Context: an optimization exercise on an open-source flow, tuned for small area, a short achievable clock period and few clock cycles. The choices shown serve that exercise and are no tape-out recipe. RTL that was checked went through simulation tests only; none was proved equivalent to the original. The series may have gaps, and a smaller design here may also do less where the tests do not look. The RTL of runs 2 to 4 was laid out without a check of its function.

==> flow/config.mk <==
export PLATFORM = sky130hd
export DESIGN_NAME = fp4_fft
export DESIGN_NICKNAME = fp4_fft
export VERILOG_FILES = /design/flow/design.v
export SDC_FILE = /design/flow/constraint.sdc
export NUM_CORES = 4
export LEC_CHECK = 0
export CAP_MARGIN = 20
export CORE_MARGIN = 2
export CORE_UTILIZATION = 40
export SLEW_MARGIN = 20
==> flow/constraint.sdc <==
create_clock -name core_clock -period 20.0 [get_ports {clk}]
set_input_delay 4.0000 -clock core_clock [delete_from_list [all_inputs] [get_ports {clk}]]
set_output_delay 4.0000 -clock core_clock [all_outputs]
set_load 0.01 [all_outputs]
==> flow/design.v <==
module fp4_mul(
    input [3:0] a,
    input [3:0] b,
    output [3:0] out
);
    wire sign_a = a[3], sign_b = b[3];
    wire [1:0] exp_a = a[2:1], exp_b = b[2:1];
    wire mant_a = a[0], mant_b = b[0];
    wire sign_out = sign_a ^ sign_b;
    wire a_zero = (exp_a == 2'b00 && mant_a == 1'b0);
    wire b_zero = (exp_b == 2'b00 && mant_b == 1'b0);
    wire [2:0] exp_sum = {1'b0, exp_a} + {1'b0, exp_b};
    wire signed [3:0] exp_temp = $signed({1'b0, exp_sum}) - 4'sd1;
    wire hidden_a = (exp_a != 2'b00);
    wire hidden_b = (exp_b != 2'b00);
    wire [2:0] sig_a = {1'b0, hidden_a, mant_a};
    wire [2:0] sig_b = {1'b0, hidden_b, mant_b};
    wire [4:0] prod = sig_a * sig_b;
    wire need_norm = (prod >= 5'd8);
    wire [4:0] prod_norm = (need_norm) ? (prod >> 1) : prod;
    wire signed [3:0] exp_norm = (need_norm) ? (exp_temp + 1) : exp_temp;
    wire mant_out = (exp_norm == 0) ? prod_norm[1] : (prod_norm >= 5'd5);
    reg [3:0] output_reg;
    always @(*) begin
        if(a_zero || b_zero || exp_norm<0) begin
            output_reg = 4'b0000;
        end
        else if(exp_norm > 2'b11 || exp_norm == 2'b11 && mant_out) begin
            output_reg = {sign_out, 2'b11, 1'b1};
        end
        else begin
            output_reg = {sign_out, exp_norm[1:0], mant_out};
        end
    end
    assign out = output_reg;
endmodule
module fp4_cmul (
    input [3:0] a,
    input [3:0] b,
    input [3:0] c,
    input [3:0] d,
    output [3:0] out_real,
    output [3:0] out_imag
);
    wire [3:0] ac, bd, ad, bc;
    fp4_mul m1(.a(a), .b(c), .out(ac));
    fp4_mul m2(.a(b), .b(d), .out(bd));
    fp4_mul m3(.a(a), .b(d), .out(ad));
    fp4_mul m4(.a(b), .b(c), .out(bc));
    wire [3:0] res_real;
    wire [3:0] res_imag;
    fp4_add_sub s1(.a(ac), .b(bd), .sub(1'b1), .out(res_real));
    fp4_add_sub a1(.a(ad), .b(bc), .sub(1'b0), .out(res_imag));
    assign out_real = res_real;
    assign out_imag = res_imag;
endmodule
module fp4_add_sub(
    input [3:0] a,
    input [3:0] b,
    input sub,  
    output [3:0] out
);
    wire sign_a = a[3];
    wire [1:0] exp_a = a[2:1];
    wire mant_a = a[0];
    wire sign_b = b[3];
    wire [1:0] exp_b = b[2:1];
    wire mant_b = b[0];
    wire sign_b_eff = sub ? ~sign_b : sign_b;
    wire a_larger = (exp_a > exp_b) || 
                    ((exp_a == exp_b) && (mant_a >= mant_b));
    wire sign_l = a_larger ? sign_a : sign_b_eff;
    wire [1:0] exp_l = a_larger ? exp_a : exp_b;
    wire mant_l = a_larger ? mant_a : mant_b;
    wire sign_s = a_larger ? sign_b_eff : sign_a;
    wire [1:0] exp_s = a_larger ? exp_b : exp_a;
    wire mant_s = a_larger ? mant_b : mant_a;
    wire [1:0] exp_diff = exp_l - exp_s;
    wire hidden_l = (exp_l != 2'b00);   
    wire hidden_s = (exp_s != 2'b00);
    wire [2:0] sig_l = {1'b0, hidden_l, mant_l};
    wire [2:0] sig_s_unaligned = {1'b0, hidden_s, mant_s};
    wire [2:0] sig_s = (exp_diff == 2'd0) ? sig_s_unaligned :
                       (exp_diff == 2'd1) ? {1'b0, sig_s_unaligned[2:1]} :
                       (exp_diff == 2'd2) ? {2'b00, sig_s_unaligned[2]} :
                       3'b000;
    wire do_sub = (sign_l != sign_s);
    wire [3:0] sig_result_raw = do_sub ? 
                                (sig_l - sig_s) : 
                                (sig_l + sig_s);
    reg [1:0] exp_norm;
    reg [2:0] sig_norm;
    reg sign_out;
    always @(*) begin
        sign_out = sign_l;
        if (sig_result_raw[3]) begin
            sig_norm = {1'b0, sig_result_raw[3:2]};   
            exp_norm = exp_l + 2'd2;                   
        end
        else if (sig_result_raw[2]) begin
            sig_norm = {1'b0, sig_result_raw[2:1]};   
            exp_norm = exp_l + 2'd1;                   
        end
        else if (sig_result_raw[1]) begin
            sig_norm = {1'b0, sig_result_raw[1:0]};   
            if (exp_l == 2'b00) begin
                exp_norm = 2'b01;   
            end else begin
                exp_norm = exp_l;   
            end
        end
        else if (sig_result_raw[0]) begin
            if (exp_l == 2'b01) begin
                sig_norm = {1'b0, sig_result_raw[1:0]};   
                exp_norm = 2'b00;                          
            end else begin
                sig_norm = {sig_result_raw[0], 2'b00};    
                exp_norm = exp_l - 2'd1;
            end
        end
        else begin
            sig_norm = 3'b000;
            exp_norm = 2'b00;
            sign_out = 1'b0;   
        end
    end
    wire mant_out = sig_norm[0];
    reg [3:0] result;
    always @(*) begin
        if (sig_norm == 3'b000) begin
            result = 4'b0000;
        end
        else if (exp_norm[1] && exp_norm[0] && mant_out) begin
            result = {sign_out, 2'b11, 1'b1};
        end
        else if (exp_norm == 2'b00) begin
            result = 4'b0000;
        end
        else begin
            result = {sign_out, exp_norm, mant_out};
        end
    end
    assign out = result;
endmodule
module fp4_complex_add_sub(
    input [7:0] a,
    input [7:0] b,
    input sub,  
    output [7:0] out
);
    wire [3:0] a_real = a[7:4];
    wire [3:0] a_imag = a[3:0];
    wire [3:0] b_real = b[7:4];
    wire [3:0] b_imag = b[3:0];
    wire [3:0] out_real;
    wire [3:0] out_imag;
    fp4_add_sub adder_real (
        .a(a_real),
        .b(b_real),
        .sub(sub),
        .out(out_real)
    );
    fp4_add_sub adder_imag (
        .a(a_imag),
        .b(b_imag),
        .sub(sub),
        .out(out_imag)
    );
    assign out = {out_real, out_imag};
endmodule
module fp4_butterfly(
    input [7:0] A,
    input [7:0] B,
    input [7:0] W,
    output [7:0] X,
    output [7:0] Y
);
    wire [7:0] wb_product;
    fp4_cmul complex_mult_inst(
        .a(B[7:4]),  
        .b(B[3:0]),  
        .c(W[7:4]),  
        .d(W[3:0]),  
        .out_real(wb_product[7:4]),
        .out_imag(wb_product[3:0])
    );
    fp4_complex_add_sub add_inst(
        .a(A),
        .b(wb_product),
        .sub(1'b0),
        .out(X)
    );
    fp4_complex_add_sub sub_inst(
        .a(A),
        .b(wb_product),
        .sub(1'b1),
        .out(Y)
    );
endmodule
module twiddle_factor (
    input [2:0] idx,
    output reg [7:0] twiddle_out
);
    always @(*) begin
        case (idx)
            3'd0: twiddle_out = 8'b00100000;  
            3'd1: twiddle_out = 8'b00101001;  
            3'd2: twiddle_out = 8'b00011001;  
            3'd3: twiddle_out = 8'b00011010;  
            3'd4: twiddle_out = 8'b00000010;  
            3'd5: twiddle_out = 8'b00011010;  
            3'd6: twiddle_out = 8'b00011001;  
            default: twiddle_out = 8'b00101001;  
        endcase
    end
endmodule
module sdf_stage #(
    parameter D = 8
)(
    input wire clk,
    input wire en,
    input wire phase,
    input wire [7:0] W,
    input wire [7:0] s_in,
    output wire [7:0] s_out
);
    reg [8*D-1:0] dl;  
    wire [7:0] A = dl[8*D-1 -: 8];
    wire [7:0] X, Y;
    fp4_butterfly bf (
        .A(A),
        .B(s_in),
        .W(W),
        .X(X),
        .Y(Y)
    );
    generate
        if (D == 1) begin : g1
            always @(posedge clk)
                if (en) dl <= phase ? Y : s_in;
        end else begin : gn
            always @(posedge clk)
                if (en) dl <= {dl[8*(D-1)-1:0], phase ? Y : s_in};
        end
    endgenerate
    assign s_out = phase ? X : A;
endmodule
module fp4_fft #(
    parameter MAX_N = 32,
    parameter ADDR_WIDTH = $clog2(MAX_N)
)(
    input wire clk,
    input wire rst,
    input wire start,
    input wire [ADDR_WIDTH-1:0] N,  
    output reg done,
    output reg error,
    input wire [7:0] data_in,  
    input wire data_in_valid,  
    output reg [7:0] data_out,  
    output reg data_out_valid,  
    output reg fft_ready  
);
    reg n16, n8;
    always @(posedge clk) begin
        n16 <= (N == 5'd16);
        n8 <= (N == 5'd8);
    end
    wire [3:0] mask = n16 ? 4'hf : n8 ? 4'h7 : 4'h3;
    reg in_frame;  
    reg [3:0] c;  
    reg [1:0] fv;  
    wire start_now = data_in_valid & ~in_frame & fft_ready;
    wire adv = in_frame ? data_in_valid : 1'b1;
    wire [3:0] cur = start_now ? 4'd0 : c;
    wire last = in_frame & data_in_valid & ((c & mask) == mask);
    wire wrap = adv & ((cur & mask) == mask);
    wire in_frame_n = start_now | (in_frame & ~last);
    wire [3:0] c_n = adv ? cur + 4'd1 : c;
    wire [3:0] r = n16 ? 4'd12 : n8 ? 4'd5 : 4'd2;
    wire [3:0] cm = c & mask;
    wire out_v = (cm >= r) ? fv[0] : fv[1];
    always @(posedge clk or negedge rst) begin
        if (!rst) begin
            in_frame <= 1'b0;
            c <= 4'd0;
            fv <= 2'b00;
            fft_ready <= 1'b1;
            done <= 1'b0;
            error <= 1'b0;
            data_out_valid <= 1'b0;
        end else begin
            in_frame <= in_frame_n;
            c <= c_n;
            fft_ready <= ~in_frame_n & ((c_n & mask) == 4'd0);
            done <= last;
            error <= start & ((N == 5'd0) | ((N & (N - 5'd1)) != 5'd0));
            data_out_valid <= adv & out_v;
            if (adv) begin
                if (wrap)
                    fv <= {fv[0], in_frame};
                else if (cm == r - 4'd1)
                    fv[1] <= 1'b0;  
            end
        end
    end
    reg [7:0] in_reg, o8, o4, o2;
    wire [7:0] s8, s4, s2, s1;
    wire [3:0] l0 = c - 4'd1;
    wire [3:0] l1 = n16 ? c - 4'd10 : c - 4'd1;
    wire [3:0] l2 = n16 ? c - 4'd15 : n8 ? c - 4'd6 : c - 4'd1;
    wire [3:0] l3 = n16 ? c - 4'd2 : n8 ? c - 4'd9 : c - 4'd4;
    wire [3:0] l4 = n16 ? c - 4'd3 : n8 ? c - 4'd10 : c - 4'd5;
    wire [3:0] l5 = c - 4'd10;
    wire [2:0] k4 = n16 ? {l1[3], 2'b00} : 3'd0;
    wire [2:0] k2 = n16 ? {l2[2], l2[3], 1'b0} : n8 ? {l2[2], 2'b00} : 3'd0;
    wire [2:0] k1 = n16 ? {l3[1], l3[2], l3[3]} : n8 ? {l3[1], l3[2], 1'b0} : {l3[1], 2'b00};
    wire [7:0] w4, w2, w1;
    twiddle_factor tw4 (.idx(k4), .twiddle_out(w4));
    twiddle_factor tw2 (.idx(k2), .twiddle_out(w2));
    twiddle_factor tw1 (.idx(k1), .twiddle_out(w1));
    sdf_stage #(.D(8)) st8 (.clk(clk), .en(adv), .phase(l0[3]), .W(8'b00100000),
                            .s_in(in_reg), .s_out(s8));
    sdf_stage #(.D(4)) st4 (.clk(clk), .en(adv), .phase(l1[2]), .W(w4),
                            .s_in(n16 ? o8 : in_reg), .s_out(s4));
    sdf_stage #(.D(2)) st2 (.clk(clk), .en(adv), .phase(l2[1]), .W(w2),
                            .s_in(n16 | n8 ? o4 : in_reg), .s_out(s2));
    sdf_stage #(.D(1)) st1 (.clk(clk), .en(adv), .phase(l3[0]), .W(w1),
                            .s_in(o2), .s_out(s1));
    reg [55:0] rv1;
    reg [15:0] rv2;
    wire [7:0] tap1 = n16 ? rv1[55:48] : n8 ? rv1[23:16] : rv1[7:0];
    wire hi4 = n16 ? l4[3] : n8 ? l4[2] : l4[1];
    wire cond1 = hi4 & ~l4[0];
    wire [7:0] q1 = cond1 ? s1 : tap1;
    wire cond2 = l5[2] & ~l5[1];
    wire [7:0] q2 = cond2 ? q1 : rv2[15:8];
    wire [7:0] q = n16 ? q2 : q1;
    always @(posedge clk) begin
        if (adv) begin
            in_reg <= data_in;
            o8 <= s8;
            o4 <= s4;
            o2 <= s2;
            rv1 <= {rv1[47:0], cond1 ? tap1 : s1};
            rv2 <= {rv2[7:0], cond2 ? rv2[15:8] : q1};
            data_out <= q;
        end
    end
endmodule
==> flow/run.sh <==
#!/bin/bash
# synth_recipe.tcl (not shown) runs the flow's synth.tcl, then flattens the netlist and writes it again
# the make line also repeats each setting of config.mk as NAME=value (left out here)
make -C /OpenROAD-flow-scripts/flow DESIGN_CONFIG=/design/flow/config.mk WORK_HOME=/design/flow/orfs CLKGATE_MAP_FILE= SYNTH_SCRIPT=/design/flow/synth_recipe.tcl finish
### Wire density map, run 1

Bar = 50 µm. 24 x 24 tiles, from black (low) to pale yellow (high), scaled to the fullest tile. Values are wire area over tile area, all layers added.
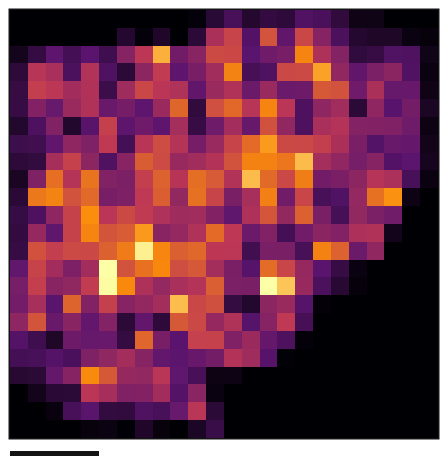
- mean over tiles: 0.15
- fullest tile: 0.52
- emptiest ninth of the die: south-east
- nearly empty tiles: 22%

### Gate-type map, run 1

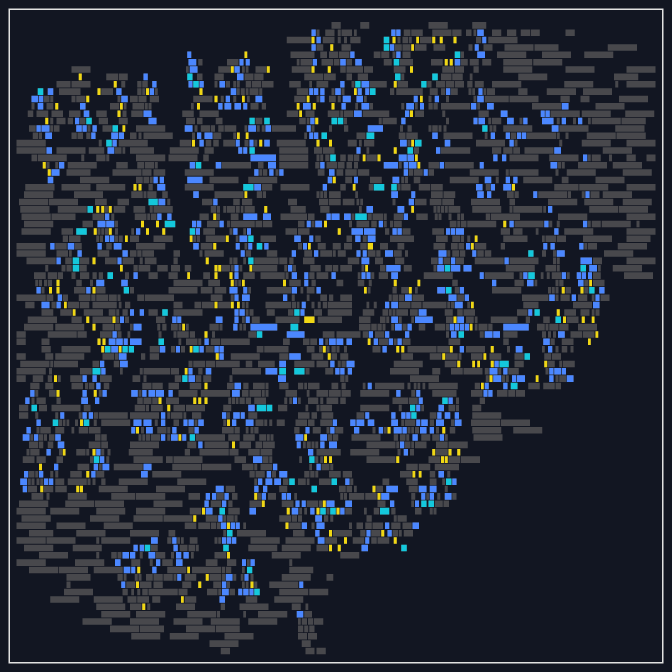
- inverters: yellow (cells 212)
- AND and OR gates: cyan (cells 95)
- inverting AOI/OAI gates: blue (cells 581; where spread over the die)
multi-input logic portion of the cell area: 57.4%
count of non-filler cells in the finished layout: 3,262
most common cell after layout, fill and taps aside: sky130_fd_sc_hd__nor2_1

==> out/summary.md, run 1 <==
The flow ran to the end and the layout has no timing, DRC or antenna violations. After layout, the worst path uses 63.3% of the clock period. The run gives 58,100 µm² as the total die area. Setup violations remaining at the end of the flow were counted as 0.

Fill cells in the final layout number 5,373. Fraction of area in registers: 29.8%. The destination of the worst register-to-register timing path was o2[0]$_DFFE_PN_. The critical path ends at o2[0]$_DFFE_PN_.

The number of hold-slack violations in the final timing report is 0. After synthesis, the largest family of logic cells by area is compound AO/OA/AOI/OAI gates. The HPWL after detailed placement came out at 41.5 mm.

The clock drives 245 sinks. The tools report the cell total after placement as 3,207. The final worst setup slack is 7.35 ns, and the number of register bits inferred by synthesis is 245. In this run the tightest slew margin relative to its limit is 33.8%. Category of the worst setup path capture point: a flip-flop. In this run the deepest clock path goes through 3 buffers. The number of enable-type register cells in the synthesized netlist is 232. Arrival time of the worst setup path: 12.96 ns.

The tools report the final number of max-transition violations as 0. During synthesis, Yosys emitted a total of 8 warnings. The top cell family by delay on the critical path was compound AO/OA/AOI/OAI gates. In the post-synthesis netlist, the cell with the most instances is sky130_fd_sc_hd__nor2_1.

Hold is met by 0.407 ns. The non-clock buffer instance count of the final layout works out to 46. Post-CTS timing repair inserted 0 buffers for setup.

After synthesis, the cell types taking the most area are sky130_fd_sc_hd__edfxtp_1 31%, sky130_fd_sc_hd__ha_1 11%, sky130_fd_sc_hd__mux2i_1 4.5%. Once the floorplan was initialized, standard cells occupied 40.6% of the core. Number of DRC markers in iteration 0: 1,187. The fraction of final layout cells with drive strength greater than 1 works out to 7.52%. The number of nets in the synthesized netlist is 2,734.

The largest registers in the layout are st8.dl: 64 flops, rv1: 56 flops, st4.dl: 32 flops. The tools report the quantity of hold-fixing buffers added after cts as 0. More flip-flops sit in one register than any other, and that register is st8.dl. After layout, the inverter instance count without clock inverters stands at 212.

The critical path is of the reg2reg type. After routing the design area is 24,500 µm². STA classifies the critical path startpoint as a flip-flop.

Tracing the worst setup path back leads to its startpoint at n16$_DFF_P_. The average cell area after synthesis was 9.05 µm². After Yosys synthesis, XOR and XNOR cells account for 2.22% of the synthesized area. Entering global routing, the biggest net connects 85 pins.

The antenna diode instance count was 0. By count the netlist is led by 242 x sky130_fd_sc_hd__nor2_1, 232 x sky130_fd_sc_hd__edfxtp_1, 216 x sky130_fd_sc_hd__nand2_1. Along the worst path, the maximum fanout reaches 38. The count of multi-input gates is 1,956, and the fraction of synthesized cell area taken by the top area cell type is 31.0%. The final-layout setup total negative slack is 0 ns, and the sequential cell count is 245. The vertical die dimension came out at 241 µm.
Testbench counts for the RTL of run 1, summed over its fixed seeds: cycles 5,352.
### Clock tree branches, run 1

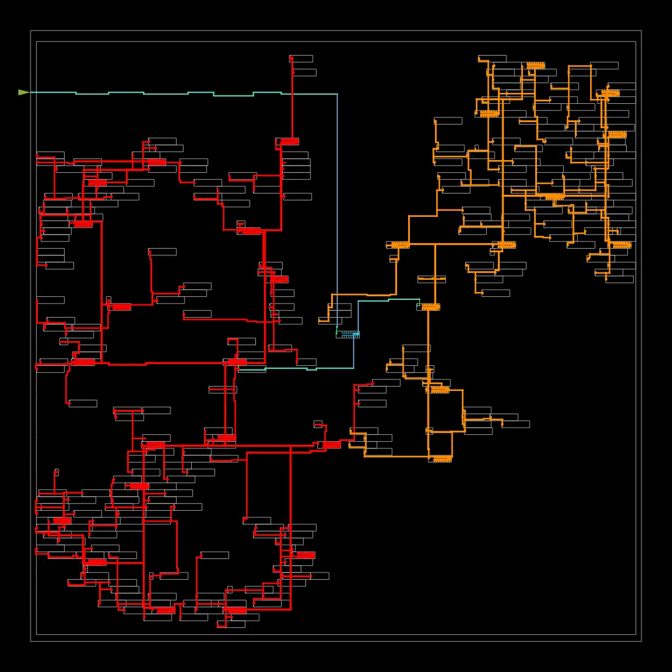
H-tree lvl count: 1
cell at the root of the clock tree: sky130_fd_sc_hd__clkbuf_16

### Metal layers overlaid, run 1

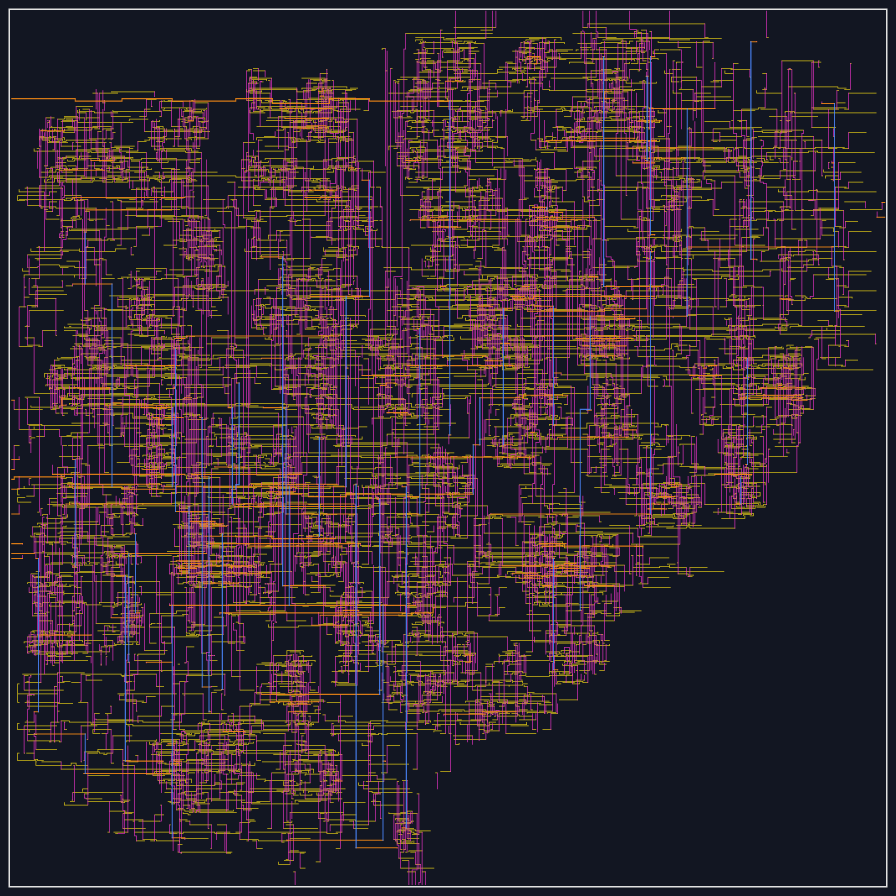
- met3: orange (wire length 2,460 µm)
- met4: blue (wire length 1,990 µm)
- met1: yellow (wire length 24.4 mm)
- met2: magenta (wire length 26.5 mm)
final routed wirelength across all metal layers: 55.3 mm
average wire length per cell after detail routing: 17.0 µm
GRT Util Overall: 18.8%

[run 1: per-layer routing]
layer	vias up	part of all wire, %	global-route usage [%]
met2	412	48	32.4
met1	8793	44	24.1
met4	0	3.6	7.00
met3	105	4.4	2.16
li1	9128	-	-
met5	-	0	0
[run 1: worst min path at each step]
| stage | slack, ns | start | to | cells after the start |
|---|---|---|---|---|
| after floorplan | 0.40 | rv1[8]$_DFFE_PN_ | rv1[16]$_DFFE_PN_ | 0 |
| after global placement | 0.40 | st4.dl[11]$_DFFE_PN_ | st4.dl[19]$_DFFE_PN_ | 0 |
| after detailed placement | 0.40 | rv1[31]$_DFFE_PN_ | rv1[39]$_DFFE_PN_ | 0 |
| after CTS | 0.41 | rv1[38]$_DFFE_PN_ | rv1[46]$_DFFE_PN_ | 0 |
| after global routing | 0.42 | rv1[38]$_DFFE_PN_ | rv1[46]$_DFFE_PN_ | 0 |
| final | 0.41 | rv1[38]$_DFFE_PN_ | rv1[46]$_DFFE_PN_ | 0 |
## Run 2: files that changed since run 1, shown whole
==> flow/design.v <==
module fp4_mul_wr(
    input [3:0] x,
    input [1:0] wr,
    output [3:0] out
);
    wire nz = x[2:1] != 2'b00;
    wire [3:0] one = (x == 4'h8) ? 4'h0 : x;
    wire [3:0] half = {x[3] & nz, x[2:1] == 2'b11, x[2:1] == 2'b10, x[2:1] == 2'b01};
    assign out = wr[1] ? 4'h0 : wr[0] ? half : one;
endmodule
module fp4_mul_wi(
    input [3:0] x,
    input [1:0] wi,
    output [3:0] out
);
    wire nz = x[2:1] != 2'b00;
    wire [3:0] one = (x == 4'h8) ? 4'h0 : x;
    wire [3:0] half = {x[3] & nz, x[2:1] == 2'b11, x[2:1] == 2'b10, x[2:1] == 2'b01};
    wire [3:0] mhalf = {~x[3] & nz, half[2:0]};
    wire [3:0] mone = (x[2:0] == 3'b000) ? 4'h0 : {~x[3], x[2:0]};
    assign out = (wi == 2'd0) ? 4'h0 : (wi == 2'd1) ? mhalf : (wi == 2'd2) ? mone : one;
endmodule
module fp4_add(a, b, out);
  input [3:0] a;
  wire [3:0] a;
  input [3:0] b;
  wire [3:0] b;
  output [3:0] out;
  wire [3:0] out;
  wire _000_;
  wire _001_;
  wire _002_;
  wire _003_;
  wire _004_;
  wire _005_;
  wire _006_;
  wire _007_;
  wire _008_;
  wire _009_;
  wire _010_;
  wire _011_;
  wire _012_;
  wire _013_;
  wire _014_;
  wire _015_;
  wire _016_;
  wire _017_;
  wire _018_;
  wire _019_;
  wire _020_;
  wire _021_;
  wire _022_;
  wire _023_;
  wire _024_;
  wire _025_;
  wire _026_;
  wire _027_;
  wire _028_;
  wire _029_;
  wire _030_;
  wire _031_;
  wire _032_;
  wire _033_;
  wire _034_;
  wire _035_;
  wire _036_;
  wire _037_;
  wire _038_;
  wire _039_;
  wire _040_;
  wire _041_;
  wire _042_;
  wire _043_;
  wire _044_;
  wire _045_;
  wire _046_;
  wire _047_;
  wire _048_;
  wire _049_;
  wire _050_;
  wire _051_;
  wire _052_;
  wire _053_;
  wire _054_;
  wire _055_;
  wire _056_;
  wire _057_;
  wire _058_;
  wire _059_;
  wire _060_;
  wire _061_;
  wire _062_;
  wire _063_;
  wire _064_;
  wire _065_;
  wire _066_;
  wire _067_;
  wire _068_;
  wire _069_;
  wire _070_;
  wire _071_;
  wire _072_;
  wire _073_;
  wire _074_;
  wire _075_;
  wire _076_;
  wire _077_;
  wire _078_;
  wire _079_;
  wire _080_;
  wire _081_;
  wire _082_;
  wire _083_;
  wire _084_;
  wire _085_;
  wire _086_;
  wire _087_;
  wire _088_;
  wire _089_;
  wire _090_;
  wire _091_;
  wire _092_;
  wire _093_;
  wire _094_;
  wire _095_;
  wire _096_;
  wire _097_;
  wire _098_;
  wire _099_;
  wire _100_;
  wire _101_;
  wire _102_;
  wire _103_;
  wire _104_;
  wire _105_;
  wire _106_;
  wire _107_;
  wire _108_;
  wire _109_;
  wire _110_;
  wire _111_;
  wire _112_;
  wire _113_;
  wire _114_;
  wire _115_;
  wire _116_;
  wire _117_;
  wire _118_;
  wire _119_;
  wire _120_;
  wire _121_;
  wire _122_;
  wire _123_;
  wire _124_;
  wire _125_;
  wire _126_;
  wire _127_;
  wire _128_;
  wire _129_;
  wire _130_;
  wire _131_;
  wire _132_;
  wire _133_;
  wire _134_;
  wire _135_;
  wire _136_;
  wire _137_;
  wire _138_;
  wire _139_;
  wire [2:0] m;
  wire [2:0] \u_d.x ;
  wire [2:0] \u_d.y ;
  wire [2:0] \u_s.x ;
  wire [2:0] \u_s.y ;
  assign _029_ = ~b[2];
  assign _039_ = ~a[2];
  assign _050_ = _039_ & _029_;
  assign _057_ = a[1] & b[1];
  assign _058_ = ~_057_;
  assign _059_ = _058_ & _050_;
  assign _060_ = ~_059_;
  assign _061_ = ~a[3];
  assign _062_ = _061_ & b[3];
  assign _063_ = ~_062_;
  assign _064_ = ~b[3];
  assign _065_ = a[3] & _064_;
  assign _066_ = ~_065_;
  assign _067_ = _066_ & _063_;
  assign _068_ = _067_ & _060_;
  assign _069_ = ~_050_;
  assign _070_ = ~b[1];
  assign _071_ = ~a[1];
  assign _072_ = _071_ & _070_;
  assign _073_ = a[2] & b[2];
  assign _074_ = _073_ & _072_;
  assign _075_ = ~_074_;
  assign _076_ = _075_ & _069_;
  assign _077_ = ~_076_;
  assign _078_ = b[0] & a[0];
  assign _079_ = _078_ & _077_;
  assign _080_ = ~_079_;
  assign _081_ = _071_ & b[0];
  assign _082_ = ~_081_;
  assign _083_ = _070_ & a[0];
  assign _084_ = ~_083_;
  assign _085_ = _084_ & _073_;
  assign _086_ = _085_ & _082_;
  assign _087_ = ~_072_;
  assign _088_ = _087_ & _058_;
  assign _089_ = _088_ & _086_;
  assign _090_ = ~_089_;
  assign _091_ = _090_ & _080_;
  assign _092_ = _071_ & b[1];
  assign _093_ = ~a[0];
  assign _094_ = _029_ & _093_;
  assign _095_ = _094_ & _092_;
  assign _096_ = ~_095_;
  assign _097_ = a[1] & _070_;
  assign _098_ = ~b[0];
  assign _099_ = _039_ & _098_;
  assign _100_ = _099_ & _097_;
  assign _101_ = ~_100_;
  assign _102_ = _101_ & _096_;
  assign _103_ = _102_ & _091_;
  assign _104_ = ~_103_;
  assign _105_ = _104_ & _068_;
  assign _106_ = ~_105_;
  assign _107_ = ~_092_;
  assign _108_ = _107_ & _029_;
  assign _109_ = ~_097_;
  assign _110_ = _109_ & _039_;
  assign _111_ = ~_110_;
  assign _112_ = _111_ & a[0];
  assign _113_ = _112_ & _108_;
  assign _114_ = ~_113_;
  assign _115_ = ~_108_;
  assign _116_ = _110_ & b[0];
  assign _117_ = _116_ & _115_;
  assign _118_ = ~_117_;
  assign _119_ = _118_ & _114_;
  assign _120_ = _119_ & _106_;
  assign out[0] = ~_120_;
  assign _121_ = ~_102_;
  assign _122_ = _121_ & _068_;
  assign _123_ = ~_122_;
  assign _124_ = ~_078_;
  assign _125_ = _098_ & _093_;
  assign _126_ = ~_125_;
  assign _127_ = _126_ & _124_;
  assign _128_ = ~_127_;
  assign _129_ = _128_ & _057_;
  assign _130_ = ~_129_;
  assign _131_ = _087_ & _067_;
  assign _132_ = ~_131_;
  assign _133_ = _132_ & _130_;
  assign _134_ = ~_133_;
  assign _135_ = _134_ & _073_;
  assign _136_ = _135_ & _091_;
  assign _137_ = ~_136_;
  assign _138_ = ~_067_;
  assign _139_ = ~_086_;
  assign _000_ = _039_ & b[2];
  assign _001_ = ~_000_;
  assign _002_ = _071_ & a[0];
  assign _003_ = ~_002_;
  assign _004_ = _003_ & _001_;
  assign _005_ = ~_004_;
  assign _006_ = b[0] & _070_;
  assign _007_ = ~_006_;
  assign _008_ = a[2] & _029_;
  assign _009_ = ~_008_;
  assign _010_ = _009_ & _007_;
  assign _011_ = ~_010_;
  assign _012_ = _011_ & _005_;
  assign _013_ = ~_012_;
  assign _014_ = _013_ & _139_;
  assign _015_ = ~_014_;
  assign _016_ = _015_ & _138_;
  assign _017_ = ~_016_;
  assign _018_ = _057_ & _050_;
  assign _019_ = ~_018_;
  assign _020_ = ~_073_;
  assign _021_ = _020_ & _072_;
  assign _022_ = _126_ & _050_;
  assign _023_ = ~_022_;
  assign _024_ = _023_ & _021_;
  assign _025_ = ~_024_;
  assign _026_ = _025_ & _019_;
  assign _027_ = _026_ & _017_;
  assign _028_ = _027_ & _137_;
  assign out[1] = _028_ & _123_;
  assign _030_ = ~_068_;
  assign _031_ = _021_ & _127_;
  assign _032_ = ~_031_;
  assign _033_ = _032_ & _077_;
  assign _034_ = ~_033_;
  assign _035_ = _034_ & _102_;
  assign _036_ = ~_035_;
  assign _037_ = _036_ & _030_;
  assign _038_ = ~_037_;
  assign out[2] = _038_ & _137_;
  assign _040_ = ~_028_;
  assign _041_ = ~out[2];
  assign _042_ = _041_ & _040_;
  assign _043_ = ~_042_;
  assign _044_ = _109_ & b[0];
  assign _045_ = ~_044_;
  assign _046_ = _001_ & _107_;
  assign _047_ = _046_ & _045_;
  assign _048_ = ~_047_;
  assign _049_ = _048_ & _009_;
  assign _051_ = ~_049_;
  assign _052_ = _051_ & _061_;
  assign _053_ = ~_052_;
  assign _054_ = _049_ & _064_;
  assign _055_ = ~_054_;
  assign _056_ = _055_ & _053_;
  assign out[3] = _056_ & _043_;
  assign \u_s.x  = a[2:0];
  assign \u_s.y  = b[2:0];
  assign \u_d.y  = b[2:0];
  assign \u_d.x  = a[2:0];
  assign m = out[2:0];
endmodule
module fp4_addsub2(a, p, x, y);
  input [3:0] a;
  wire [3:0] a;
  input [3:0] p;
  wire [3:0] p;
  output [3:0] x;
  wire [3:0] x;
  output [3:0] y;
  wire [3:0] y;
  wire _000_;
  wire _001_;
  wire _002_;
  wire _003_;
  wire _004_;
  wire _005_;
  wire _006_;
  wire _007_;
  wire _008_;
  wire _009_;
  wire _010_;
  wire _011_;
  wire _012_;
  wire _013_;
  wire _014_;
  wire _015_;
  wire _016_;
  wire _017_;
  wire _018_;
  wire _019_;
  wire _020_;
  wire _021_;
  wire _022_;
  wire _023_;
  wire _024_;
  wire _025_;
  wire _026_;
  wire _027_;
  wire _028_;
  wire _029_;
  wire _030_;
  wire _031_;
  wire _032_;
  wire _033_;
  wire _034_;
  wire _035_;
  wire _036_;
  wire _037_;
  wire _038_;
  wire _039_;
  wire _040_;
  wire _041_;
  wire _042_;
  wire _043_;
  wire _044_;
  wire _045_;
  wire _046_;
  wire _047_;
  wire _048_;
  wire _049_;
  wire _050_;
  wire _051_;
  wire _052_;
  wire _053_;
  wire _054_;
  wire _055_;
  wire _056_;
  wire _057_;
  wire _058_;
  wire _059_;
  wire _060_;
  wire _061_;
  wire _062_;
  wire _063_;
  wire _064_;
  wire _065_;
  wire _066_;
  wire _067_;
  wire _068_;
  wire _069_;
  wire _070_;
  wire _071_;
  wire _072_;
  wire _073_;
  wire _074_;
  wire _075_;
  wire _076_;
  wire _077_;
  wire _078_;
  wire _079_;
  wire _080_;
  wire _081_;
  wire _082_;
  wire _083_;
  wire _084_;
  wire _085_;
  wire _086_;
  wire _087_;
  wire _088_;
  wire _089_;
  wire _090_;
  wire _091_;
  wire _092_;
  wire _093_;
  wire _094_;
  wire _095_;
  wire _096_;
  wire _097_;
  wire _098_;
  wire _099_;
  wire _100_;
  wire _101_;
  wire _102_;
  wire _103_;
  wire _104_;
  wire _105_;
  wire _106_;
  wire _107_;
  wire _108_;
  wire _109_;
  wire _110_;
  wire _111_;
  wire _112_;
  wire _113_;
  wire _114_;
  wire _115_;
  wire _116_;
  wire _117_;
  wire _118_;
  wire _119_;
  wire _120_;
  wire _121_;
  wire _122_;
  wire _123_;
  wire _124_;
  wire _125_;
  wire _126_;
  wire _127_;
  wire _128_;
  wire _129_;
  wire _130_;
  wire _131_;
  wire _132_;
  wire _133_;
  wire _134_;
  wire _135_;
  wire _136_;
  wire _137_;
  wire _138_;
  wire _139_;
  wire _140_;
  wire _141_;
  wire _142_;
  wire _143_;
  wire _144_;
  wire _145_;
  wire _146_;
  wire _147_;
  wire _148_;
  wire _149_;
  wire _150_;
  wire _151_;
  wire _152_;
  wire _153_;
  wire _154_;
  wire _155_;
  wire _156_;
  wire _157_;
  wire _158_;
  wire [2:0] \u_d.x ;
  wire [2:0] \u_d.y ;
  wire [2:0] \u_s.x ;
  wire [2:0] \u_s.y ;
  wire [2:0] xm;
  wire [2:0] ym;
  assign _066_ = ~p[2];
  assign _075_ = ~a[1];
  assign _079_ = _075_ & p[1];
  assign _080_ = ~_079_;
  assign _081_ = _080_ & _066_;
  assign _082_ = ~_081_;
  assign _083_ = ~a[2];
  assign _084_ = ~p[1];
  assign _085_ = a[1] & _084_;
  assign _086_ = ~_085_;
  assign _087_ = _086_ & _083_;
  assign _088_ = ~_087_;
  assign _089_ = _088_ & _082_;
  assign _090_ = ~_089_;
  assign _091_ = _088_ & a[0];
  assign _092_ = ~_091_;
  assign _093_ = _082_ & p[0];
  assign _094_ = ~_093_;
  assign _095_ = _094_ & _092_;
  assign _096_ = ~_095_;
  assign _097_ = _096_ & _090_;
  assign _098_ = ~_097_;
  assign _099_ = ~p[0];
  assign _100_ = a[2] & _066_;
  assign _101_ = ~_100_;
  assign _102_ = _083_ & _066_;
  assign _103_ = ~_102_;
  assign _104_ = a[2] & p[2];
  assign _105_ = ~_104_;
  assign _106_ = _105_ & _103_;
  assign _107_ = ~_106_;
  assign _108_ = _086_ & p[0];
  assign _109_ = ~_108_;
  assign _110_ = _109_ & _080_;
  assign _111_ = _110_ & _107_;
  assign _112_ = ~_111_;
  assign _113_ = _112_ & _101_;
  assign _114_ = _113_ & _099_;
  assign _115_ = ~_114_;
  assign _116_ = ~_113_;
  assign _117_ = ~a[0];
  assign _118_ = _086_ & p[2];
  assign _119_ = ~_118_;
  assign _120_ = _119_ & _117_;
  assign _121_ = _120_ & _116_;
  assign _122_ = ~_121_;
  assign _123_ = _122_ & _115_;
  assign _124_ = ~_123_;
  assign _125_ = _124_ & _089_;
  assign _126_ = ~_125_;
  assign _127_ = p[0] & a[0];
  assign _128_ = _075_ & _084_;
  assign _129_ = _128_ & a[2];
  assign _130_ = ~_129_;
  assign _131_ = a[1] & p[1];
  assign _132_ = _131_ & _083_;
  assign _133_ = ~_132_;
  assign _134_ = _133_ & _130_;
  assign _135_ = ~_134_;
  assign _136_ = _135_ & _127_;
  assign _137_ = ~_136_;
  assign _138_ = _137_ & _126_;
  assign _139_ = ~_138_;
  assign _140_ = ~a[3];
  assign _141_ = _140_ & p[3];
  assign _142_ = ~_141_;
  assign _143_ = ~p[3];
  assign _144_ = a[3] & _143_;
  assign _145_ = ~_144_;
  assign _146_ = _145_ & _142_;
  assign _147_ = ~_146_;
  assign _148_ = _147_ & _139_;
  assign _149_ = ~_148_;
  assign _150_ = _149_ & _098_;
  assign y[0] = ~_150_;
  assign _151_ = _125_ & _106_;
  assign _152_ = ~_151_;
  assign _153_ = _122_ & _107_;
  assign _154_ = ~_153_;
  assign _155_ = _154_ & _128_;
  assign _156_ = ~_155_;
  assign _157_ = _131_ & _107_;
  assign _158_ = ~_157_;
  assign _000_ = a[1] & a[0];
  assign _001_ = ~_000_;
  assign _002_ = p[0] & p[1];
  assign _003_ = ~_002_;
  assign _004_ = _003_ & _001_;
  assign _005_ = ~_004_;
  assign _006_ = _005_ & _104_;
  assign _007_ = ~_006_;
  assign _008_ = _007_ & _158_;
  assign _009_ = _008_ & _156_;
  assign _010_ = _009_ & _152_;
  assign _011_ = _010_ & _147_;
  assign _012_ = ~_011_;
  assign _013_ = ~_127_;
  assign _014_ = _099_ & _117_;
  assign _015_ = ~_014_;
  assign _016_ = _015_ & _013_;
  assign _017_ = _016_ & _128_;
  assign _018_ = ~_017_;
  assign _019_ = ~_128_;
  assign _020_ = _019_ & _090_;
  assign _021_ = ~_020_;
  assign _022_ = _021_ & _018_;
  assign _023_ = _022_ & _010_;
  assign _024_ = ~_023_;
  assign _025_ = ~_010_;
  assign _026_ = _086_ & _080_;
  assign _027_ = _026_ & _025_;
  assign _028_ = ~_027_;
  assign _029_ = _028_ & _024_;
  assign _030_ = _029_ & _146_;
  assign _031_ = ~_030_;
  assign _032_ = _031_ & _012_;
  assign y[1] = ~_032_;
  assign _033_ = _146_ & _139_;
  assign _034_ = ~_033_;
  assign _035_ = _034_ & _098_;
  assign x[0] = ~_035_;
  assign _036_ = _010_ & _146_;
  assign _037_ = ~_036_;
  assign _038_ = _029_ & _147_;
  assign _039_ = ~_038_;
  assign _040_ = _039_ & _037_;
  assign x[1] = ~_040_;
  assign _041_ = _018_ & _102_;
  assign _042_ = ~_041_;
  assign _043_ = _042_ & _008_;
  assign _044_ = ~_043_;
  assign _045_ = _044_ & _134_;
  assign _046_ = ~_045_;
  assign _047_ = _046_ & _147_;
  assign _048_ = ~_047_;
  assign _049_ = ~_016_;
  assign _050_ = _049_ & _157_;
  assign _051_ = ~_050_;
  assign _052_ = _128_ & _104_;
  assign _053_ = ~_052_;
  assign _054_ = _053_ & _042_;
  assign _055_ = _054_ & _051_;
  assign _056_ = _055_ & _152_;
  assign _057_ = _056_ & _146_;
  assign _058_ = ~_057_;
  assign _059_ = _058_ & _048_;
  assign y[2] = ~_059_;
  assign _060_ = _059_ & _032_;
  assign _061_ = ~_060_;
  assign _062_ = _113_ & p[3];
  assign _063_ = ~_062_;
  assign _064_ = _116_ & _140_;
  assign _065_ = ~_064_;
  assign _067_ = _065_ & _063_;
  assign y[3] = _067_ & _061_;
  assign _068_ = _046_ & _146_;
  assign _069_ = ~_068_;
  assign _070_ = _056_ & _147_;
  assign _071_ = ~_070_;
  assign _072_ = _071_ & _069_;
  assign x[2] = ~_072_;
  assign _073_ = _072_ & _040_;
  assign _074_ = ~_073_;
  assign _076_ = _113_ & _143_;
  assign _077_ = ~_076_;
  assign _078_ = _077_ & _065_;
  assign x[3] = _078_ & _074_;
  assign \u_s.y  = p[2:0];
  assign \u_s.x  = a[2:0];
  assign \u_d.y  = p[2:0];
  assign \u_d.x  = a[2:0];
  assign ym = y[2:0];
  assign xm = x[2:0];
endmodule
module fp4_butterfly(
    input [7:0] A,
    input [7:0] B,
    input [2:0] widx,
    output [7:0] X,
    output [7:0] Y
);
    wire [1:0] wr, wi;
    twiddle_factor tw (.idx(widx), .wr(wr), .wi(wi));
    wire [3:0] br_wr, bi_wi, br_wi, bi_wr;
    fp4_mul_wr m1 (.x(B[7:4]), .wr(wr), .out(br_wr));
    fp4_mul_wi m2 (.x(B[3:0]), .wi(wi), .out(bi_wi));
    fp4_mul_wi m3 (.x(B[7:4]), .wi(wi), .out(br_wi));
    fp4_mul_wr m4 (.x(B[3:0]), .wr(wr), .out(bi_wr));
    wire [3:0] p_re, p_im;
    fp4_add s1 (.a(br_wr), .b({~bi_wi[3], bi_wi[2:0]}), .out(p_re));
    fp4_add a1 (.a(br_wi), .b(bi_wr), .out(p_im));
    fp4_addsub2 xr (.a(A[7:4]), .p(p_re), .x(X[7:4]), .y(Y[7:4]));
    fp4_addsub2 xi (.a(A[3:0]), .p(p_im), .x(X[3:0]), .y(Y[3:0]));
endmodule
module fp4_butterfly_w0(
    input [7:0] A,
    input [7:0] B,
    output [7:0] X,
    output [7:0] Y
);
    wire [3:0] br = (B[7:4] == 4'h8) ? 4'h0 : B[7:4];
    wire [3:0] bi = (B[3:0] == 4'h8) ? 4'h0 : B[3:0];
    wire [3:0] p_re, p_im;
    fp4_add s1 (.a(br), .b(4'h8), .out(p_re));
    fp4_add a1 (.a(4'h0), .b(bi), .out(p_im));
    fp4_addsub2 xr (.a(A[7:4]), .p(p_re), .x(X[7:4]), .y(Y[7:4]));
    fp4_addsub2 xi (.a(A[3:0]), .p(p_im), .x(X[3:0]), .y(Y[3:0]));
endmodule
module fp4_butterfly_w08(
    input [7:0] A,
    input [7:0] B,
    input w8,
    output [7:0] X,
    output [7:0] Y
);
    wire [3:0] br = (B[7:4] == 4'h8) ? 4'h0 : B[7:4];
    wire [3:0] bi = (B[3:0] == 4'h8) ? 4'h0 : B[3:0];
    wire [3:0] re0, im0, re8, im8;
    fp4_add s0 (.a(br), .b(4'h8), .out(re0));
    fp4_add a0 (.a(4'h0), .b(bi), .out(im0));
    fp4_add s8 (.a(4'h0), .b({~bi[3], bi[2:0]}), .out(re8));
    fp4_add a8 (.a(br), .b(4'h0), .out(im8));
    wire [3:0] p_re = w8 ? re8 : re0;
    wire [3:0] p_im = w8 ? im8 : im0;
    fp4_addsub2 xr (.a(A[7:4]), .p(p_re), .x(X[7:4]), .y(Y[7:4]));
    fp4_addsub2 xi (.a(A[3:0]), .p(p_im), .x(X[3:0]), .y(Y[3:0]));
endmodule
module twiddle_factor (
    input [2:0] idx,
    output reg [1:0] wr,
    output reg [1:0] wi
);
    always @(*) begin
        case (idx)
            3'd0: begin wr = 2'd0; wi = 2'd0; end
            3'd1, 3'd7: begin wr = 2'd0; wi = 2'd1; end
            3'd2, 3'd6: begin wr = 2'd1; wi = 2'd1; end
            3'd3, 3'd5: begin wr = 2'd1; wi = 2'd2; end
            default: begin wr = 2'd2; wi = 2'd3; end
        endcase
    end
endmodule
module sdf_stage #(
    parameter D = 8
)(
    input wire clk,
    input wire en,
    input wire phase,
    input wire [7:0] s_in,
    input wire [7:0] X,
    input wire [7:0] Y,
    output wire [7:0] A,
    output wire [7:0] s_out
);
    reg [8*D-1:0] dl;  
    assign A = dl[8*D-1 -: 8];
    generate
        if (D == 1) begin : g1
            always @(posedge clk)
                if (en) dl <= phase ? Y : s_in;
        end else begin : gn
            always @(posedge clk)
                if (en) dl <= {dl[8*(D-1)-1:0], phase ? Y : s_in};
        end
    endgenerate
    assign s_out = phase ? X : A;
endmodule
module fp4_fft #(
    parameter MAX_N = 32,
    parameter ADDR_WIDTH = $clog2(MAX_N)
)(
    input wire clk,
    input wire rst,
    input wire start,
    input wire [ADDR_WIDTH-1:0] N,  
    output reg done,
    output reg error,
    input wire [7:0] data_in,  
    input wire data_in_valid,  
    output reg [7:0] data_out,  
    output reg data_out_valid,  
    output reg fft_ready  
);
    reg n16, n8;
    always @(posedge clk) begin
        n16 <= (N == 5'd16);
        n8 <= (N == 5'd8);
    end
    wire [3:0] mask = n16 ? 4'hf : n8 ? 4'h7 : 4'h3;
    reg in_frame;  
    reg [3:0] c;  
    reg [1:0] fv;  
    wire start_now = data_in_valid & ~in_frame & fft_ready;
    wire adv = in_frame ? data_in_valid : 1'b1;
    wire [3:0] cur = start_now ? 4'd0 : c;
    wire last = in_frame & data_in_valid & ((c & mask) == mask);
    wire wrap = adv & ((cur & mask) == mask);
    wire in_frame_n = start_now | (in_frame & ~last);
    wire [3:0] c_n = adv ? cur + 4'd1 : c;
    wire [3:0] r = n16 ? 4'd12 : n8 ? 4'd5 : 4'd2;
    wire [3:0] cm = c & mask;
    wire out_v = (cm >= r) ? fv[0] : fv[1];
    always @(posedge clk or negedge rst) begin
        if (!rst) begin
            in_frame <= 1'b0;
            c <= 4'd0;
            fv <= 2'b00;
            fft_ready <= 1'b1;
            done <= 1'b0;
            error <= 1'b0;
            data_out_valid <= 1'b0;
        end else begin
            in_frame <= in_frame_n;
            c <= c_n;
            fft_ready <= ~in_frame_n & ((c_n & mask) == 4'd0);
            done <= last;
            error <= start & ((N == 5'd0) | ((N & (N - 5'd1)) != 5'd0));
            data_out_valid <= adv & out_v;
            if (adv) begin
                if (wrap)
                    fv <= {fv[0], in_frame};
                else if (cm == r - 4'd1)
                    fv[1] <= 1'b0;  
            end
        end
    end
    reg [7:0] in_reg, o8, o4, o2;
    wire [7:0] s8, s4, s2, s1;
    wire [3:0] l0 = c - 4'd1;
    wire [3:0] l1 = n16 ? c - 4'd10 : c - 4'd1;
    wire [3:0] l2 = n16 ? c - 4'd15 : n8 ? c - 4'd6 : c - 4'd1;
    wire [3:0] l3 = n16 ? c - 4'd2 : n8 ? c - 4'd9 : c - 4'd4;
    wire [3:0] l4 = n16 ? c - 4'd3 : n8 ? c - 4'd10 : c - 4'd5;
    wire [3:0] l5 = c - 4'd10;
    wire [2:0] k4 = n16 ? {l1[3], 2'b00} : 3'd0;
    wire [2:0] k2 = n16 ? {l2[2], l2[3], 1'b0} : n8 ? {l2[2], 2'b00} : 3'd0;
    wire [2:0] k1 = n16 ? {l3[1], l3[2], l3[3]} : n8 ? {l3[1], l3[2], 1'b0} : {l3[1], 2'b00};
    wire [7:0] a8, a4, a2, a1, x8, y8, x4, y4, x2, y2, x1, y1;
    wire [7:0] b4 = n16 ? o8 : in_reg;
    wire [7:0] b2 = n16 | n8 ? o4 : in_reg;
    fp4_butterfly_w0 bf8 (.A(a8), .B(in_reg), .X(x8), .Y(y8));
    fp4_butterfly_w08 bf4 (.A(a4), .B(b4), .w8(k4[2]), .X(x4), .Y(y4));
    fp4_butterfly bf2 (.A(a2), .B(b2), .widx(k2), .X(x2), .Y(y2));
    fp4_butterfly bf1 (.A(a1), .B(o2), .widx(k1), .X(x1), .Y(y1));
    sdf_stage #(.D(8)) st8 (.clk(clk), .en(adv), .phase(l0[3]), .s_in(in_reg),
                            .X(x8), .Y(y8), .A(a8), .s_out(s8));
    sdf_stage #(.D(4)) st4 (.clk(clk), .en(adv), .phase(l1[2]), .s_in(b4),
                            .X(x4), .Y(y4), .A(a4), .s_out(s4));
    sdf_stage #(.D(2)) st2 (.clk(clk), .en(adv), .phase(l2[1]), .s_in(b2),
                            .X(x2), .Y(y2), .A(a2), .s_out(s2));
    sdf_stage #(.D(1)) st1 (.clk(clk), .en(adv), .phase(l3[0]), .s_in(o2),
                            .X(x1), .Y(y1), .A(a1), .s_out(s1));
    reg [55:0] rv1;
    reg [15:0] rv2;
    wire [7:0] tap1 = n16 ? rv1[55:48] : n8 ? rv1[23:16] : rv1[7:0];
    wire hi4 = n16 ? l4[3] : n8 ? l4[2] : l4[1];
    wire cond1 = hi4 & ~l4[0];
    wire [7:0] q1 = cond1 ? s1 : tap1;
    wire cond2 = l5[2] & ~l5[1];
    wire [7:0] q2 = cond2 ? q1 : rv2[15:8];
    wire [7:0] q = n16 ? q2 : q1;
    always @(posedge clk) begin
        if (adv) begin
            in_reg <= data_in;
            o8 <= s8;
            o4 <= s4;
            o2 <= s2;
            rv1 <= {rv1[47:0], cond1 ? tap1 : s1};
            rv2 <= {rv2[7:0], cond2 ? rv2[15:8] : q1};
            data_out <= q;
        end
    end
endmodule
==> flow/config.mk <==
export PLATFORM = sky130hd
export DESIGN_NAME = fp4_fft
export DESIGN_NICKNAME = fp4_fft
export VERILOG_FILES = /design/flow/design.v
export SDC_FILE = /design/flow/constraint.sdc
export NUM_CORES = 4
export LEC_CHECK = 0
export ABC_AREA = 1
export CAP_MARGIN = 20
export CORE_MARGIN = 2
export CORE_UTILIZATION = 40
export SLEW_MARGIN = 20
==> run 2 against run 1 <==
Effect of this change:
- cell count is 33% lower
- register-to-register slack better by 6.9 ns
- highest routed layer unchanged
- global-route usage is 1.9 points lower
- critical endpoint is now st8.dl[61]$_DFFE_PN_
- synthesized cell count is 33% lower
- hold slack worse by 0.022 ns
- count of clock-buffer cells in the layout stayed put
==> out/summary.md, run 2 <==
The clock network latency to the later pin of the worst-skew pair is 0.58 ns. On the critical path, the stage with the largest delay is an instance of sky130_fd_sc_hd__buf_4. In this run the core area contains 70 standard-cell rows. The maximum cell stage delay along the critical path is 0.91 ns, and the clock-pin slew reported for the worst setup and hold paths after clock tree synthesis is 0.06 ns. The run gives 1,669 as the post-synthesis instance total. The final number of max-transition violations was 0. The number of warnings issued by yosys is 6. The quantity of hold-fixing buffers added after cts was 0; the post-route cell area was 16,500 µm².

Timing analysis after detailed placement gives a worst setup slack of 13.10 ns. Top layer reached by signal wires: met4. Final hold analysis gives a worst-case slack of 0.385 ns. The run finished with no timing, DRC or antenna violations. The multiplexer fraction of the synthesized cell area came out at 0.288%.

The path class of the tightest hold or removal check is reg2reg. The data required time of the critical path is 20.20 ns. Category of the worst setup path capture point: a flip-flop. Cells with a size suffix above 1 make up 8.68% of the layout. Synthesis inferred 245 register bits. The number of hold-slack violations in the final timing report was 0.

After synthesis, the cell types taking the most area are sky130_fd_sc_hd__edfxtp_1 47%, sky130_fd_sc_hd__nand2_1 11%, sky130_fd_sc_hd__ha_1 7.5%. For the number of buffers created by CTS, the log shows 28. In the global route stage, met2 resource usage came out at 26.7%. The final-layout setup total negative slack came out at 0 ns.

The cell with the most instances after synthesis is sky130_fd_sc_hd__nand2_1. The first global-routing pass estimated 53.0 mm of wire. Of the total synthesized cell area, the portion taken by AND, OR, NAND and NOR gates is 20.8%. The number of nets in the synthesized netlist is 1,775.

The tools report the total die area as 38,500 µm². For the number of DRC markers in iteration 0, the log shows 793. Clock skew on the completed layout was measured at 0.0426 ns.

At the pin with the least slew margin, the transition time is 1.13 ns. By count the netlist is led by 438 x sky130_fd_sc_hd__nand2_1, 232 x sky130_fd_sc_hd__edfxtp_1, 208 x sky130_fd_sc_hd__inv_1. The most used flip-flop cell after synthesis is sky130_fd_sc_hd__edfxtp_1. The library cells used most frequently in the layout, excluding fill and tap cells, are 438 x sky130_fd_sc_hd__nand2_1, 232 x sky130_fd_sc_hd__edfxtp_1, 207 x sky130_fd_sc_hd__inv_1.

The fraction of the mapped netlist area in compound gates is 14.1%. The top cell type by area accounts for 47.1% of the synthesized area. Once the floorplan was initialized, standard cells occupied 40.5% of the core.

Pin placement for this block handled 29 I/O pins. Based on the critical path, the design can be clocked at up to 159 MHz. The net count of the finished layout is 1,814.

The buffer levels on the longest clock path is 3, and the number of enable-type register cells in the synthesized netlist is 232. Once detail routing completed, the nets flagged for antenna violations numbered 0. The total met2 wirelength after detailed routing is 14.3 mm, and the maximum number of pins on one net before global-route repair is 157. The final worst setup slack is 13.73 ns. Number of buffer and inverter stages on the critical path: 3. Summing the areas of all xor and xnor instances in the mapped netlist gives 1.05% of the synthesized area.

The tools report the number of library cell types mapped by synthesis as 67. The final worst-path cycle share works out to 31.4%. The HPWL after detailed placement is 23.6 mm, and the largest fanout of any net on the critical path is 156.

The register with the most flip-flops was st8.dl. Cells fill 45.1% of the core in the end. The critical path start-end classification was in2reg. The run gives 15.9 mm as the post-route met1 wirelength.

Measured along the y axis, the die boundary spans 196 µm. Counting tap cells, the placed design contains a total of 2,146 instances. The detailed-route wire length per cell came out at 14.9 µm.

The synthesized netlist occupies a cell area of 14,800 µm². The number of flip-flops under the largest register name came out at 64. Global routing consumed, over all layers together, 16.9% of the routing resources. Setup violation total in the final timing report: 0.

The tightest slew margin relative to the limit is 24.6%, and the H-tree level count is 1. The main combinational cell family by area after synthesis was simple AND/OR/NAND/NOR gates. For this run, global-route usage on met3 was measured as 2.92%. After global routing, the most crowded layer is met2. Share of async-settable or async-resettable flops after synthesis: 4.49%. The run gives 36,500 µm² as the core region area. Setup repair after global routing left no endpoint under its margin. For the worst setup path, the data arrival time is 6.47 ns. The tools report the antenna diode instance count as 0. In the final layout, the registers with the most flip-flops are st8.dl: 64 flops, rv1: 56 flops, st4.dl: 32 flops.

Horizontal die dimension: 196 µm. The startpoint class of the critical path is an input port. The average cell area after synthesis was 8.86 µm²; the post-CTS setup-driven buffer insertion count was 0.

The tree built by TritonCTS fans out to 245 sinks. The adder-cell share of the synthesized area was 7.53%; the wire length on met3 was 1.58 mm. The number of detailed-route iterations in the first pass is 8.

Top cell family by delay on the critical path: buffers and inverters. Clock tree synthesis selected as its root buffer the cell sky130_fd_sc_hd__clkbuf_16.
==> run 2: worst paths after layout <==
kind | startpoint | end | slack [ns] | cells after the start
hold reg to reg | rv1[30]$_DFFE_PN_ | rv1[38]$_DFFE_PN_ | 0.39 | 0
max in group asynchronous | rst | data_out_valid$_DFF_PN0_ | 15.70 | 1
setup / recovery | data_in_valid | st8.dl[61]$_DFFE_PN_ | 13.73 | 4
hold / removal | rv1[30]$_DFFE_PN_ | rv1[38]$_DFFE_PN_ | 0.39 | 0
setup reg to reg | c[1]$_DFF_PN0_ | data_out[3]$_DFFE_PN_ | 14.29 | 31
min in group asynchronous | rst | done$_DFF_PN0_ | 3.83 | 1
==> run 2: cell type report <==
class / count / area, µm²
inverter: 237 / 900
fill: 3479 / 20100
multi-input combinational: 1163 / 6480
clock buffer: 33 / 719
sequential: 245 / 7280
clock inverter: 18 / 176
tap: 468 / 586
timing repair buffer: 33 / 318
==> run 2: worst register-to-register path: cells and delay by family (launching register included) <==
kind,cells,cell delay (ns)
buffers and inverters,5,0.59
adders and majority gates,3,0.98
AOI/OAI and AO/OA,1,0.18
and+or+nand+nor,22,3.18
DFF,1,0.50
### M1 wires, run 2

Bar = 50 µm.
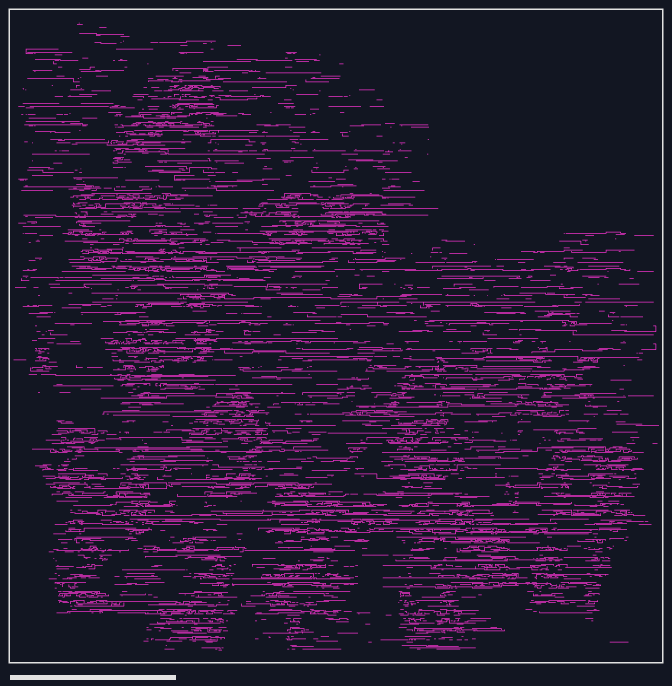
- share of all routed wire: 49%
- longest straight run: 58.6 µm
- nets with wire on the layer: 1,687
- wire length on this layer: 15,900 µm
- main direction: horizontal
final routed wirelength across all metal layers: 32.6 mm
met1 Use GR: 23.6%
total number of vias: 11,405

### Close-up of the layout, run 2

Window x 132 to 162, y 34 to 64 µm. Cells in grey, sequential cells in the stronger grey; small squares are vias.
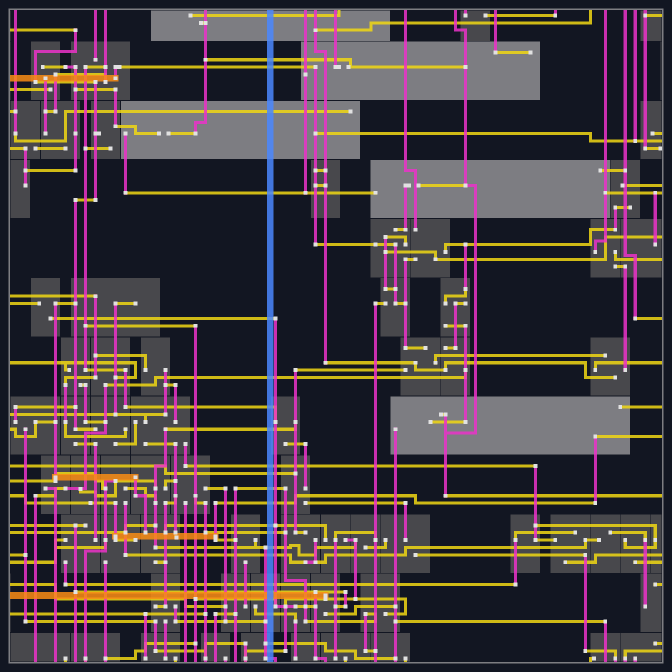
- met3: orange
- met4: blue
- met2: magenta
- met1: yellow
- cells with their middle in the window: 68
- most frequent: nand2_1 (22), nand3_1 (9), inv_1 (8)
- netlist names of flops here include: `st1.dl` (3), `rv2` (2)
- sequential cells in the window: 5

### Gate-type map, run 2

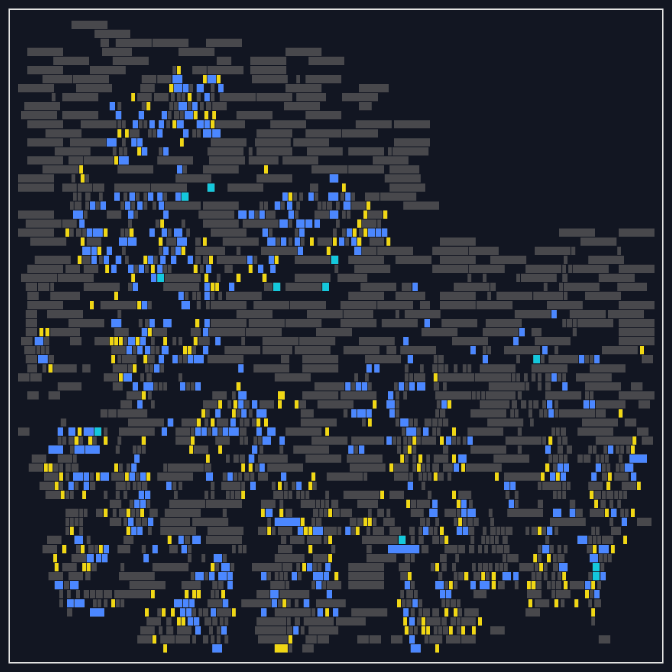
- inverters: yellow (cells 237; where spread over the die)
- AND and OR gates: cyan (cells 11)
- inverting AOI/OAI gates: blue (cells 337)
most common cell after layout, fill and taps aside: sky130_fd_sc_hd__nand2_1
count of non-filler cells in the finished layout: 2,197
multi-input logic portion of the cell area: 39.4%

--- run 3 (diff from run 2) ---
--- a/flow/design.v
+++ b/flow/design.v
@@ -788,6 +788,7 @@
     reg in_frame;  
     reg [3:0] c;  
     reg [1:0] fv;  
+    reg en;  
     wire start_now = data_in_valid & ~in_frame & fft_ready;
     wire adv = in_frame ? data_in_valid : 1'b1;
     wire [3:0] cur = start_now ? 4'd0 : c;
@@ -807,19 +808,19 @@
             done <= 1'b0;
             error <= 1'b0;
             data_out_valid <= 1'b0;
+            en <= 1'b0;
         end else begin
+            en <= adv;
             in_frame <= in_frame_n;
             c <= c_n;
             fft_ready <= ~in_frame_n & ((c_n & mask) == 4'd0);
             done <= last;
             error <= start & ((N == 5'd0) | ((N & (N - 5'd1)) != 5'd0));
-            data_out_valid <= adv & out_v;
-            if (adv) begin
-                if (wrap)
-                    fv <= {fv[0], in_frame};
-                else if (cm == r - 4'd1)
-                    fv[1] <= 1'b0;  
-            end
+            data_out_valid <= en & out_v;
+            if (adv & wrap)
+                fv <= {fv[0], in_frame};
+            else if (en & (cm == r - 4'd1))
+                fv[1] <= 1'b0;  
         end
     end
     reg [7:0] in_reg, o8, o4, o2;
@@ -840,13 +841,13 @@
     fp4_butterfly_w08 bf4 (.A(a4), .B(b4), .w8(k4[2]), .X(x4), .Y(y4));
     fp4_butterfly bf2 (.A(a2), .B(b2), .widx(k2), .X(x2), .Y(y2));
     fp4_butterfly bf1 (.A(a1), .B(o2), .widx(k1), .X(x1), .Y(y1));
-    sdf_stage #(.D(8)) st8 (.clk(clk), .en(adv), .phase(l0[3]), .s_in(in_reg),
+    sdf_stage #(.D(8)) st8 (.clk(clk), .en(en), .phase(l0[3]), .s_in(in_reg),
                             .X(x8), .Y(y8), .A(a8), .s_out(s8));
-    sdf_stage #(.D(4)) st4 (.clk(clk), .en(adv), .phase(l1[2]), .s_in(b4),
+    sdf_stage #(.D(4)) st4 (.clk(clk), .en(en), .phase(l1[2]), .s_in(b4),
                             .X(x4), .Y(y4), .A(a4), .s_out(s4));
-    sdf_stage #(.D(2)) st2 (.clk(clk), .en(adv), .phase(l2[1]), .s_in(b2),
+    sdf_stage #(.D(2)) st2 (.clk(clk), .en(en), .phase(l2[1]), .s_in(b2),
                             .X(x2), .Y(y2), .A(a2), .s_out(s2));
-    sdf_stage #(.D(1)) st1 (.clk(clk), .en(adv), .phase(l3[0]), .s_in(o2),
+    sdf_stage #(.D(1)) st1 (.clk(clk), .en(en), .phase(l3[0]), .s_in(o2),
                             .X(x1), .Y(y1), .A(a1), .s_out(s1));
     reg [55:0] rv1;
     reg [15:0] rv2;
@@ -857,9 +858,10 @@
     wire cond2 = l5[2] & ~l5[1];
     wire [7:0] q2 = cond2 ? q1 : rv2[15:8];
     wire [7:0] q = n16 ? q2 : q1;
+    always @(posedge clk)
+        in_reg <= data_in;
     always @(posedge clk) begin
-        if (adv) begin
-            in_reg <= data_in;
+        if (en) begin
             o8 <= s8;
             o4 <= s4;
             o2 <= s2;
==> run 3 against run 2 <==
Effect of this change:
- still clean
- routed wire length up 2.9%
- non-clock buffer count unchanged
- clock skew down 0.030 ns
- via count about the same
- worst setup slack better by 0.66 ns
- critical path depth down 3
- sequential cell count up 1
- maximum frequency up 12%
==> out/summary.md, run 3 <==
The run finished with no timing, DRC or antenna violations. The non-clock inverter count in the final layout is 224, and the final-layout setup total negative slack is 0 ns. The final critical path takes up 28.0% of the cycle.

The floorplan step defined a die boundary enclosing 39,100 µm². The number of antenna diodes in the final layout is 0. Ranked by flip-flop count, first place goes to st8.dl. The final-layout fill cell count came out at 3,527.

Summing the areas of all compound-gate instances in the mapped netlist gives 14.2% of the synthesized area. For met2 alone, demand over resource in global routing was 30.3%. The top cell types in the final layout, fill and taps aside, are 434 x sky130_fd_sc_hd__nand2_1, 224 x sky130_fd_sc_hd__edfxtp_1, 190 x sky130_fd_sc_hd__inv_1. The post-route met1 wirelength was 15.4 mm. sky130_fd_sc_hd__nand2_1 is the most common cell in the netlist. The most frequent standard cell in the layout excluding fill and tap cells is sky130_fd_sc_hd__nand2_1.

29 I/O pins were placed. The leading register cell type out of synthesis is sky130_fd_sc_hd__edfxtp_1. The layer with the highest usage is met2.

For the number of nets with antenna violations after routing, the log shows 0. The final number of max-transition violations is 0, and the number of flip-flops under the largest register name is 64. The run gives 0.0128 ns as the clock tree skew after final layout. From bottom edge to top edge, the die measures 198 µm.

Summing all multi-input logic gate instances after layout gives 6790 µm². The pre-antenna-repair detailed-routing pass consisted of 6 iterations. Signal routing reaches up to met4. The plain and repair buffers instantiated in the layout total 33.

The cell at the root of the clock tree was sky130_fd_sc_hd__clkbuf_16. The count of multi-input gates was 1,184. By startpoint and endpoint, the worst setup path is classified as reg2out. Clock-pin slew was measured on the worst setup and hold paths at 0.06 ns. Ranked by total cell area, the synthesized netlist is headed by sky130_fd_sc_hd__edfxtp_1 45%, sky130_fd_sc_hd__nand2_1 11%, sky130_fd_sc_hd__ha_1 7.4%. The horizontal die dimension came out at 198 µm.

Main combinational cell family by area after synthesis: simple AND/OR/NAND/NOR gates. Setup violations remaining at the end of the flow were counted as 0. The run gives 468 as the number of well taps. Non-clock buffering takes up 1.92% of total cell area after layout. The number of nets in the synthesized netlist is 1,789. In the detailed route, the total length drawn on met2 is 16.2 mm. The number of non-filler instances in the completed layout is 2,204. The number of library cell types mapped by synthesis is 73, and the largest fanout of any net on the critical path is 2. The most critical setup path has its startpoint at fft_ready$_DFF_PN1_.

At the end of the flow, the number of nets in the layout was 1,822. The number of enable-type register cells in the synthesized netlist was 224. Core region area: 36,800 µm². The first routing iteration left 888 violations. After Yosys synthesis, XOR and XNOR cells account for 1.17% of the synthesized area. The tools report the launch point of the worst hold path as st8.dl[45]$_DFFE_PP_. The logs give 31 for the clock buffer count and 22.9% for the met1 track demand over resource in global routing. STA classifies the critical path startpoint as a flip-flop.

After synthesis, the largest area contributor takes up 44.8% of total cell area. The final worst setup slack is 14.39 ns. The number of buffer and inverter stages on the critical path was 1. For met3 alone, demand over resource in global routing was 2.37%. The run gives 55.6 mm as the wire length of the first global-routing pass.

The instance count on the critical path came out at 1. The worst-case hold path end point is st8.dl[53]$_DFFE_PP_. The endpoint identified for the worst register-to-register timing path is o2[3]$_DFFE_PP_.

Measured on the finished design, the core utilization comes to 45.4%. Among all stages on the critical path, the largest delay is contributed by sky130_fd_sc_hd__dfstp_2. The category of the worst setup path capture point is an output pin. Counting every instance in the synthesized netlist gives 1,683.

The hold slack is 0.414 ns, and the post-synth design cell area is 15,000 µm². The cell row count is 70.

The min-delay analysis places its worst path in the category reg2reg. In the final layout, the registers with the most flip-flops are st8.dl: 64 flops, rv1: 56 flops, st4.dl: 32 flops. The average cell area after synthesis works out to 8.93 µm².

The largest single stage delay on the critical path is 0.53 ns. Across the whole layout, storage elements make up 43.3% of the cell area. In this design, the largest share of critical-path delay is due to flip-flops.

After detailed routing, the met3 layer carries 1.18 mm of wire. The clock network latency to the later pin of the worst-skew pair is 0.55 ns. The slack of the worst reg-to-reg path was 14.74 ns.
run 3: cell count changes after synthesis, moves of 6 or more:
cell | before | now
sky130_fd_sc_hd__dfxtp_1 | 2 | 10
sky130_fd_sc_hd__edfxtp_1 | 232 | 224
sky130_fd_sc_hd__inv_1 | 208 | 190
sky130_fd_sc_hd__inv_2 | 24 | 33
sky130_fd_sc_hd__nand2_2 | 18 | 26
sky130_fd_sc_hd__nand3_2 | 12 | 19
sky130_fd_sc_hd__nand4_1 | 8 | 14
sky130_fd_sc_hd__nor2_1 | 100 | 89
sky130_fd_sc_hd__o211ai_1 | 11 | 2
sky130_fd_sc_hd__o21ai_0 | 142 | 126
sky130_fd_sc_hd__o21ai_1 | 33 | 52
sky130_fd_sc_hd__o21ai_2 | 3 | 9
### Gate-type map, run 3

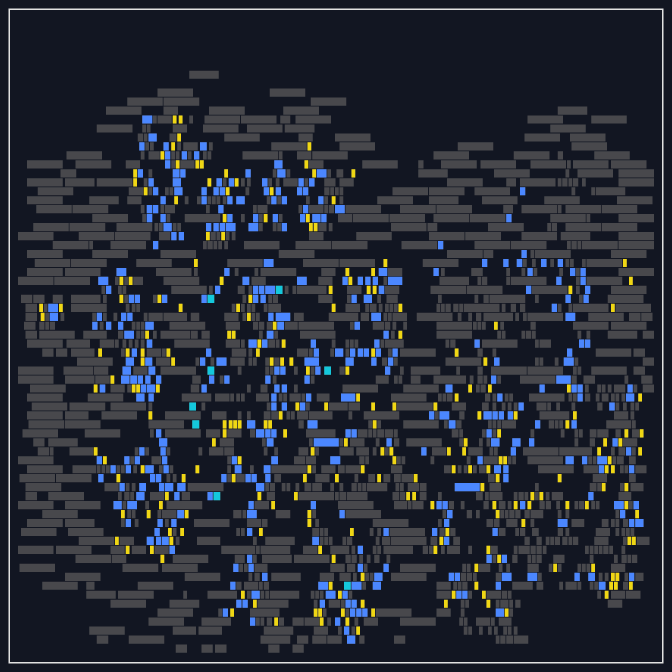
- inverting AOI/OAI gates: blue (cells 340)
- AND and OR gates: cyan (cells 8)
- inverters: yellow (cells 224)

### Clock tree branches, run 3

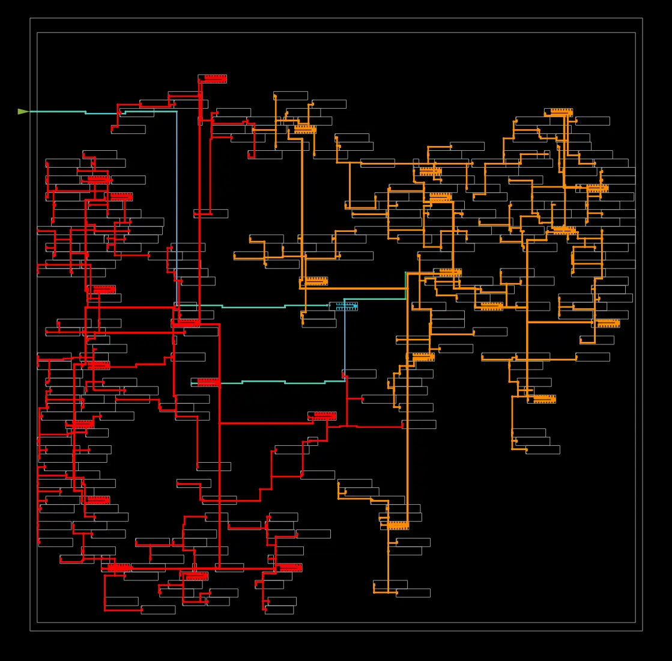
CTS sink count: 246
number of CTS-inserted buffers: 27
number of sequential storage elements: 246

### Wire density map, run 3

Bar = 50 µm. 40 x 40 tiles, from black (low) to pale yellow (high), scaled to the fullest tile. Values are wire area over tile area, all layers added.
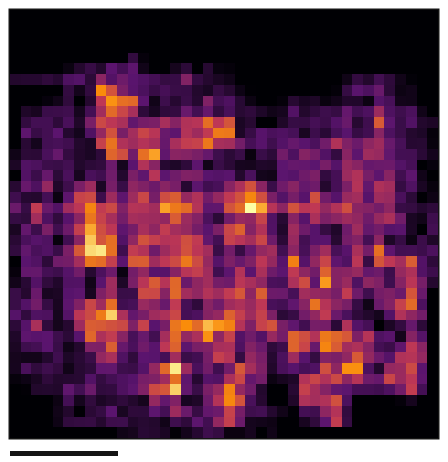
total number of vias: 11,413
final routed wirelength across all metal layers: 33.6 mm
GRT Util Overall: 17.4%
average wire length per cell after detail routing: 15.2 µm

==> run 4: too many edits to list; what changed since run 3 <==
flow/design.v: 873 -> 1918 lines; modules unchanged: 3
  fp4_cmul_w: new, 662 lines
  fp4_cmul_w2: new, 388 lines
  fp4_butterfly: edited, 20 -> 12 lines
  fp4_butterfly_w2: new, 12 lines
  fp4_z: new, 7 lines
  fp4_butterfly_w0: edited, 14 -> 12 lines
  fp4_butterfly_w08: edited, 19 -> 15 lines
  fp4_fft: edited, 108 -> 135 lines
  removed: fp4_mul_wr, fp4_mul_wi, twiddle_factor
==> module fp4_butterfly_w08 as of run 4 <==
module fp4_butterfly_w08(
    input [7:0] A,
    input [7:0] B,
    input w8,
    output [7:0] X,
    output [7:0] Y
);
    wire [3:0] zr, zi;
    fp4_z u_r (.x(B[7:4]), .y(zr));
    fp4_z u_i (.x(B[3:0]), .y(zi));
    wire [3:0] p_re = w8 ? {zi[3] ^ (zi != 4'h0), zi[2:0]} : zr;
    wire [3:0] p_im = w8 ? zr : zi;
    fp4_addsub2 xr (.a(A[7:4]), .p(p_re), .x(X[7:4]), .y(Y[7:4]));
    fp4_addsub2 xi (.a(A[3:0]), .p(p_im), .x(X[3:0]), .y(Y[3:0]));
endmodule
==> module fp4_cmul_w2 as of run 4 <==
module fp4_cmul_w2(br, bi, w, p_re, p_im);
  input [3:0] br;
  wire [3:0] br;
  input [3:0] bi;
  wire [3:0] bi;
  input [1:0] w;
  wire [1:0] w;
  output [3:0] p_re;
  wire [3:0] p_re;
  output [3:0] p_im;
  wire [3:0] p_im;
  wire _000_;
  wire _001_;
  wire _002_;
  wire _003_;
  wire _004_;
  wire _005_;
  wire _006_;
  wire _007_;
  wire _008_;
  wire _009_;
  wire _010_;
  wire _011_;
  wire _012_;
  wire _013_;
  wire _014_;
  wire _015_;
  wire _016_;
  wire _017_;
  wire _018_;
  wire _019_;
  wire _020_;
  wire _021_;
  wire _022_;
  wire _023_;
  wire _024_;
  wire _025_;
  wire _026_;
  wire _027_;
  wire _028_;
  wire _029_;
  wire _030_;
  wire _031_;
  wire _032_;
  wire _033_;
  wire _034_;
  wire _035_;
  wire _036_;
  wire _037_;
  wire _038_;
  wire _039_;
  wire _040_;
  wire _041_;
  wire _042_;
  wire _043_;
  wire _044_;
  wire _045_;
  wire _046_;
  wire _047_;
  wire _048_;
  wire _049_;
  wire _050_;
  wire _051_;
  wire _052_;
  wire _053_;
  wire _054_;
  wire _055_;
  wire _056_;
  wire _057_;
  wire _058_;
  wire _059_;
  wire _060_;
  wire _061_;
  wire _062_;
  wire _063_;
  wire _064_;
  wire _065_;
  wire _066_;
  wire _067_;
  wire _068_;
  wire _069_;
  wire _070_;
  wire _071_;
  wire _072_;
  wire _073_;
  wire _074_;
  wire _075_;
  wire _076_;
  wire _077_;
  wire _078_;
  wire _079_;
  wire _080_;
  wire _081_;
  wire _082_;
  wire _083_;
  wire _084_;
  wire _085_;
  wire _086_;
  wire _087_;
  wire _088_;
  wire _089_;
  wire _090_;
  wire _091_;
  wire _092_;
  wire _093_;
  wire _094_;
  wire _095_;
  wire _096_;
  wire _097_;
  wire _098_;
  wire _099_;
  wire _100_;
  wire _101_;
  wire _102_;
  wire _103_;
  wire _104_;
  wire _105_;
  wire _106_;
  wire _107_;
  wire _108_;
  wire _109_;
  wire _110_;
  wire _111_;
  wire _112_;
  wire _113_;
  wire _114_;
  wire _115_;
  wire _116_;
  wire _117_;
  wire _118_;
  wire _119_;
  wire _120_;
  wire _121_;
  wire _122_;
  wire _123_;
  wire _124_;
  wire _125_;
  wire _126_;
  wire _127_;
  wire _128_;
  wire _129_;
  wire _130_;
  wire _131_;
  wire _132_;
  wire _133_;
  wire _134_;
  wire _135_;
  wire _136_;
  wire _137_;
  wire _138_;
  wire _139_;
  wire _140_;
  wire _141_;
  wire _142_;
  wire _143_;
  wire _144_;
  wire _145_;
  wire _146_;
  wire _147_;
  wire _148_;
  wire _149_;
  wire _150_;
  wire _151_;
  wire _152_;
  wire _153_;
  wire _154_;
  wire _155_;
  wire _156_;
  wire _157_;
  wire [3:0] \u.a1.out ;
  wire [3:0] \u.a1.result ;
  wire [2:0] \u.a1.sig_l ;
  wire [2:0] \u.a1.sig_s ;
  wire [2:0] \u.a1.sig_s_unaligned ;
  wire \u.a1.sub ;
  wire [3:0] \u.bi ;
  wire [3:0] \u.br ;
  wire [3:0] \u.m1.x ;
  wire [3:0] \u.m2.half ;
  wire [3:0] \u.m2.mhalf ;
  wire [3:0] \u.m2.x ;
  wire [3:0] \u.m3.half ;
  wire [3:0] \u.m3.x ;
  wire [3:0] \u.m4.half ;
  wire [3:0] \u.m4.x ;
  wire [3:0] \u.p_im ;
  wire [3:0] \u.p_re ;
  wire [3:0] \u.s1.out ;
  wire [3:0] \u.s1.result ;
  wire [2:0] \u.s1.sig_l ;
  wire [2:0] \u.s1.sig_s ;
  wire [2:0] \u.s1.sig_s_unaligned ;
  wire \u.s1.sub ;
  wire [2:0] \u.tw.idx ;
  wire [2:0] \u.widx ;
  assign _077_ = br[1] & br[2];
  assign _078_ = ~_077_;
  assign _079_ = bi[2] & bi[1];
  assign _080_ = ~_079_;
  assign _081_ = bi[2] & br[2];
  assign _082_ = ~_081_;
  assign _083_ = _082_ & _080_;
  assign _084_ = _083_ & _078_;
  assign _085_ = ~_084_;
  assign _086_ = _085_ & w[0];
  assign _087_ = ~_086_;
  assign _088_ = bi[1] & br[1];
  assign _089_ = ~_088_;
  assign _090_ = _089_ & w[0];
  assign _091_ = ~_090_;
  assign _092_ = _091_ & bi[2];
  assign _093_ = ~_092_;
  assign _094_ = ~br[3];
  assign _095_ = ~bi[3];
  assign _096_ = _095_ & _094_;
  assign _097_ = ~_096_;
  assign _098_ = bi[3] & br[3];
  assign _099_ = ~_098_;
  assign _100_ = _099_ & _097_;
  assign _101_ = ~bi[2];
  assign _102_ = _089_ & _101_;
  assign _103_ = ~_102_;
  assign _104_ = _103_ & _100_;
  assign _105_ = _104_ & _093_;
  assign _106_ = ~_105_;
  assign _107_ = ~br[2];
  assign _108_ = _101_ & _107_;
  assign _109_ = ~_108_;
  assign _110_ = _109_ & _082_;
  assign _111_ = ~_110_;
  assign _112_ = _111_ & w[0];
  assign _113_ = ~_112_;
  assign _114_ = ~bi[1];
  assign _115_ = ~w[0];
  assign _116_ = ~w[1];
  assign _117_ = _116_ & _115_;
  assign _118_ = _117_ & _114_;
  assign _119_ = ~_118_;
  assign _120_ = ~br[1];
  assign _121_ = w[1] & _115_;
  assign _122_ = _121_ & _120_;
  assign _123_ = ~_122_;
  assign _124_ = _123_ & _119_;
  assign _125_ = _124_ & _113_;
  assign _126_ = ~_125_;
  assign _127_ = _126_ & _106_;
  assign _128_ = _127_ & _086_;
  assign _129_ = ~_128_;
  assign _130_ = _114_ & _120_;
  assign _131_ = ~_130_;
  assign _132_ = _131_ & _089_;
  assign _133_ = _132_ & _112_;
  assign _134_ = ~_133_;
  assign _135_ = _117_ & br[0];
  assign _136_ = ~_135_;
  assign _137_ = _121_ & bi[0];
  assign _138_ = ~_137_;
  assign _139_ = _138_ & _136_;
  assign _140_ = _139_ & _134_;
  assign _141_ = _140_ & _129_;
  assign _142_ = ~_141_;
  assign _143_ = ~_100_;
  assign _144_ = _128_ & _143_;
  assign _145_ = ~_144_;
  assign _146_ = ~_127_;
  assign _147_ = _146_ & _087_;
  assign _148_ = ~_147_;
  assign _149_ = _148_ & _145_;
  assign _150_ = _131_ & _091_;
  assign _151_ = _150_ & _149_;
  assign _152_ = ~_151_;
  assign _153_ = ~_149_;
  assign _154_ = ~_132_;
  assign _155_ = _154_ & _115_;
  assign _156_ = ~_155_;
  assign _157_ = _156_ & _091_;
  assign _000_ = ~_157_;
  assign _001_ = _000_ & _153_;
  assign _002_ = ~_001_;
  assign _003_ = _002_ & _152_;
  assign _004_ = _003_ & _142_;
  assign _005_ = _004_ & _087_;
  assign _006_ = ~_005_;
  assign _007_ = _117_ & br[2];
  assign _008_ = ~_007_;
  assign _009_ = _121_ & bi[2];
  assign _010_ = ~_009_;
  assign _011_ = _010_ & _008_;
  assign _012_ = _100_ & _081_;
  assign _013_ = ~_012_;
  assign _014_ = _013_ & _086_;
  assign _015_ = ~_014_;
  assign _016_ = _015_ & _011_;
  assign _017_ = _016_ & _006_;
  assign p_re[2] = ~_017_;
  assign _018_ = _011_ & _004_;
  assign _019_ = ~_018_;
  assign _020_ = ~_003_;
  assign _021_ = _020_ & _087_;
  assign _022_ = ~_021_;
  assign _023_ = _022_ & _019_;
  assign p_re[1] = ~_023_;
  assign _024_ = ~_140_;
  assign p_re[0] = _019_ & _024_;
  assign _025_ = _117_ & bi[2];
  assign _026_ = ~_025_;
  assign _027_ = _121_ & br[2];
  assign _028_ = ~_027_;
  assign _029_ = _028_ & _026_;
  assign _030_ = _029_ & _127_;
  assign _031_ = _117_ & bi[0];
  assign _032_ = ~_031_;
  assign _033_ = _121_ & br[0];
  assign _034_ = ~_033_;
  assign _035_ = _034_ & _032_;
  assign _036_ = _035_ & _134_;
  assign _037_ = _036_ & _013_;
  assign _038_ = _037_ & _030_;
  assign _039_ = ~_038_;
  assign _040_ = _029_ & _153_;
  assign _041_ = ~_040_;
  assign p_im[2] = _041_ & _039_;
  assign _042_ = ~_030_;
  assign _043_ = _042_ & _149_;
  assign _044_ = ~_043_;
  assign p_im[1] = _044_ & _039_;
  assign _045_ = ~_036_;
  assign p_im[0] = _045_ & _042_;
  assign _046_ = _023_ & _017_;
  assign _047_ = ~_046_;
  assign _048_ = _080_ & br[2];
  assign _049_ = ~_048_;
  assign _050_ = _101_ & _114_;
  assign _051_ = ~_050_;
  assign _052_ = _051_ & w[0];
  assign _053_ = _052_ & _049_;
  assign _054_ = _053_ & _095_;
  assign _055_ = ~_054_;
  assign _056_ = _121_ & _095_;
  assign _057_ = ~_056_;
  assign _058_ = ~_053_;
  assign _059_ = ~_121_;
  assign _060_ = _059_ & br[3];
  assign _061_ = ~_060_;
  assign _062_ = _061_ & _058_;
  assign _063_ = _062_ & _057_;
  assign _064_ = ~_063_;
  assign _065_ = _064_ & _055_;
  assign p_re[3] = _065_ & _047_;
  assign _066_ = ~_117_;
  assign _067_ = _058_ & _066_;
  assign _068_ = ~_067_;
  assign _069_ = _068_ & bi[3];
  assign _070_ = ~_069_;
  assign _071_ = _094_ & _115_;
  assign _072_ = ~_071_;
  assign _073_ = _072_ & _062_;
  assign _074_ = ~_073_;
  assign _075_ = _074_ & _070_;
  assign _076_ = ~_075_;
  assign p_im[3] = _076_ & _039_;
  assign \u.s1.sig_l [2] = 1'h0;
  assign \u.s1.sig_s_unaligned [2] = 1'h0;
  assign \u.s1.sig_s [2] = 1'h0;
  assign \u.m2.x  = bi;
  assign \u.m2.half [3] = 1'hx;
  assign \u.m2.mhalf [2:0] = \u.m2.half [2:0];
  assign \u.s1.result  = p_re;
  assign \u.m3.half [3] = 1'hx;
  assign \u.m3.x  = br;
  assign \u.s1.out  = p_re;
  assign \u.m1.x  = br;
  assign \u.s1.sub  = 1'h1;
  assign \u.m4.half [2:0] = \u.m2.half [2:0];
  assign \u.m4.x  = bi;
  assign \u.tw.idx  = { w, 1'h0 };
  assign \u.p_im  = p_im;
  assign \u.p_re  = p_re;
  assign \u.widx  = { w, 1'h0 };
  assign \u.bi  = bi;
  assign \u.br  = br;
  assign \u.a1.result  = p_im;
  assign \u.a1.sig_s [2] = 1'h0;
  assign \u.a1.sig_s_unaligned [2] = 1'h0;
  assign \u.a1.sig_l [2] = 1'h0;
  assign \u.a1.out  = p_im;
  assign \u.a1.sub  = 1'h0;
endmodule
==> module fp4_butterfly_w2 as of run 4 <==
module fp4_butterfly_w2(
    input [7:0] A,
    input [7:0] B,
    input [1:0] w,
    output [7:0] X,
    output [7:0] Y
);
    wire [3:0] p_re, p_im;
    fp4_cmul_w2 cm (.br(B[7:4]), .bi(B[3:0]), .w(w), .p_re(p_re), .p_im(p_im));
    fp4_addsub2 xr (.a(A[7:4]), .p(p_re), .x(X[7:4]), .y(Y[7:4]));
    fp4_addsub2 xi (.a(A[3:0]), .p(p_im), .x(X[3:0]), .y(Y[3:0]));
endmodule
==> module fp4_butterfly_w0 as of run 4 <==
module fp4_butterfly_w0(
    input [7:0] A,
    input [7:0] B,
    output [7:0] X,
    output [7:0] Y
);
    wire [3:0] p_re, p_im;
    fp4_z zr (.x(B[7:4]), .y(p_re));
    fp4_z zi (.x(B[3:0]), .y(p_im));
    fp4_addsub2 xr (.a(A[7:4]), .p(p_re), .x(X[7:4]), .y(Y[7:4]));
    fp4_addsub2 xi (.a(A[3:0]), .p(p_im), .x(X[3:0]), .y(Y[3:0]));
endmodule
==> module fp4_butterfly as of run 4 <==
module fp4_butterfly(
    input [7:0] A,
    input [7:0] B,
    input [2:0] widx,
    output [7:0] X,
    output [7:0] Y
);
    wire [3:0] p_re, p_im;
    fp4_cmul_w cm (.br(B[7:4]), .bi(B[3:0]), .widx(widx), .p_re(p_re), .p_im(p_im));
    fp4_addsub2 xr (.a(A[7:4]), .p(p_re), .x(X[7:4]), .y(Y[7:4]));
    fp4_addsub2 xi (.a(A[3:0]), .p(p_im), .x(X[3:0]), .y(Y[3:0]));
endmodule
==> module fp4_z as of run 4 <==
module fp4_z(
    input [3:0] x,
    output [3:0] y
);
    wire sub = (x[2:1] == 2'b00);
    assign y = {x[3] & (x[2:0] != 3'b000), x[2] | (sub & x[0]), x[1] | (sub & x[0]), x[0] & ~sub};
endmodule
==> flow/flow/run.sh (new file) <==
#!/bin/bash
set -e
echo "export BUFFER_PORTS_ARGS = -buffer_cell sky130_fd_sc_hd__buf_4" >> "$FLOW_CONFIG"
echo "export SETUP_SLACK_MARGIN = 15" >> "$FLOW_CONFIG"
bash standard.sh > standard_flow.log 2>&1
==> flow/standard.sh (new file) <==
#!/bin/bash
# synth_recipe.tcl (not shown) runs the flow's synth.tcl, then flattens the netlist and writes it again
# the make line also repeats each setting of config.mk as NAME=value (left out here)
make -C /OpenROAD-flow-scripts/flow DESIGN_CONFIG=/design/flow/config.mk WORK_HOME=/design/flow/orfs CLKGATE_MAP_FILE= SYNTH_SCRIPT=/design/flow/synth_recipe.tcl "${@:-finish}"
--- a/flow/config.mk
+++ b/flow/config.mk
@@ -11,2 +11,4 @@
 export CORE_UTILIZATION = 40
 export SLEW_MARGIN = 20
+export BUFFER_PORTS_ARGS = -buffer_cell sky130_fd_sc_hd__buf_4
+export SETUP_SLACK_MARGIN = 15
removed: flow/run.sh
==> run 4 against run 3 <==
Effect of this change:
- first-iteration DRC count decreased by 9.1%
- cell area fell by 2.9%
- critical path type unchanged
- routed wire length shrank 4.8%
- clock skew decreased by 0.0041 ns
- critical endpoint unchanged
- die area decreased by 4.7%
- utilization increased by 0.42 points
- still clean on timing, DRC and antenna
- sequential share of layout area up 3.9 points
==> out/summary.md, run 4 <==
The run finished with no timing, DRC or antenna violations. In this run the register-to-register setup slack is 15.46 ns.

The instance count on the critical path is 1, and the antenna diode instance count is 0. The tools report the source of the worst register-to-register timing path as n16$_DFF_P_. The main combinational cell family by area after synthesis was simple AND/OR/NAND/NOR gates. The top layer reached by signal wires is met4.

The synthesized netlist devotes 17.8% of its cell area to simple gates. For the post-route met1 wirelength, the log shows 16.1 mm. Ranked by instance count, the synthesized netlist is headed by 380 x sky130_fd_sc_hd__nand2_1, 238 x sky130_fd_sc_hd__edfxtp_1, 210 x sky130_fd_sc_hd__inv_1. By startpoint and endpoint, the worst setup path is classified as reg2out. The met3 routing resource usage after global routing is 2.48%, and the vias after detailed routing is 10,621. Among all stages on the critical path, the largest delay is contributed by sky130_fd_sc_hd__dfstp_2.

In this design, the stage delay of the slowest critical-path cell is 0.54 ns. The logs give 0 for the number of nets with antenna violations after routing and 50.7 mm for the wire length of the first global-routing pass. The number of top-level design ports was 29; the vertical die dimension was 193 µm. Of the total synthesized cell area, the portion taken by XOR and XNOR cells is 1.26%.

The horizontal die dimension is 193 µm. The fraction of synthesized cell area taken by the top area cell type was 50.0%. The tools report the number of hold-slack violations in the final timing report as 0.

The most frequent standard cell in the layout excluding fill and tap cells was sky130_fd_sc_hd__nand2_1. For this design, the CTS-stage hold fixing added 0 buffers. For the met1 track demand over resource in global routing, the log shows 25.1%.

Entering global routing, the biggest net connects 68 pins. Detailed placement finished with a half-perimeter wire length of 22.4 mm.

The detailed-route wire length per cell is 15.5 µm, and the adder-cell share of the synthesized area is 7.00%. In the detailed route, the total length drawn on met3 is 1.68 mm. For this run, the post-layout net count is 1,680.

For this run, the top clock speed supported by timing is 193 MHz. The tools report the post-synth design cell area as 14,300 µm². At the end of the flow the core is filled with cells to 45.8%.

The largest registers in the layout are st8.dl: 64 flops, rv1: 56 flops, st4.dl: 32 flops. Number of library cell types mapped by synthesis: 62. The multiplexer fraction of the synthesized cell area is 0.429%. The fraction of final layout cells with drive strength greater than 1 came out at 11.5%. The library cells used most frequently in the layout, excluding fill and tap cells, are 378 x sky130_fd_sc_hd__nand2_1, 238 x sky130_fd_sc_hd__edfxtp_1, 208 x sky130_fd_sc_hd__inv_1. Grouping stages by cell kind, the critical path spends the most delay in flip-flops.

Yosys attributes the largest share of cell area to sky130_fd_sc_hd__edfxtp_1 50%, sky130_fd_sc_hd__nand2_1 10%, sky130_fd_sc_hd__ha_1 7.0%. The worst setup path is captured at an output pin. Once layout is done, the placed cells without fillers occupy 16,200 µm². The final worst-path cycle share works out to 25.9%.

Counting cells, the worst reg-to-reg path comes to 23. The logs give 3,363 for the final-layout fill cell count and 37,300 µm² for the total die area. Yosys mapped a number of flops with a built-in enable equal to 238. In the global route stage, overall resource usage came out at 17.0%. The most critical setup path has its startpoint at fft_ready$_DFF_PN1_. The run gives 1,529 as the post-synthesis instance total. Setup repair after global routing could not meet its margin everywhere. The worst path meets setup with 14.81 ns of slack. The number of buffers created by CTS is 29. The worst setup path is launched from a flip-flop. The number of warnings issued by yosys came out at 5.

For this run, asynchronously set or reset flops after synthesis account for 4.62%. The H-tree level count is 1. Clock latency on the worst-skew pair, taken at its later pin, is 0.56 ns. For the data required time of the critical path, the log shows 16.00 ns.

The tools report the overall routed net length as 32.0 mm. The min-delay analysis places its worst path in the category reg2reg. The average instance in the mapped netlist occupies 9.35 µm². The hold slack was 0.415 ns; the tightest slew margin relative to the limit was 43.1%. For the final database, setup skew stands at 0.00871 ns.

The final number of max-transition violations came out at 0.
run 4: logic make-up (layout without fill, tap and decap cells):
group / Yosys count / in the layout
buffers and inverters: 250 / 324
flip-flops: 260 / 260
XOR/XNOR: 18 / 18
AO/OA/AOI/OAI: 317 / 317
AND/OR/NAND/NOR: 598 / 600
multiplexers: 6 / 6
adder cells (fa/ha/maj): 80 / 80
run 4: layout make-up:
cell class	count	area (µm²)	share of cell area, %
tap	461	577	3.56
clock inverter	15	188	1.16
sequential	260	7660	47.2
clock buffer	38	779	4.80
inverter	229	867	5.34
multi-input combinational	1021	5790	35.7
timing repair buffer	41	360	2.22
timing repair inverter	1	5.00	0.0308
run 4: worst min-delay path by stage:
stage / endpoint / slack, ns / cells past startpoint
finish: rv1[40]$_DFFE_PP_ / 0.41 / 0
global route: rv1[19]$_DFFE_PP_ / 0.42 / 0
CTS: st4.dl[15]$_DFFE_PP_ / 0.42 / 0
detailed placement: rv1[37]$_DFFE_PP_ / 0.40 / 0
global placement: rv1[51]$_DFFE_PP_ / 0.40 / 0
floorplan: rv1[16]$_DFFE_PP_ / 0.40 / 0
### Gate-type map, run 4

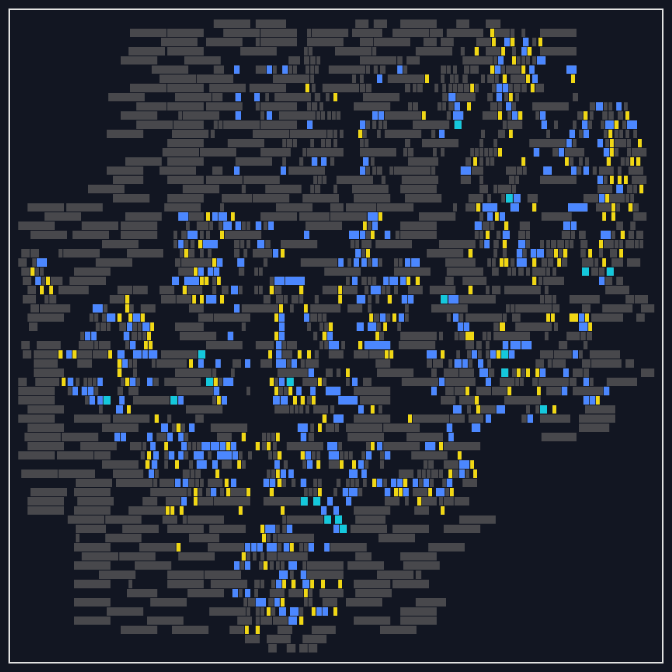
count of non-filler cells in the finished layout: 2,066
multi-input logic portion of the cell area: 35.7%

### Close-up of the layout, run 4

Window x 130 to 160, y 33 to 63 µm. Cells in grey, sequential cells in the stronger grey; small squares are vias.
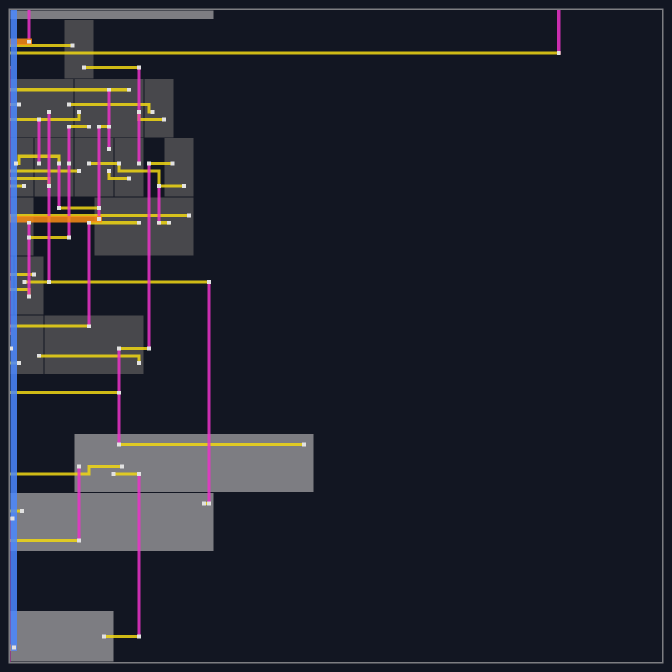

### Clock tree branches, run 4

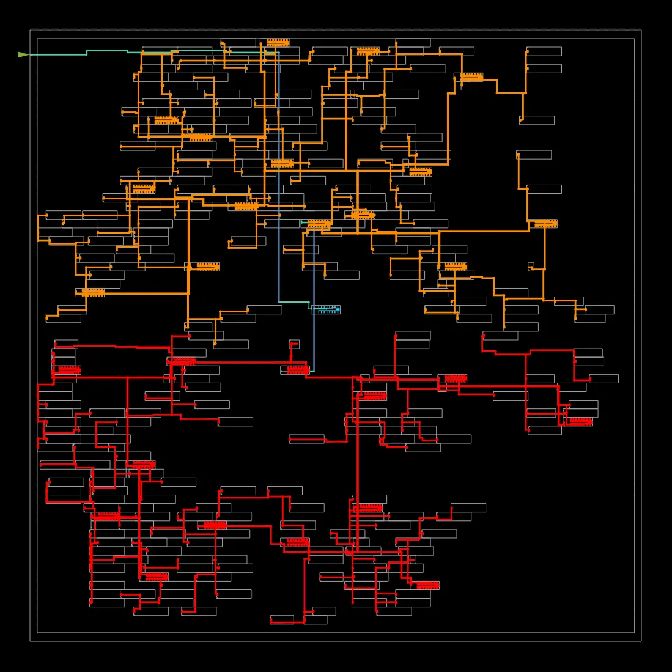
number of sequential storage elements: 260
CTS sink count: 260

--- run 5 (diff from run 4) ---
--- a/flow/design.v
+++ b/flow/design.v
@@ -1048,308 +1048,6 @@
   assign \u.a1.out  = p_im;
   assign \u.a1.sub  = 1'h0;
 endmodule
-module fp4_add(a, b, out);
-  input [3:0] a;
-  wire [3:0] a;
-  input [3:0] b;
-  wire [3:0] b;
-  output [3:0] out;
-  wire [3:0] out;
-  wire _000_;
-  wire _001_;
-  wire _002_;
-  wire _003_;
-  wire _004_;
-  wire _005_;
-  wire _006_;
-  wire _007_;
-  wire _008_;
-  wire _009_;
-  wire _010_;
-  wire _011_;
-  wire _012_;
-  wire _013_;
-  wire _014_;
-  wire _015_;
-  wire _016_;
-  wire _017_;
-  wire _018_;
-  wire _019_;
-  wire _020_;
-  wire _021_;
-  wire _022_;
-  wire _023_;
-  wire _024_;
-  wire _025_;
-  wire _026_;
-  wire _027_;
-  wire _028_;
-  wire _029_;
-  wire _030_;
-  wire _031_;
-  wire _032_;
-  wire _033_;
-  wire _034_;
-  wire _035_;
-  wire _036_;
-  wire _037_;
-  wire _038_;
-  wire _039_;
-  wire _040_;
-  wire _041_;
-  wire _042_;
-  wire _043_;
-  wire _044_;
-  wire _045_;
-  wire _046_;
-  wire _047_;
-  wire _048_;
-  wire _049_;
-  wire _050_;
-  wire _051_;
-  wire _052_;
-  wire _053_;
-  wire _054_;
-  wire _055_;
-  wire _056_;
-  wire _057_;
-  wire _058_;
-  wire _059_;
-  wire _060_;
-  wire _061_;
-  wire _062_;
-  wire _063_;
-  wire _064_;
-  wire _065_;
-  wire _066_;
-  wire _067_;
-  wire _068_;
-  wire _069_;
-  wire _070_;
-  wire _071_;
-  wire _072_;
-  wire _073_;
-  wire _074_;
-  wire _075_;
-  wire _076_;
-  wire _077_;
-  wire _078_;
-  wire _079_;
-  wire _080_;
-  wire _081_;
-  wire _082_;
-  wire _083_;
-  wire _084_;
-  wire _085_;
-  wire _086_;
-  wire _087_;
-  wire _088_;
-  wire _089_;
-  wire _090_;
-  wire _091_;
-  wire _092_;
-  wire _093_;
-  wire _094_;
-  wire _095_;
-  wire _096_;
-  wire _097_;
-  wire _098_;
-  wire _099_;
-  wire _100_;
-  wire _101_;
-  wire _102_;
-  wire _103_;
-  wire _104_;
-  wire _105_;
-  wire _106_;
-  wire _107_;
-  wire _108_;
-  wire _109_;
-  wire _110_;
-  wire _111_;
-  wire _112_;
-  wire _113_;
-  wire _114_;
-  wire _115_;
-  wire _116_;
-  wire _117_;
-  wire _118_;
-  wire _119_;
-  wire _120_;
-  wire _121_;
-  wire _122_;
-  wire _123_;
-  wire _124_;
-  wire _125_;
-  wire _126_;
-  wire _127_;
-  wire _128_;
-  wire _129_;
-  wire _130_;
-  wire _131_;
-  wire _132_;
-  wire _133_;
-  wire _134_;
-  wire _135_;
-  wire _136_;
-  wire _137_;
-  wire _138_;
-  wire _139_;
-  wire [2:0] m;
-  wire [2:0] \u_d.x ;
-  wire [2:0] \u_d.y ;
-  wire [2:0] \u_s.x ;
-  wire [2:0] \u_s.y ;
-  assign _029_ = ~b[2];
-  assign _039_ = ~a[2];
-  assign _050_ = _039_ & _029_;
-  assign _057_ = a[1] & b[1];
-  assign _058_ = ~_057_;
-  assign _059_ = _058_ & _050_;
-  assign _060_ = ~_059_;
-  assign _061_ = ~a[3];
-  assign _062_ = _061_ & b[3];
-  assign _063_ = ~_062_;
-  assign _064_ = ~b[3];
-  assign _065_ = a[3] & _064_;
-  assign _066_ = ~_065_;
-  assign _067_ = _066_ & _063_;
-  assign _068_ = _067_ & _060_;
-  assign _069_ = ~_050_;
-  assign _070_ = ~b[1];
-  assign _071_ = ~a[1];
-  assign _072_ = _071_ & _070_;
-  assign _073_ = a[2] & b[2];
-  assign _074_ = _073_ & _072_;
-  assign _075_ = ~_074_;
-  assign _076_ = _075_ & _069_;
-  assign _077_ = ~_076_;
-  assign _078_ = b[0] & a[0];
-  assign _079_ = _078_ & _077_;
-  assign _080_ = ~_079_;
-  assign _081_ = _071_ & b[0];
-  assign _082_ = ~_081_;
-  assign _083_ = _070_ & a[0];
-  assign _084_ = ~_083_;
-  assign _085_ = _084_ & _073_;
-  assign _086_ = _085_ & _082_;
-  assign _087_ = ~_072_;
-  assign _088_ = _087_ & _058_;
-  assign _089_ = _088_ & _086_;
-  assign _090_ = ~_089_;
-  assign _091_ = _090_ & _080_;
-  assign _092_ = _071_ & b[1];
-  assign _093_ = ~a[0];
-  assign _094_ = _029_ & _093_;
-  assign _095_ = _094_ & _092_;
-  assign _096_ = ~_095_;
-  assign _097_ = a[1] & _070_;
-  assign _098_ = ~b[0];
-  assign _099_ = _039_ & _098_;
-  assign _100_ = _099_ & _097_;
-  assign _101_ = ~_100_;
-  assign _102_ = _101_ & _096_;
-  assign _103_ = _102_ & _091_;
-  assign _104_ = ~_103_;
-  assign _105_ = _104_ & _068_;
-  assign _106_ = ~_105_;
-  assign _107_ = ~_092_;
-  assign _108_ = _107_ & _029_;
-  assign _109_ = ~_097_;
-  assign _110_ = _109_ & _039_;
-  assign _111_ = ~_110_;
-  assign _112_ = _111_ & a[0];
-  assign _113_ = _112_ & _108_;
-  assign _114_ = ~_113_;
-  assign _115_ = ~_108_;
-  assign _116_ = _110_ & b[0];
-  assign _117_ = _116_ & _115_;
-  assign _118_ = ~_117_;
-  assign _119_ = _118_ & _114_;
-  assign _120_ = _119_ & _106_;
-  assign out[0] = ~_120_;
-  assign _121_ = ~_102_;
-  assign _122_ = _121_ & _068_;
-  assign _123_ = ~_122_;
-  assign _124_ = ~_078_;
-  assign _125_ = _098_ & _093_;
-  assign _126_ = ~_125_;
-  assign _127_ = _126_ & _124_;
-  assign _128_ = ~_127_;
-  assign _129_ = _128_ & _057_;
-  assign _130_ = ~_129_;
-  assign _131_ = _087_ & _067_;
-  assign _132_ = ~_131_;
-  assign _133_ = _132_ & _130_;
-  assign _134_ = ~_133_;
-  assign _135_ = _134_ & _073_;
-  assign _136_ = _135_ & _091_;
-  assign _137_ = ~_136_;
-  assign _138_ = ~_067_;
-  assign _139_ = ~_086_;
-  assign _000_ = _039_ & b[2];
-  assign _001_ = ~_000_;
-  assign _002_ = _071_ & a[0];
-  assign _003_ = ~_002_;
-  assign _004_ = _003_ & _001_;
-  assign _005_ = ~_004_;
-  assign _006_ = b[0] & _070_;
-  assign _007_ = ~_006_;
-  assign _008_ = a[2] & _029_;
-  assign _009_ = ~_008_;
-  assign _010_ = _009_ & _007_;
-  assign _011_ = ~_010_;
-  assign _012_ = _011_ & _005_;
-  assign _013_ = ~_012_;
-  assign _014_ = _013_ & _139_;
-  assign _015_ = ~_014_;
-  assign _016_ = _015_ & _138_;
-  assign _017_ = ~_016_;
-  assign _018_ = _057_ & _050_;
-  assign _019_ = ~_018_;
-  assign _020_ = ~_073_;
-  assign _021_ = _020_ & _072_;
-  assign _022_ = _126_ & _050_;
-  assign _023_ = ~_022_;
-  assign _024_ = _023_ & _021_;
-  assign _025_ = ~_024_;
-  assign _026_ = _025_ & _019_;
-  assign _027_ = _026_ & _017_;
-  assign _028_ = _027_ & _137_;
-  assign out[1] = _028_ & _123_;
-  assign _030_ = ~_068_;
-  assign _031_ = _021_ & _127_;
-  assign _032_ = ~_031_;
-  assign _033_ = _032_ & _077_;
-  assign _034_ = ~_033_;
-  assign _035_ = _034_ & _102_;
-  assign _036_ = ~_035_;
-  assign _037_ = _036_ & _030_;
-  assign _038_ = ~_037_;
-  assign out[2] = _038_ & _137_;
-  assign _040_ = ~_028_;
-  assign _041_ = ~out[2];
-  assign _042_ = _041_ & _040_;
-  assign _043_ = ~_042_;
-  assign _044_ = _109_ & b[0];
-  assign _045_ = ~_044_;
-  assign _046_ = _001_ & _107_;
-  assign _047_ = _046_ & _045_;
-  assign _048_ = ~_047_;
-  assign _049_ = _048_ & _009_;
-  assign _051_ = ~_049_;
-  assign _052_ = _051_ & _061_;
-  assign _053_ = ~_052_;
-  assign _054_ = _049_ & _064_;
-  assign _055_ = ~_054_;
-  assign _056_ = _055_ & _053_;
-  assign out[3] = _056_ & _043_;
-  assign \u_s.x  = a[2:0];
-  assign \u_s.y  = b[2:0];
-  assign \u_d.y  = b[2:0];
-  assign \u_d.x  = a[2:0];
-  assign m = out[2:0];
-endmodule
 module fp4_addsub2(a, p, x, y);
   input [3:0] a;
   wire [3:0] a;
@@ -1859,9 +1557,9 @@
     always @(posedge clk or negedge rst) begin
         if (!rst) begin
             in_frame <= 1'b0;
-            c <= 4'd0;
+            c <= 4'hf;  
             fv <= 2'b00;
-            fft_ready <= 1'b1;
+            fft_ready <= 1'b0;
             done <= 1'b0;
             error <= 1'b0;
             data_out_valid <= 1'b0;
--- a/flow/config.mk
+++ b/flow/config.mk
@@ -9,6 +9,7 @@
 export CAP_MARGIN = 20
 export CORE_MARGIN = 2
 export CORE_UTILIZATION = 40
+export CTS_BUF_LIST = sky130_fd_sc_hd__clkbuf_4 sky130_fd_sc_hd__clkbuf_8
 export SLEW_MARGIN = 20
 export BUFFER_PORTS_ARGS = -buffer_cell sky130_fd_sc_hd__buf_4
 export SETUP_SLACK_MARGIN = 15
==> run 5 against run 4 <==
Effect of this change:
- non-clock buffer count is 6 lower
- highest routed layer unchanged
- worst setup slack better by 0.079 ns
- routed wire length is 0.30% lower
- critical endpoint unchanged
- area after synthesis hardly changed
- via count is 0.28% higher
- cell area is 0.89% lower
==> out/summary.md, run 5 <==
The tools report the number of top-level design ports as 29. The run gives 44.6% as the tightest slew margin relative to the limit. The finished cells cover 16,100 µm².

After synthesis, the cell types taking the most area are sky130_fd_sc_hd__edfxtp_1 50%, sky130_fd_sc_hd__nand2_1 10%, sky130_fd_sc_hd__ha_1 7.0%. The initial core utilization is 40.4%. Global routing used 17.5% of the available tracks across all layers.

Setup repair after global routing could not meet its margin everywhere. The register with the most flip-flops in the layout has 64 of them. The number of buffer and inverter stages on the critical path was 1. The buffer levels on the longest clock path was 3; the xor/xnor share of the synthesized area was 1.26%. The synthesized netlist occupies a cell area of 14,300 µm².

The run finished with no timing, DRC or antenna violations. In the final layout, the registers with the most flip-flops are st8.dl: 64 flops, rv1: 56 flops, st4.dl: 32 flops. The antenna diode instance count is 0. The count of cells in the finished layout, fillers not included, comes to 2,089. The startpoint identified for the worst hold timing path is st4.dl[9]$_DFFE_PP_.

The clock-pin slew reported for the worst setup and hold paths after clock tree synthesis is 0.06 ns, and the number of nets with antenna violations after routing is 0. The transition time at the pin with the least slew margin was 0.831 ns; the final-layout fill cell count was 3,401. STA classifies the critical path endpoint as an output pin. The post-route met1 wirelength was 15.7 mm; the maximum number of pins on one net before global-route repair was 67. The logs give 1,529 for the post-synthesis instance total and 16.00 ns for the data required time of the critical path. Global routing used 26.4% of the available met2 tracks. The fraction of final layout cells with drive strength greater than 1 works out to 12.8%. The startpoint identified for the worst register-to-register timing path is n16$_DFF_P_. Yosys printed 5 warnings. The setup violation total in the final timing report was 0.

On the critical path, the stage with the largest delay is an instance of sky130_fd_sc_hd__dfrtp_2. Post-synth net total: 1,626. Final core utilization: 45.4%. For this block, the via count after detailed routing is 10,651. Number of enable-type register cells in the synthesized netlist: 238. The wire length of the first global-routing pass is 51.6 mm, and the adder-cell share of the synthesized area is 7.00%. Global routing consumed, on the met1 layer, 25.6% of the routing resources. The floorplan step set the die width to 193 µm. STA puts the critical path data arrival time at 1.11 ns. The tightest hold path in the finished design has a slack of 0.409 ns. The final number of max-transition violations is 0, and the H-tree level count is 2.

The final worst setup slack is 14.89 ns, and the final worst-path cycle share is 25.5%. In the synthesized netlist the dominant register cell turns out to be sky130_fd_sc_hd__edfxtp_1. The top cell family by delay on the critical path was flip-flops.

The number of detailed-route iterations in the first pass is 6. Timing analysis after detailed placement gives a worst setup slack of 14.49 ns. The fraction of synthesized cell area taken by the top area cell type came out at 50.0%. The slack of the worst reg-to-reg path was 15.37 ns.
Testbench counts for the RTL of run 5, summed over its fixed seeds: cycles 5,352.
## run 5: final cells by class
cell class	instances	area, µm²	area share (%)
clock buffers	61	746	4.64
clock inverters	22	148	0.918
inverters	229	863	5.37
multi-input cells	1020	5780	35.9
flip-flops and latches	260	7660	47.6
well taps	461	577	3.59
repair buffers	35	308	1.91
repair inverters	1	5.00	0.0311
## run 5: timing repair
| item | 4_1_cts | 5_1_grt |
|---|---|---|
| pin swaps | 0 | 1 |
| endpoints found under the hold margin | 0 | 0 |
| hold buffers | 0 | 0 |
| cloned | 0 | 2 |
| buffers inserted | 1 | 1 |
| resized for setup | 6 | 18 |
| endpoints found under the setup margin | 14 | 38 |
## run 5: worst max-delay path by stage
stage                          start           endpoint  slack, ns  cells past startpoint
2_1_floorplan          data_in_valid  fv[1]$_DFFE_PN0P_      14.94                     10
3_3_place_gp                    N[1]   ctl[1]$_DFFE_PP_      14.51                      6
3_5_place_dp                    N[1]   ctl[1]$_DFFE_PP_      14.49                      6
4_1_cts        data_out[0]$_DFFE_PP_        data_out[0]      14.82                      1
5_1_grt        data_out[0]$_DFFE_PP_        data_out[0]      14.83                      1
6_report         fft_ready$_DFF_PN0_          fft_ready      14.89                      1
### Gate-type map, run 5

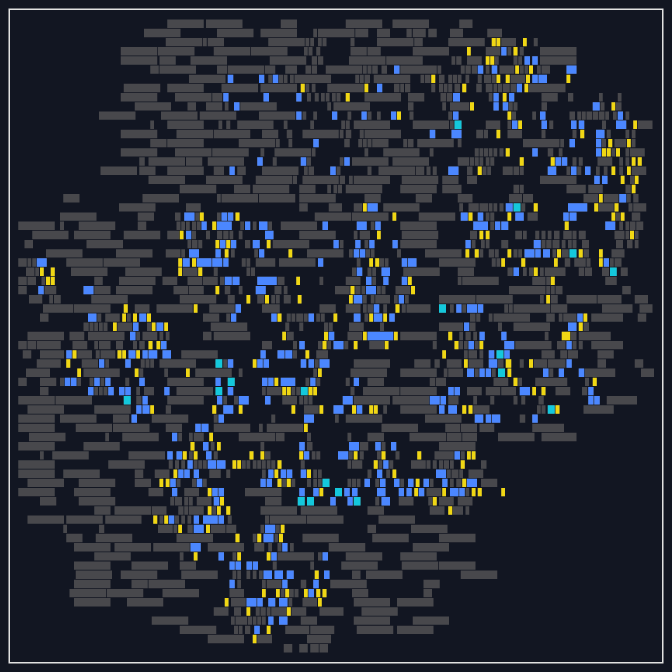
- inverters: yellow (cells 230; where spread over the die)
- inverting AOI/OAI gates: blue (cells 308)
- AND and OR gates: cyan (cells 18)

### Wire density map, run 5

Bar = 50 µm. 39 x 39 tiles, from black (low) to pale yellow (high), scaled to the fullest tile. Values are wire area over tile area, all layers added.
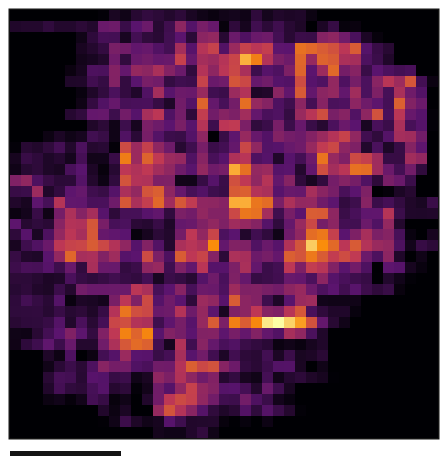
- fullest tile: 0.63
- tiles over half the peak: 8.6%
- emptiest ninth of the die: south-east
- mean over tiles: 0.14
- densest ninth of the die: centre
- nearly empty tiles: 22%

### Clock tree branches, run 5

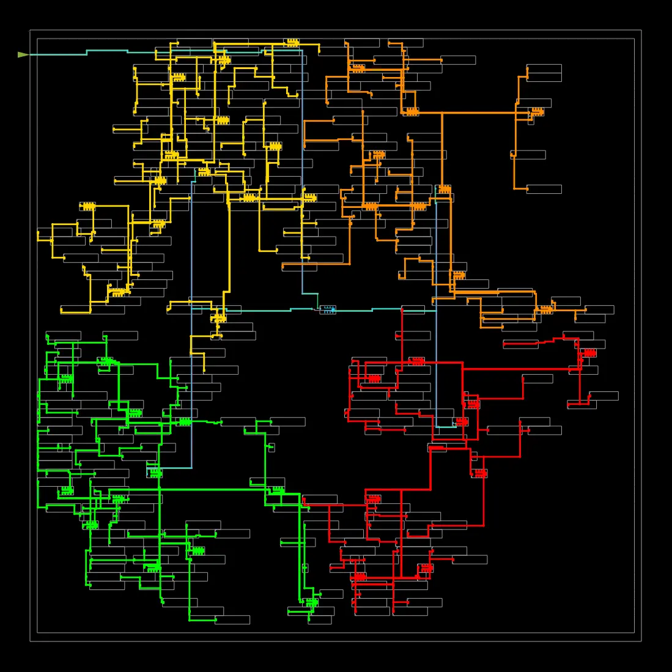
number of CTS-inserted buffers: 45
cell at the root of the clock tree: sky130_fd_sc_hd__clkbuf_8

--- run 6 (diff from run 5) ---
--- a/flow/config.mk
+++ b/flow/config.mk
@@ -9,7 +9,6 @@
 export CAP_MARGIN = 20
 export CORE_MARGIN = 2
 export CORE_UTILIZATION = 40
-export CTS_BUF_LIST = sky130_fd_sc_hd__clkbuf_4 sky130_fd_sc_hd__clkbuf_8
 export SLEW_MARGIN = 20
 export BUFFER_PORTS_ARGS = -buffer_cell sky130_fd_sc_hd__buf_4
 export SETUP_SLACK_MARGIN = 15
==> run 6 against run 5 <==
Effect of this change:
- still clean
- hold slack improved by 0.0042 ns
- sequential cell count did not move
- largest cell class unchanged
==> out/summary.md, run 6 <==
The tightest slew margin relative to the limit is 46.1%. After Yosys synthesis, XOR and XNOR cells account for 1.26% of the synthesized area. Dividing the final minimum period by the clock period gives 25.5%. The run gives 26.4% as the met2 layer usage reported by global route.

The clock passes through at most 3 buffers. The most frequent standard cell in the layout excluding fill and tap cells is sky130_fd_sc_hd__nand2_1. The worst slack at placement is 14.49 ns, and the antenna diode instance count is 0. Cells with a size suffix above 1 make up 11.6% of the layout. STA puts the critical path data arrival time at 1.09 ns. The flow ran to the end and the layout has no timing, DRC or antenna violations.

Detailed routing placed a total of 13.8 mm of wire on met2. The first TritonRoute pass finished after 4 iterations. Synthesis instantiated 62 different standard cells from the library. Derived from the worst setup path, the maximum achievable clock frequency is 196 MHz.

The core region area was 35,400 µm²; the vias after detailed routing was 10,584. Main combinational cell family by area after synthesis: simple AND/OR/NAND/NOR gates. In this run the remaining antenna-violating nets after routing total 0. Summing the areas of all fa, ha and maj instances in the mapped netlist gives 7.00% of the synthesized area.

Yosys printed 5 warnings. The largest single stage delay on the critical path is 0.39 ns. Maximum number of pins on one net before global-route repair: 67.

For flop-to-flop paths, the worst setup slack is 15.41 ns. The register with the most flip-flops in the layout has 64 of them. Across all hold checks on the routed design, the worst slack comes to 0.413 ns. The number of hold-slack violations in the final timing report was 0. The synthesized netlist devotes 13.4% of its cell area to compound gates. The worst setup path is launched from a flip-flop.

In this run the worst setup path begins at data_out[1]$_DFFE_PP_. The cell with the largest stage delay on the worst path is sky130_fd_sc_hd__edfxtp_1. The tools report the post-synthesis instance total as 1,529.

Global routing finished with a remaining overflow of 0. Of the post-synthesis cell area, the dominant cell type holds 50.0%. In the detailed route, the total length drawn on met3 is 1.49 mm. The wire length of the first global-routing pass came out at 50.9 mm. Data on the critical path is required at its endpoint by 16.00 ns.

The synthesized design contains 238 enable-type register cells. At the end of the flow, the number of nets in the layout was 1,680. The final worst setup slack is 14.91 ns, and the largest fanout of any net on the critical path is 1. Along the worst hold path, the cell count comes to 0. Synthesis inferred 260 register bits. The clock tree skew after final layout came out at 0.0224 ns.

The worst setup path is captured at an output pin. The final-layout setup total negative slack is 0 ns. In the post-synthesis netlist, the cell with the most instances is sky130_fd_sc_hd__nand2_1. For the H-tree level count, the log shows 1.

The average cell area after synthesis is 9.36 µm². Yosys attributes the largest share of cell area to sky130_fd_sc_hd__edfxtp_1 50%, sky130_fd_sc_hd__nand2_1 10%, sky130_fd_sc_hd__ha_1 7.0%. Clock tree synthesis found a total of 260 sinks. In this run the critical register-to-register path is launched from n16$_DFF_P_. For this run, the number of standard cells in the final layout without fillers is 2,068. The number of buffer and inverter stages on the critical path works out to 1. In this run, the number of DRC markers left after iteration 0 of detailed routing was 799.

After detailed placement, the design holds a cell count of 2,002. Total global routing track utilization: 17.1%. Broken down by cell family, the worst path's largest delay share belongs to flip-flops.

The layer flagged by global routing as most heavily used is met2. For the pin with the worst max-slew slack, the measured transition is 0.808 ns. The share of async-settable or async-resettable flops after synthesis works out to 4.62%.

The tools report the worst-case hold path end point as st4.dl[8]$_DFFE_PP_. The destination of the worst register-to-register timing path is st2.dl[3]$_DFFE_PP_. For this configuration, the core starts out at a cell density of 40.4%. The horizontal die dimension was 193 µm.

The tightest min-delay check is of the reg2reg type. The detailed-route wire length per cell works out to 15.3 µm. The logic depth of the worst register-to-register path was 23.

For this run, the leading register cell type out of synthesis is sky130_fd_sc_hd__edfxtp_1. The die covers 37,300 µm². From bottom edge to top edge, the die measures 193 µm. Cells fill 45.8% of the core in the end.

After clock tree synthesis, the flow added hold-fix buffers numbering 0. Setup violation total in the final timing report: 0. Setup repair after global routing could not meet its margin everywhere. For this block, wires on met1 add up to 15.8 mm.

The cell row count came out at 69. st8.dl holds more flip-flops than any other register. The highest metal layer carrying signal wires in the routed design is met4. The multiplexer fraction of the synthesized cell area was 0.429%. The overall routed net length is 31.7 mm.

In the layout the commonest cells are 378 x sky130_fd_sc_hd__nand2_1, 238 x sky130_fd_sc_hd__edfxtp_1, 208 x sky130_fd_sc_hd__inv_1. Clock-pin slew was measured on the worst setup and hold paths at 0.06 ns. Synthesis produced a netlist with a net count of 1,626.

29 I/O pins were placed. The finished cells cover 16,200 µm². The startpoint identified for the worst hold timing path is st4.dl[0]$_DFFE_PP_. The clock reaches the later pin of the worst-skew pair after 0.58 ns.

The final number of max-transition violations came out at 0. By count the netlist is led by 380 x sky130_fd_sc_hd__nand2_1, 238 x sky130_fd_sc_hd__edfxtp_1, 210 x sky130_fd_sc_hd__inv_1. For the post-synth design cell area, the log shows 14,300 µm².
run 6: worst max path at each step:
stage	endpoint	cells past startpoint
CTS	data_out[0]	1
finish	data_out[1]	1
global placement	ctl[1]$_DFFE_PP_	6
floorplan	fv[1]$_DFFE_PN0P_	10
detailed placement	ctl[1]$_DFFE_PP_	6
global route	data_out[3]	1
run 6: final cells by class:
cell class | count | area (µm²)
Multi-Input combinational cell | 1020 | 5780
Inverter | 229 | 867
Clock inverter | 18 | 201
Timing Repair Buffer | 41 | 353
Clock buffer | 38 | 781
Sequential cell | 260 | 7660
Tap cell | 461 | 577
Timing Repair inverter | 1 | 5.00
Fill cell | 3366 | 19200
run 6: repair_timing:
action                     CTS  global route
setup endpoints to repair   16            39
pin swaps                    0             2
cloned                       0             2
resized for setup            6            19
buffers inserted             1             7
### Close-up of the layout, run 6

Window x 130 to 160, y 33 to 63 µm. Cells in grey, sequential cells in the stronger grey; small squares are vias.
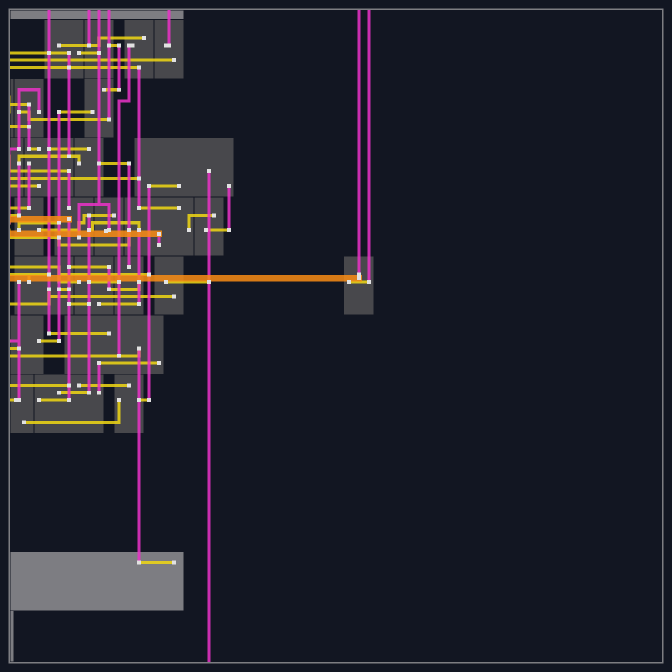
- met2: magenta
- met3: orange
- met1: yellow
- sequential cells in the window: 1
- most frequent: inv_1 (7), nand2_1 (6), ha_1 (2)
- netlist names of flops here include: `st4.dl` (1)
- cells with their middle in the window: 24

### Clock tree branches, run 6

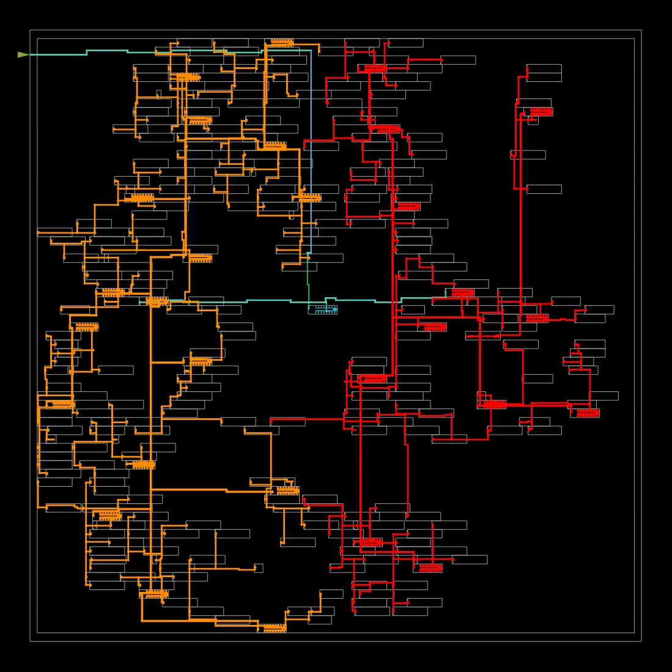
cell at the root of the clock tree: sky130_fd_sc_hd__clkbuf_16
number of CTS-inserted buffers: 30

### Wire density map, run 6

Bar = 50 µm. 39 x 39 tiles, from black (low) to pale yellow (high), scaled to the fullest tile. Values are wire area over tile area, all layers added.
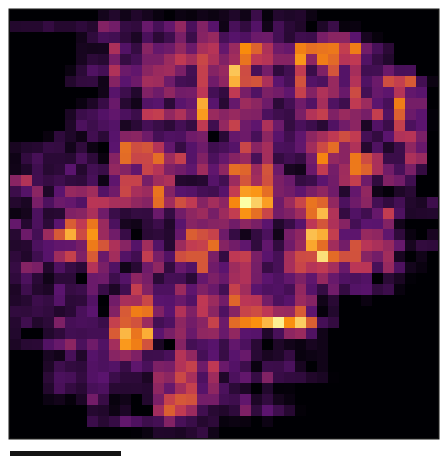
- densest ninth of the die: centre
- tiles over half the peak: 11%
- mean over tiles: 0.13
- fullest tile: 0.59
- nearly empty tiles: 22%

what the ideal ports hide:
No port has a modelled driver above. Below, the same layouts with a new extraction and two added sets of constraints. Step 1 (the two cells are an assumption about what drives the block):
set clk [get_ports {clk}]
set_driving_cell -lib_cell sky130_fd_sc_hd__clkbuf_16 $clk
set_driving_cell -lib_cell sky130_fd_sc_hd__buf_2 [delete_from_list [all_inputs] $clk]
Step 2 times the ports against the registers' clock, not the clock port: input delays grow and output delays shrink by t, the midpoint of the rising clock arrivals with the driver on. a / b / c = ideal / step 1 / step 2; a / b = the first two.
| run | t, ns | setup WS [ns] | hold slack, ns | worst slew at a driven data input, ns | cell pins on the clock port's net |
|---|---|---|---|---|---|
| run 1 | 0.645 | 7.347 / 7.347 / 7.347 | 0.407 / 0.407 / 0.407 | 0.08 | 1 |
| run 2 | 0.612 | 13.730 / 13.751 / 13.139 | 0.385 / 0.385 / 0.385 | 0.04 | 1 |
| run 3 | 0.593 | 14.393 / 14.343 / 14.114 | 0.414 / 0.414 / 0.414 | 0.04 | 1 |
| run 4 | 0.601 | 14.813 / 14.763 / 14.495 | 0.415 / 0.415 / 0.415 | 0.04 | 1 |
| run 5 | 0.635 | 14.892 / 14.844 / 14.471 | 0.409 / 0.409 / 0.409 | 0.04 | 1 |
| run 6 | 0.621 | 14.907 / 14.857 / 14.495 | 0.413 / 0.413 / 0.413 | 0.04 | 1 |
After both steps every run listed still meets setup and hold. The setup slack of run 2, which loses most, moves by +0.021 ns with the drivers and by -0.591 ns with both steps.
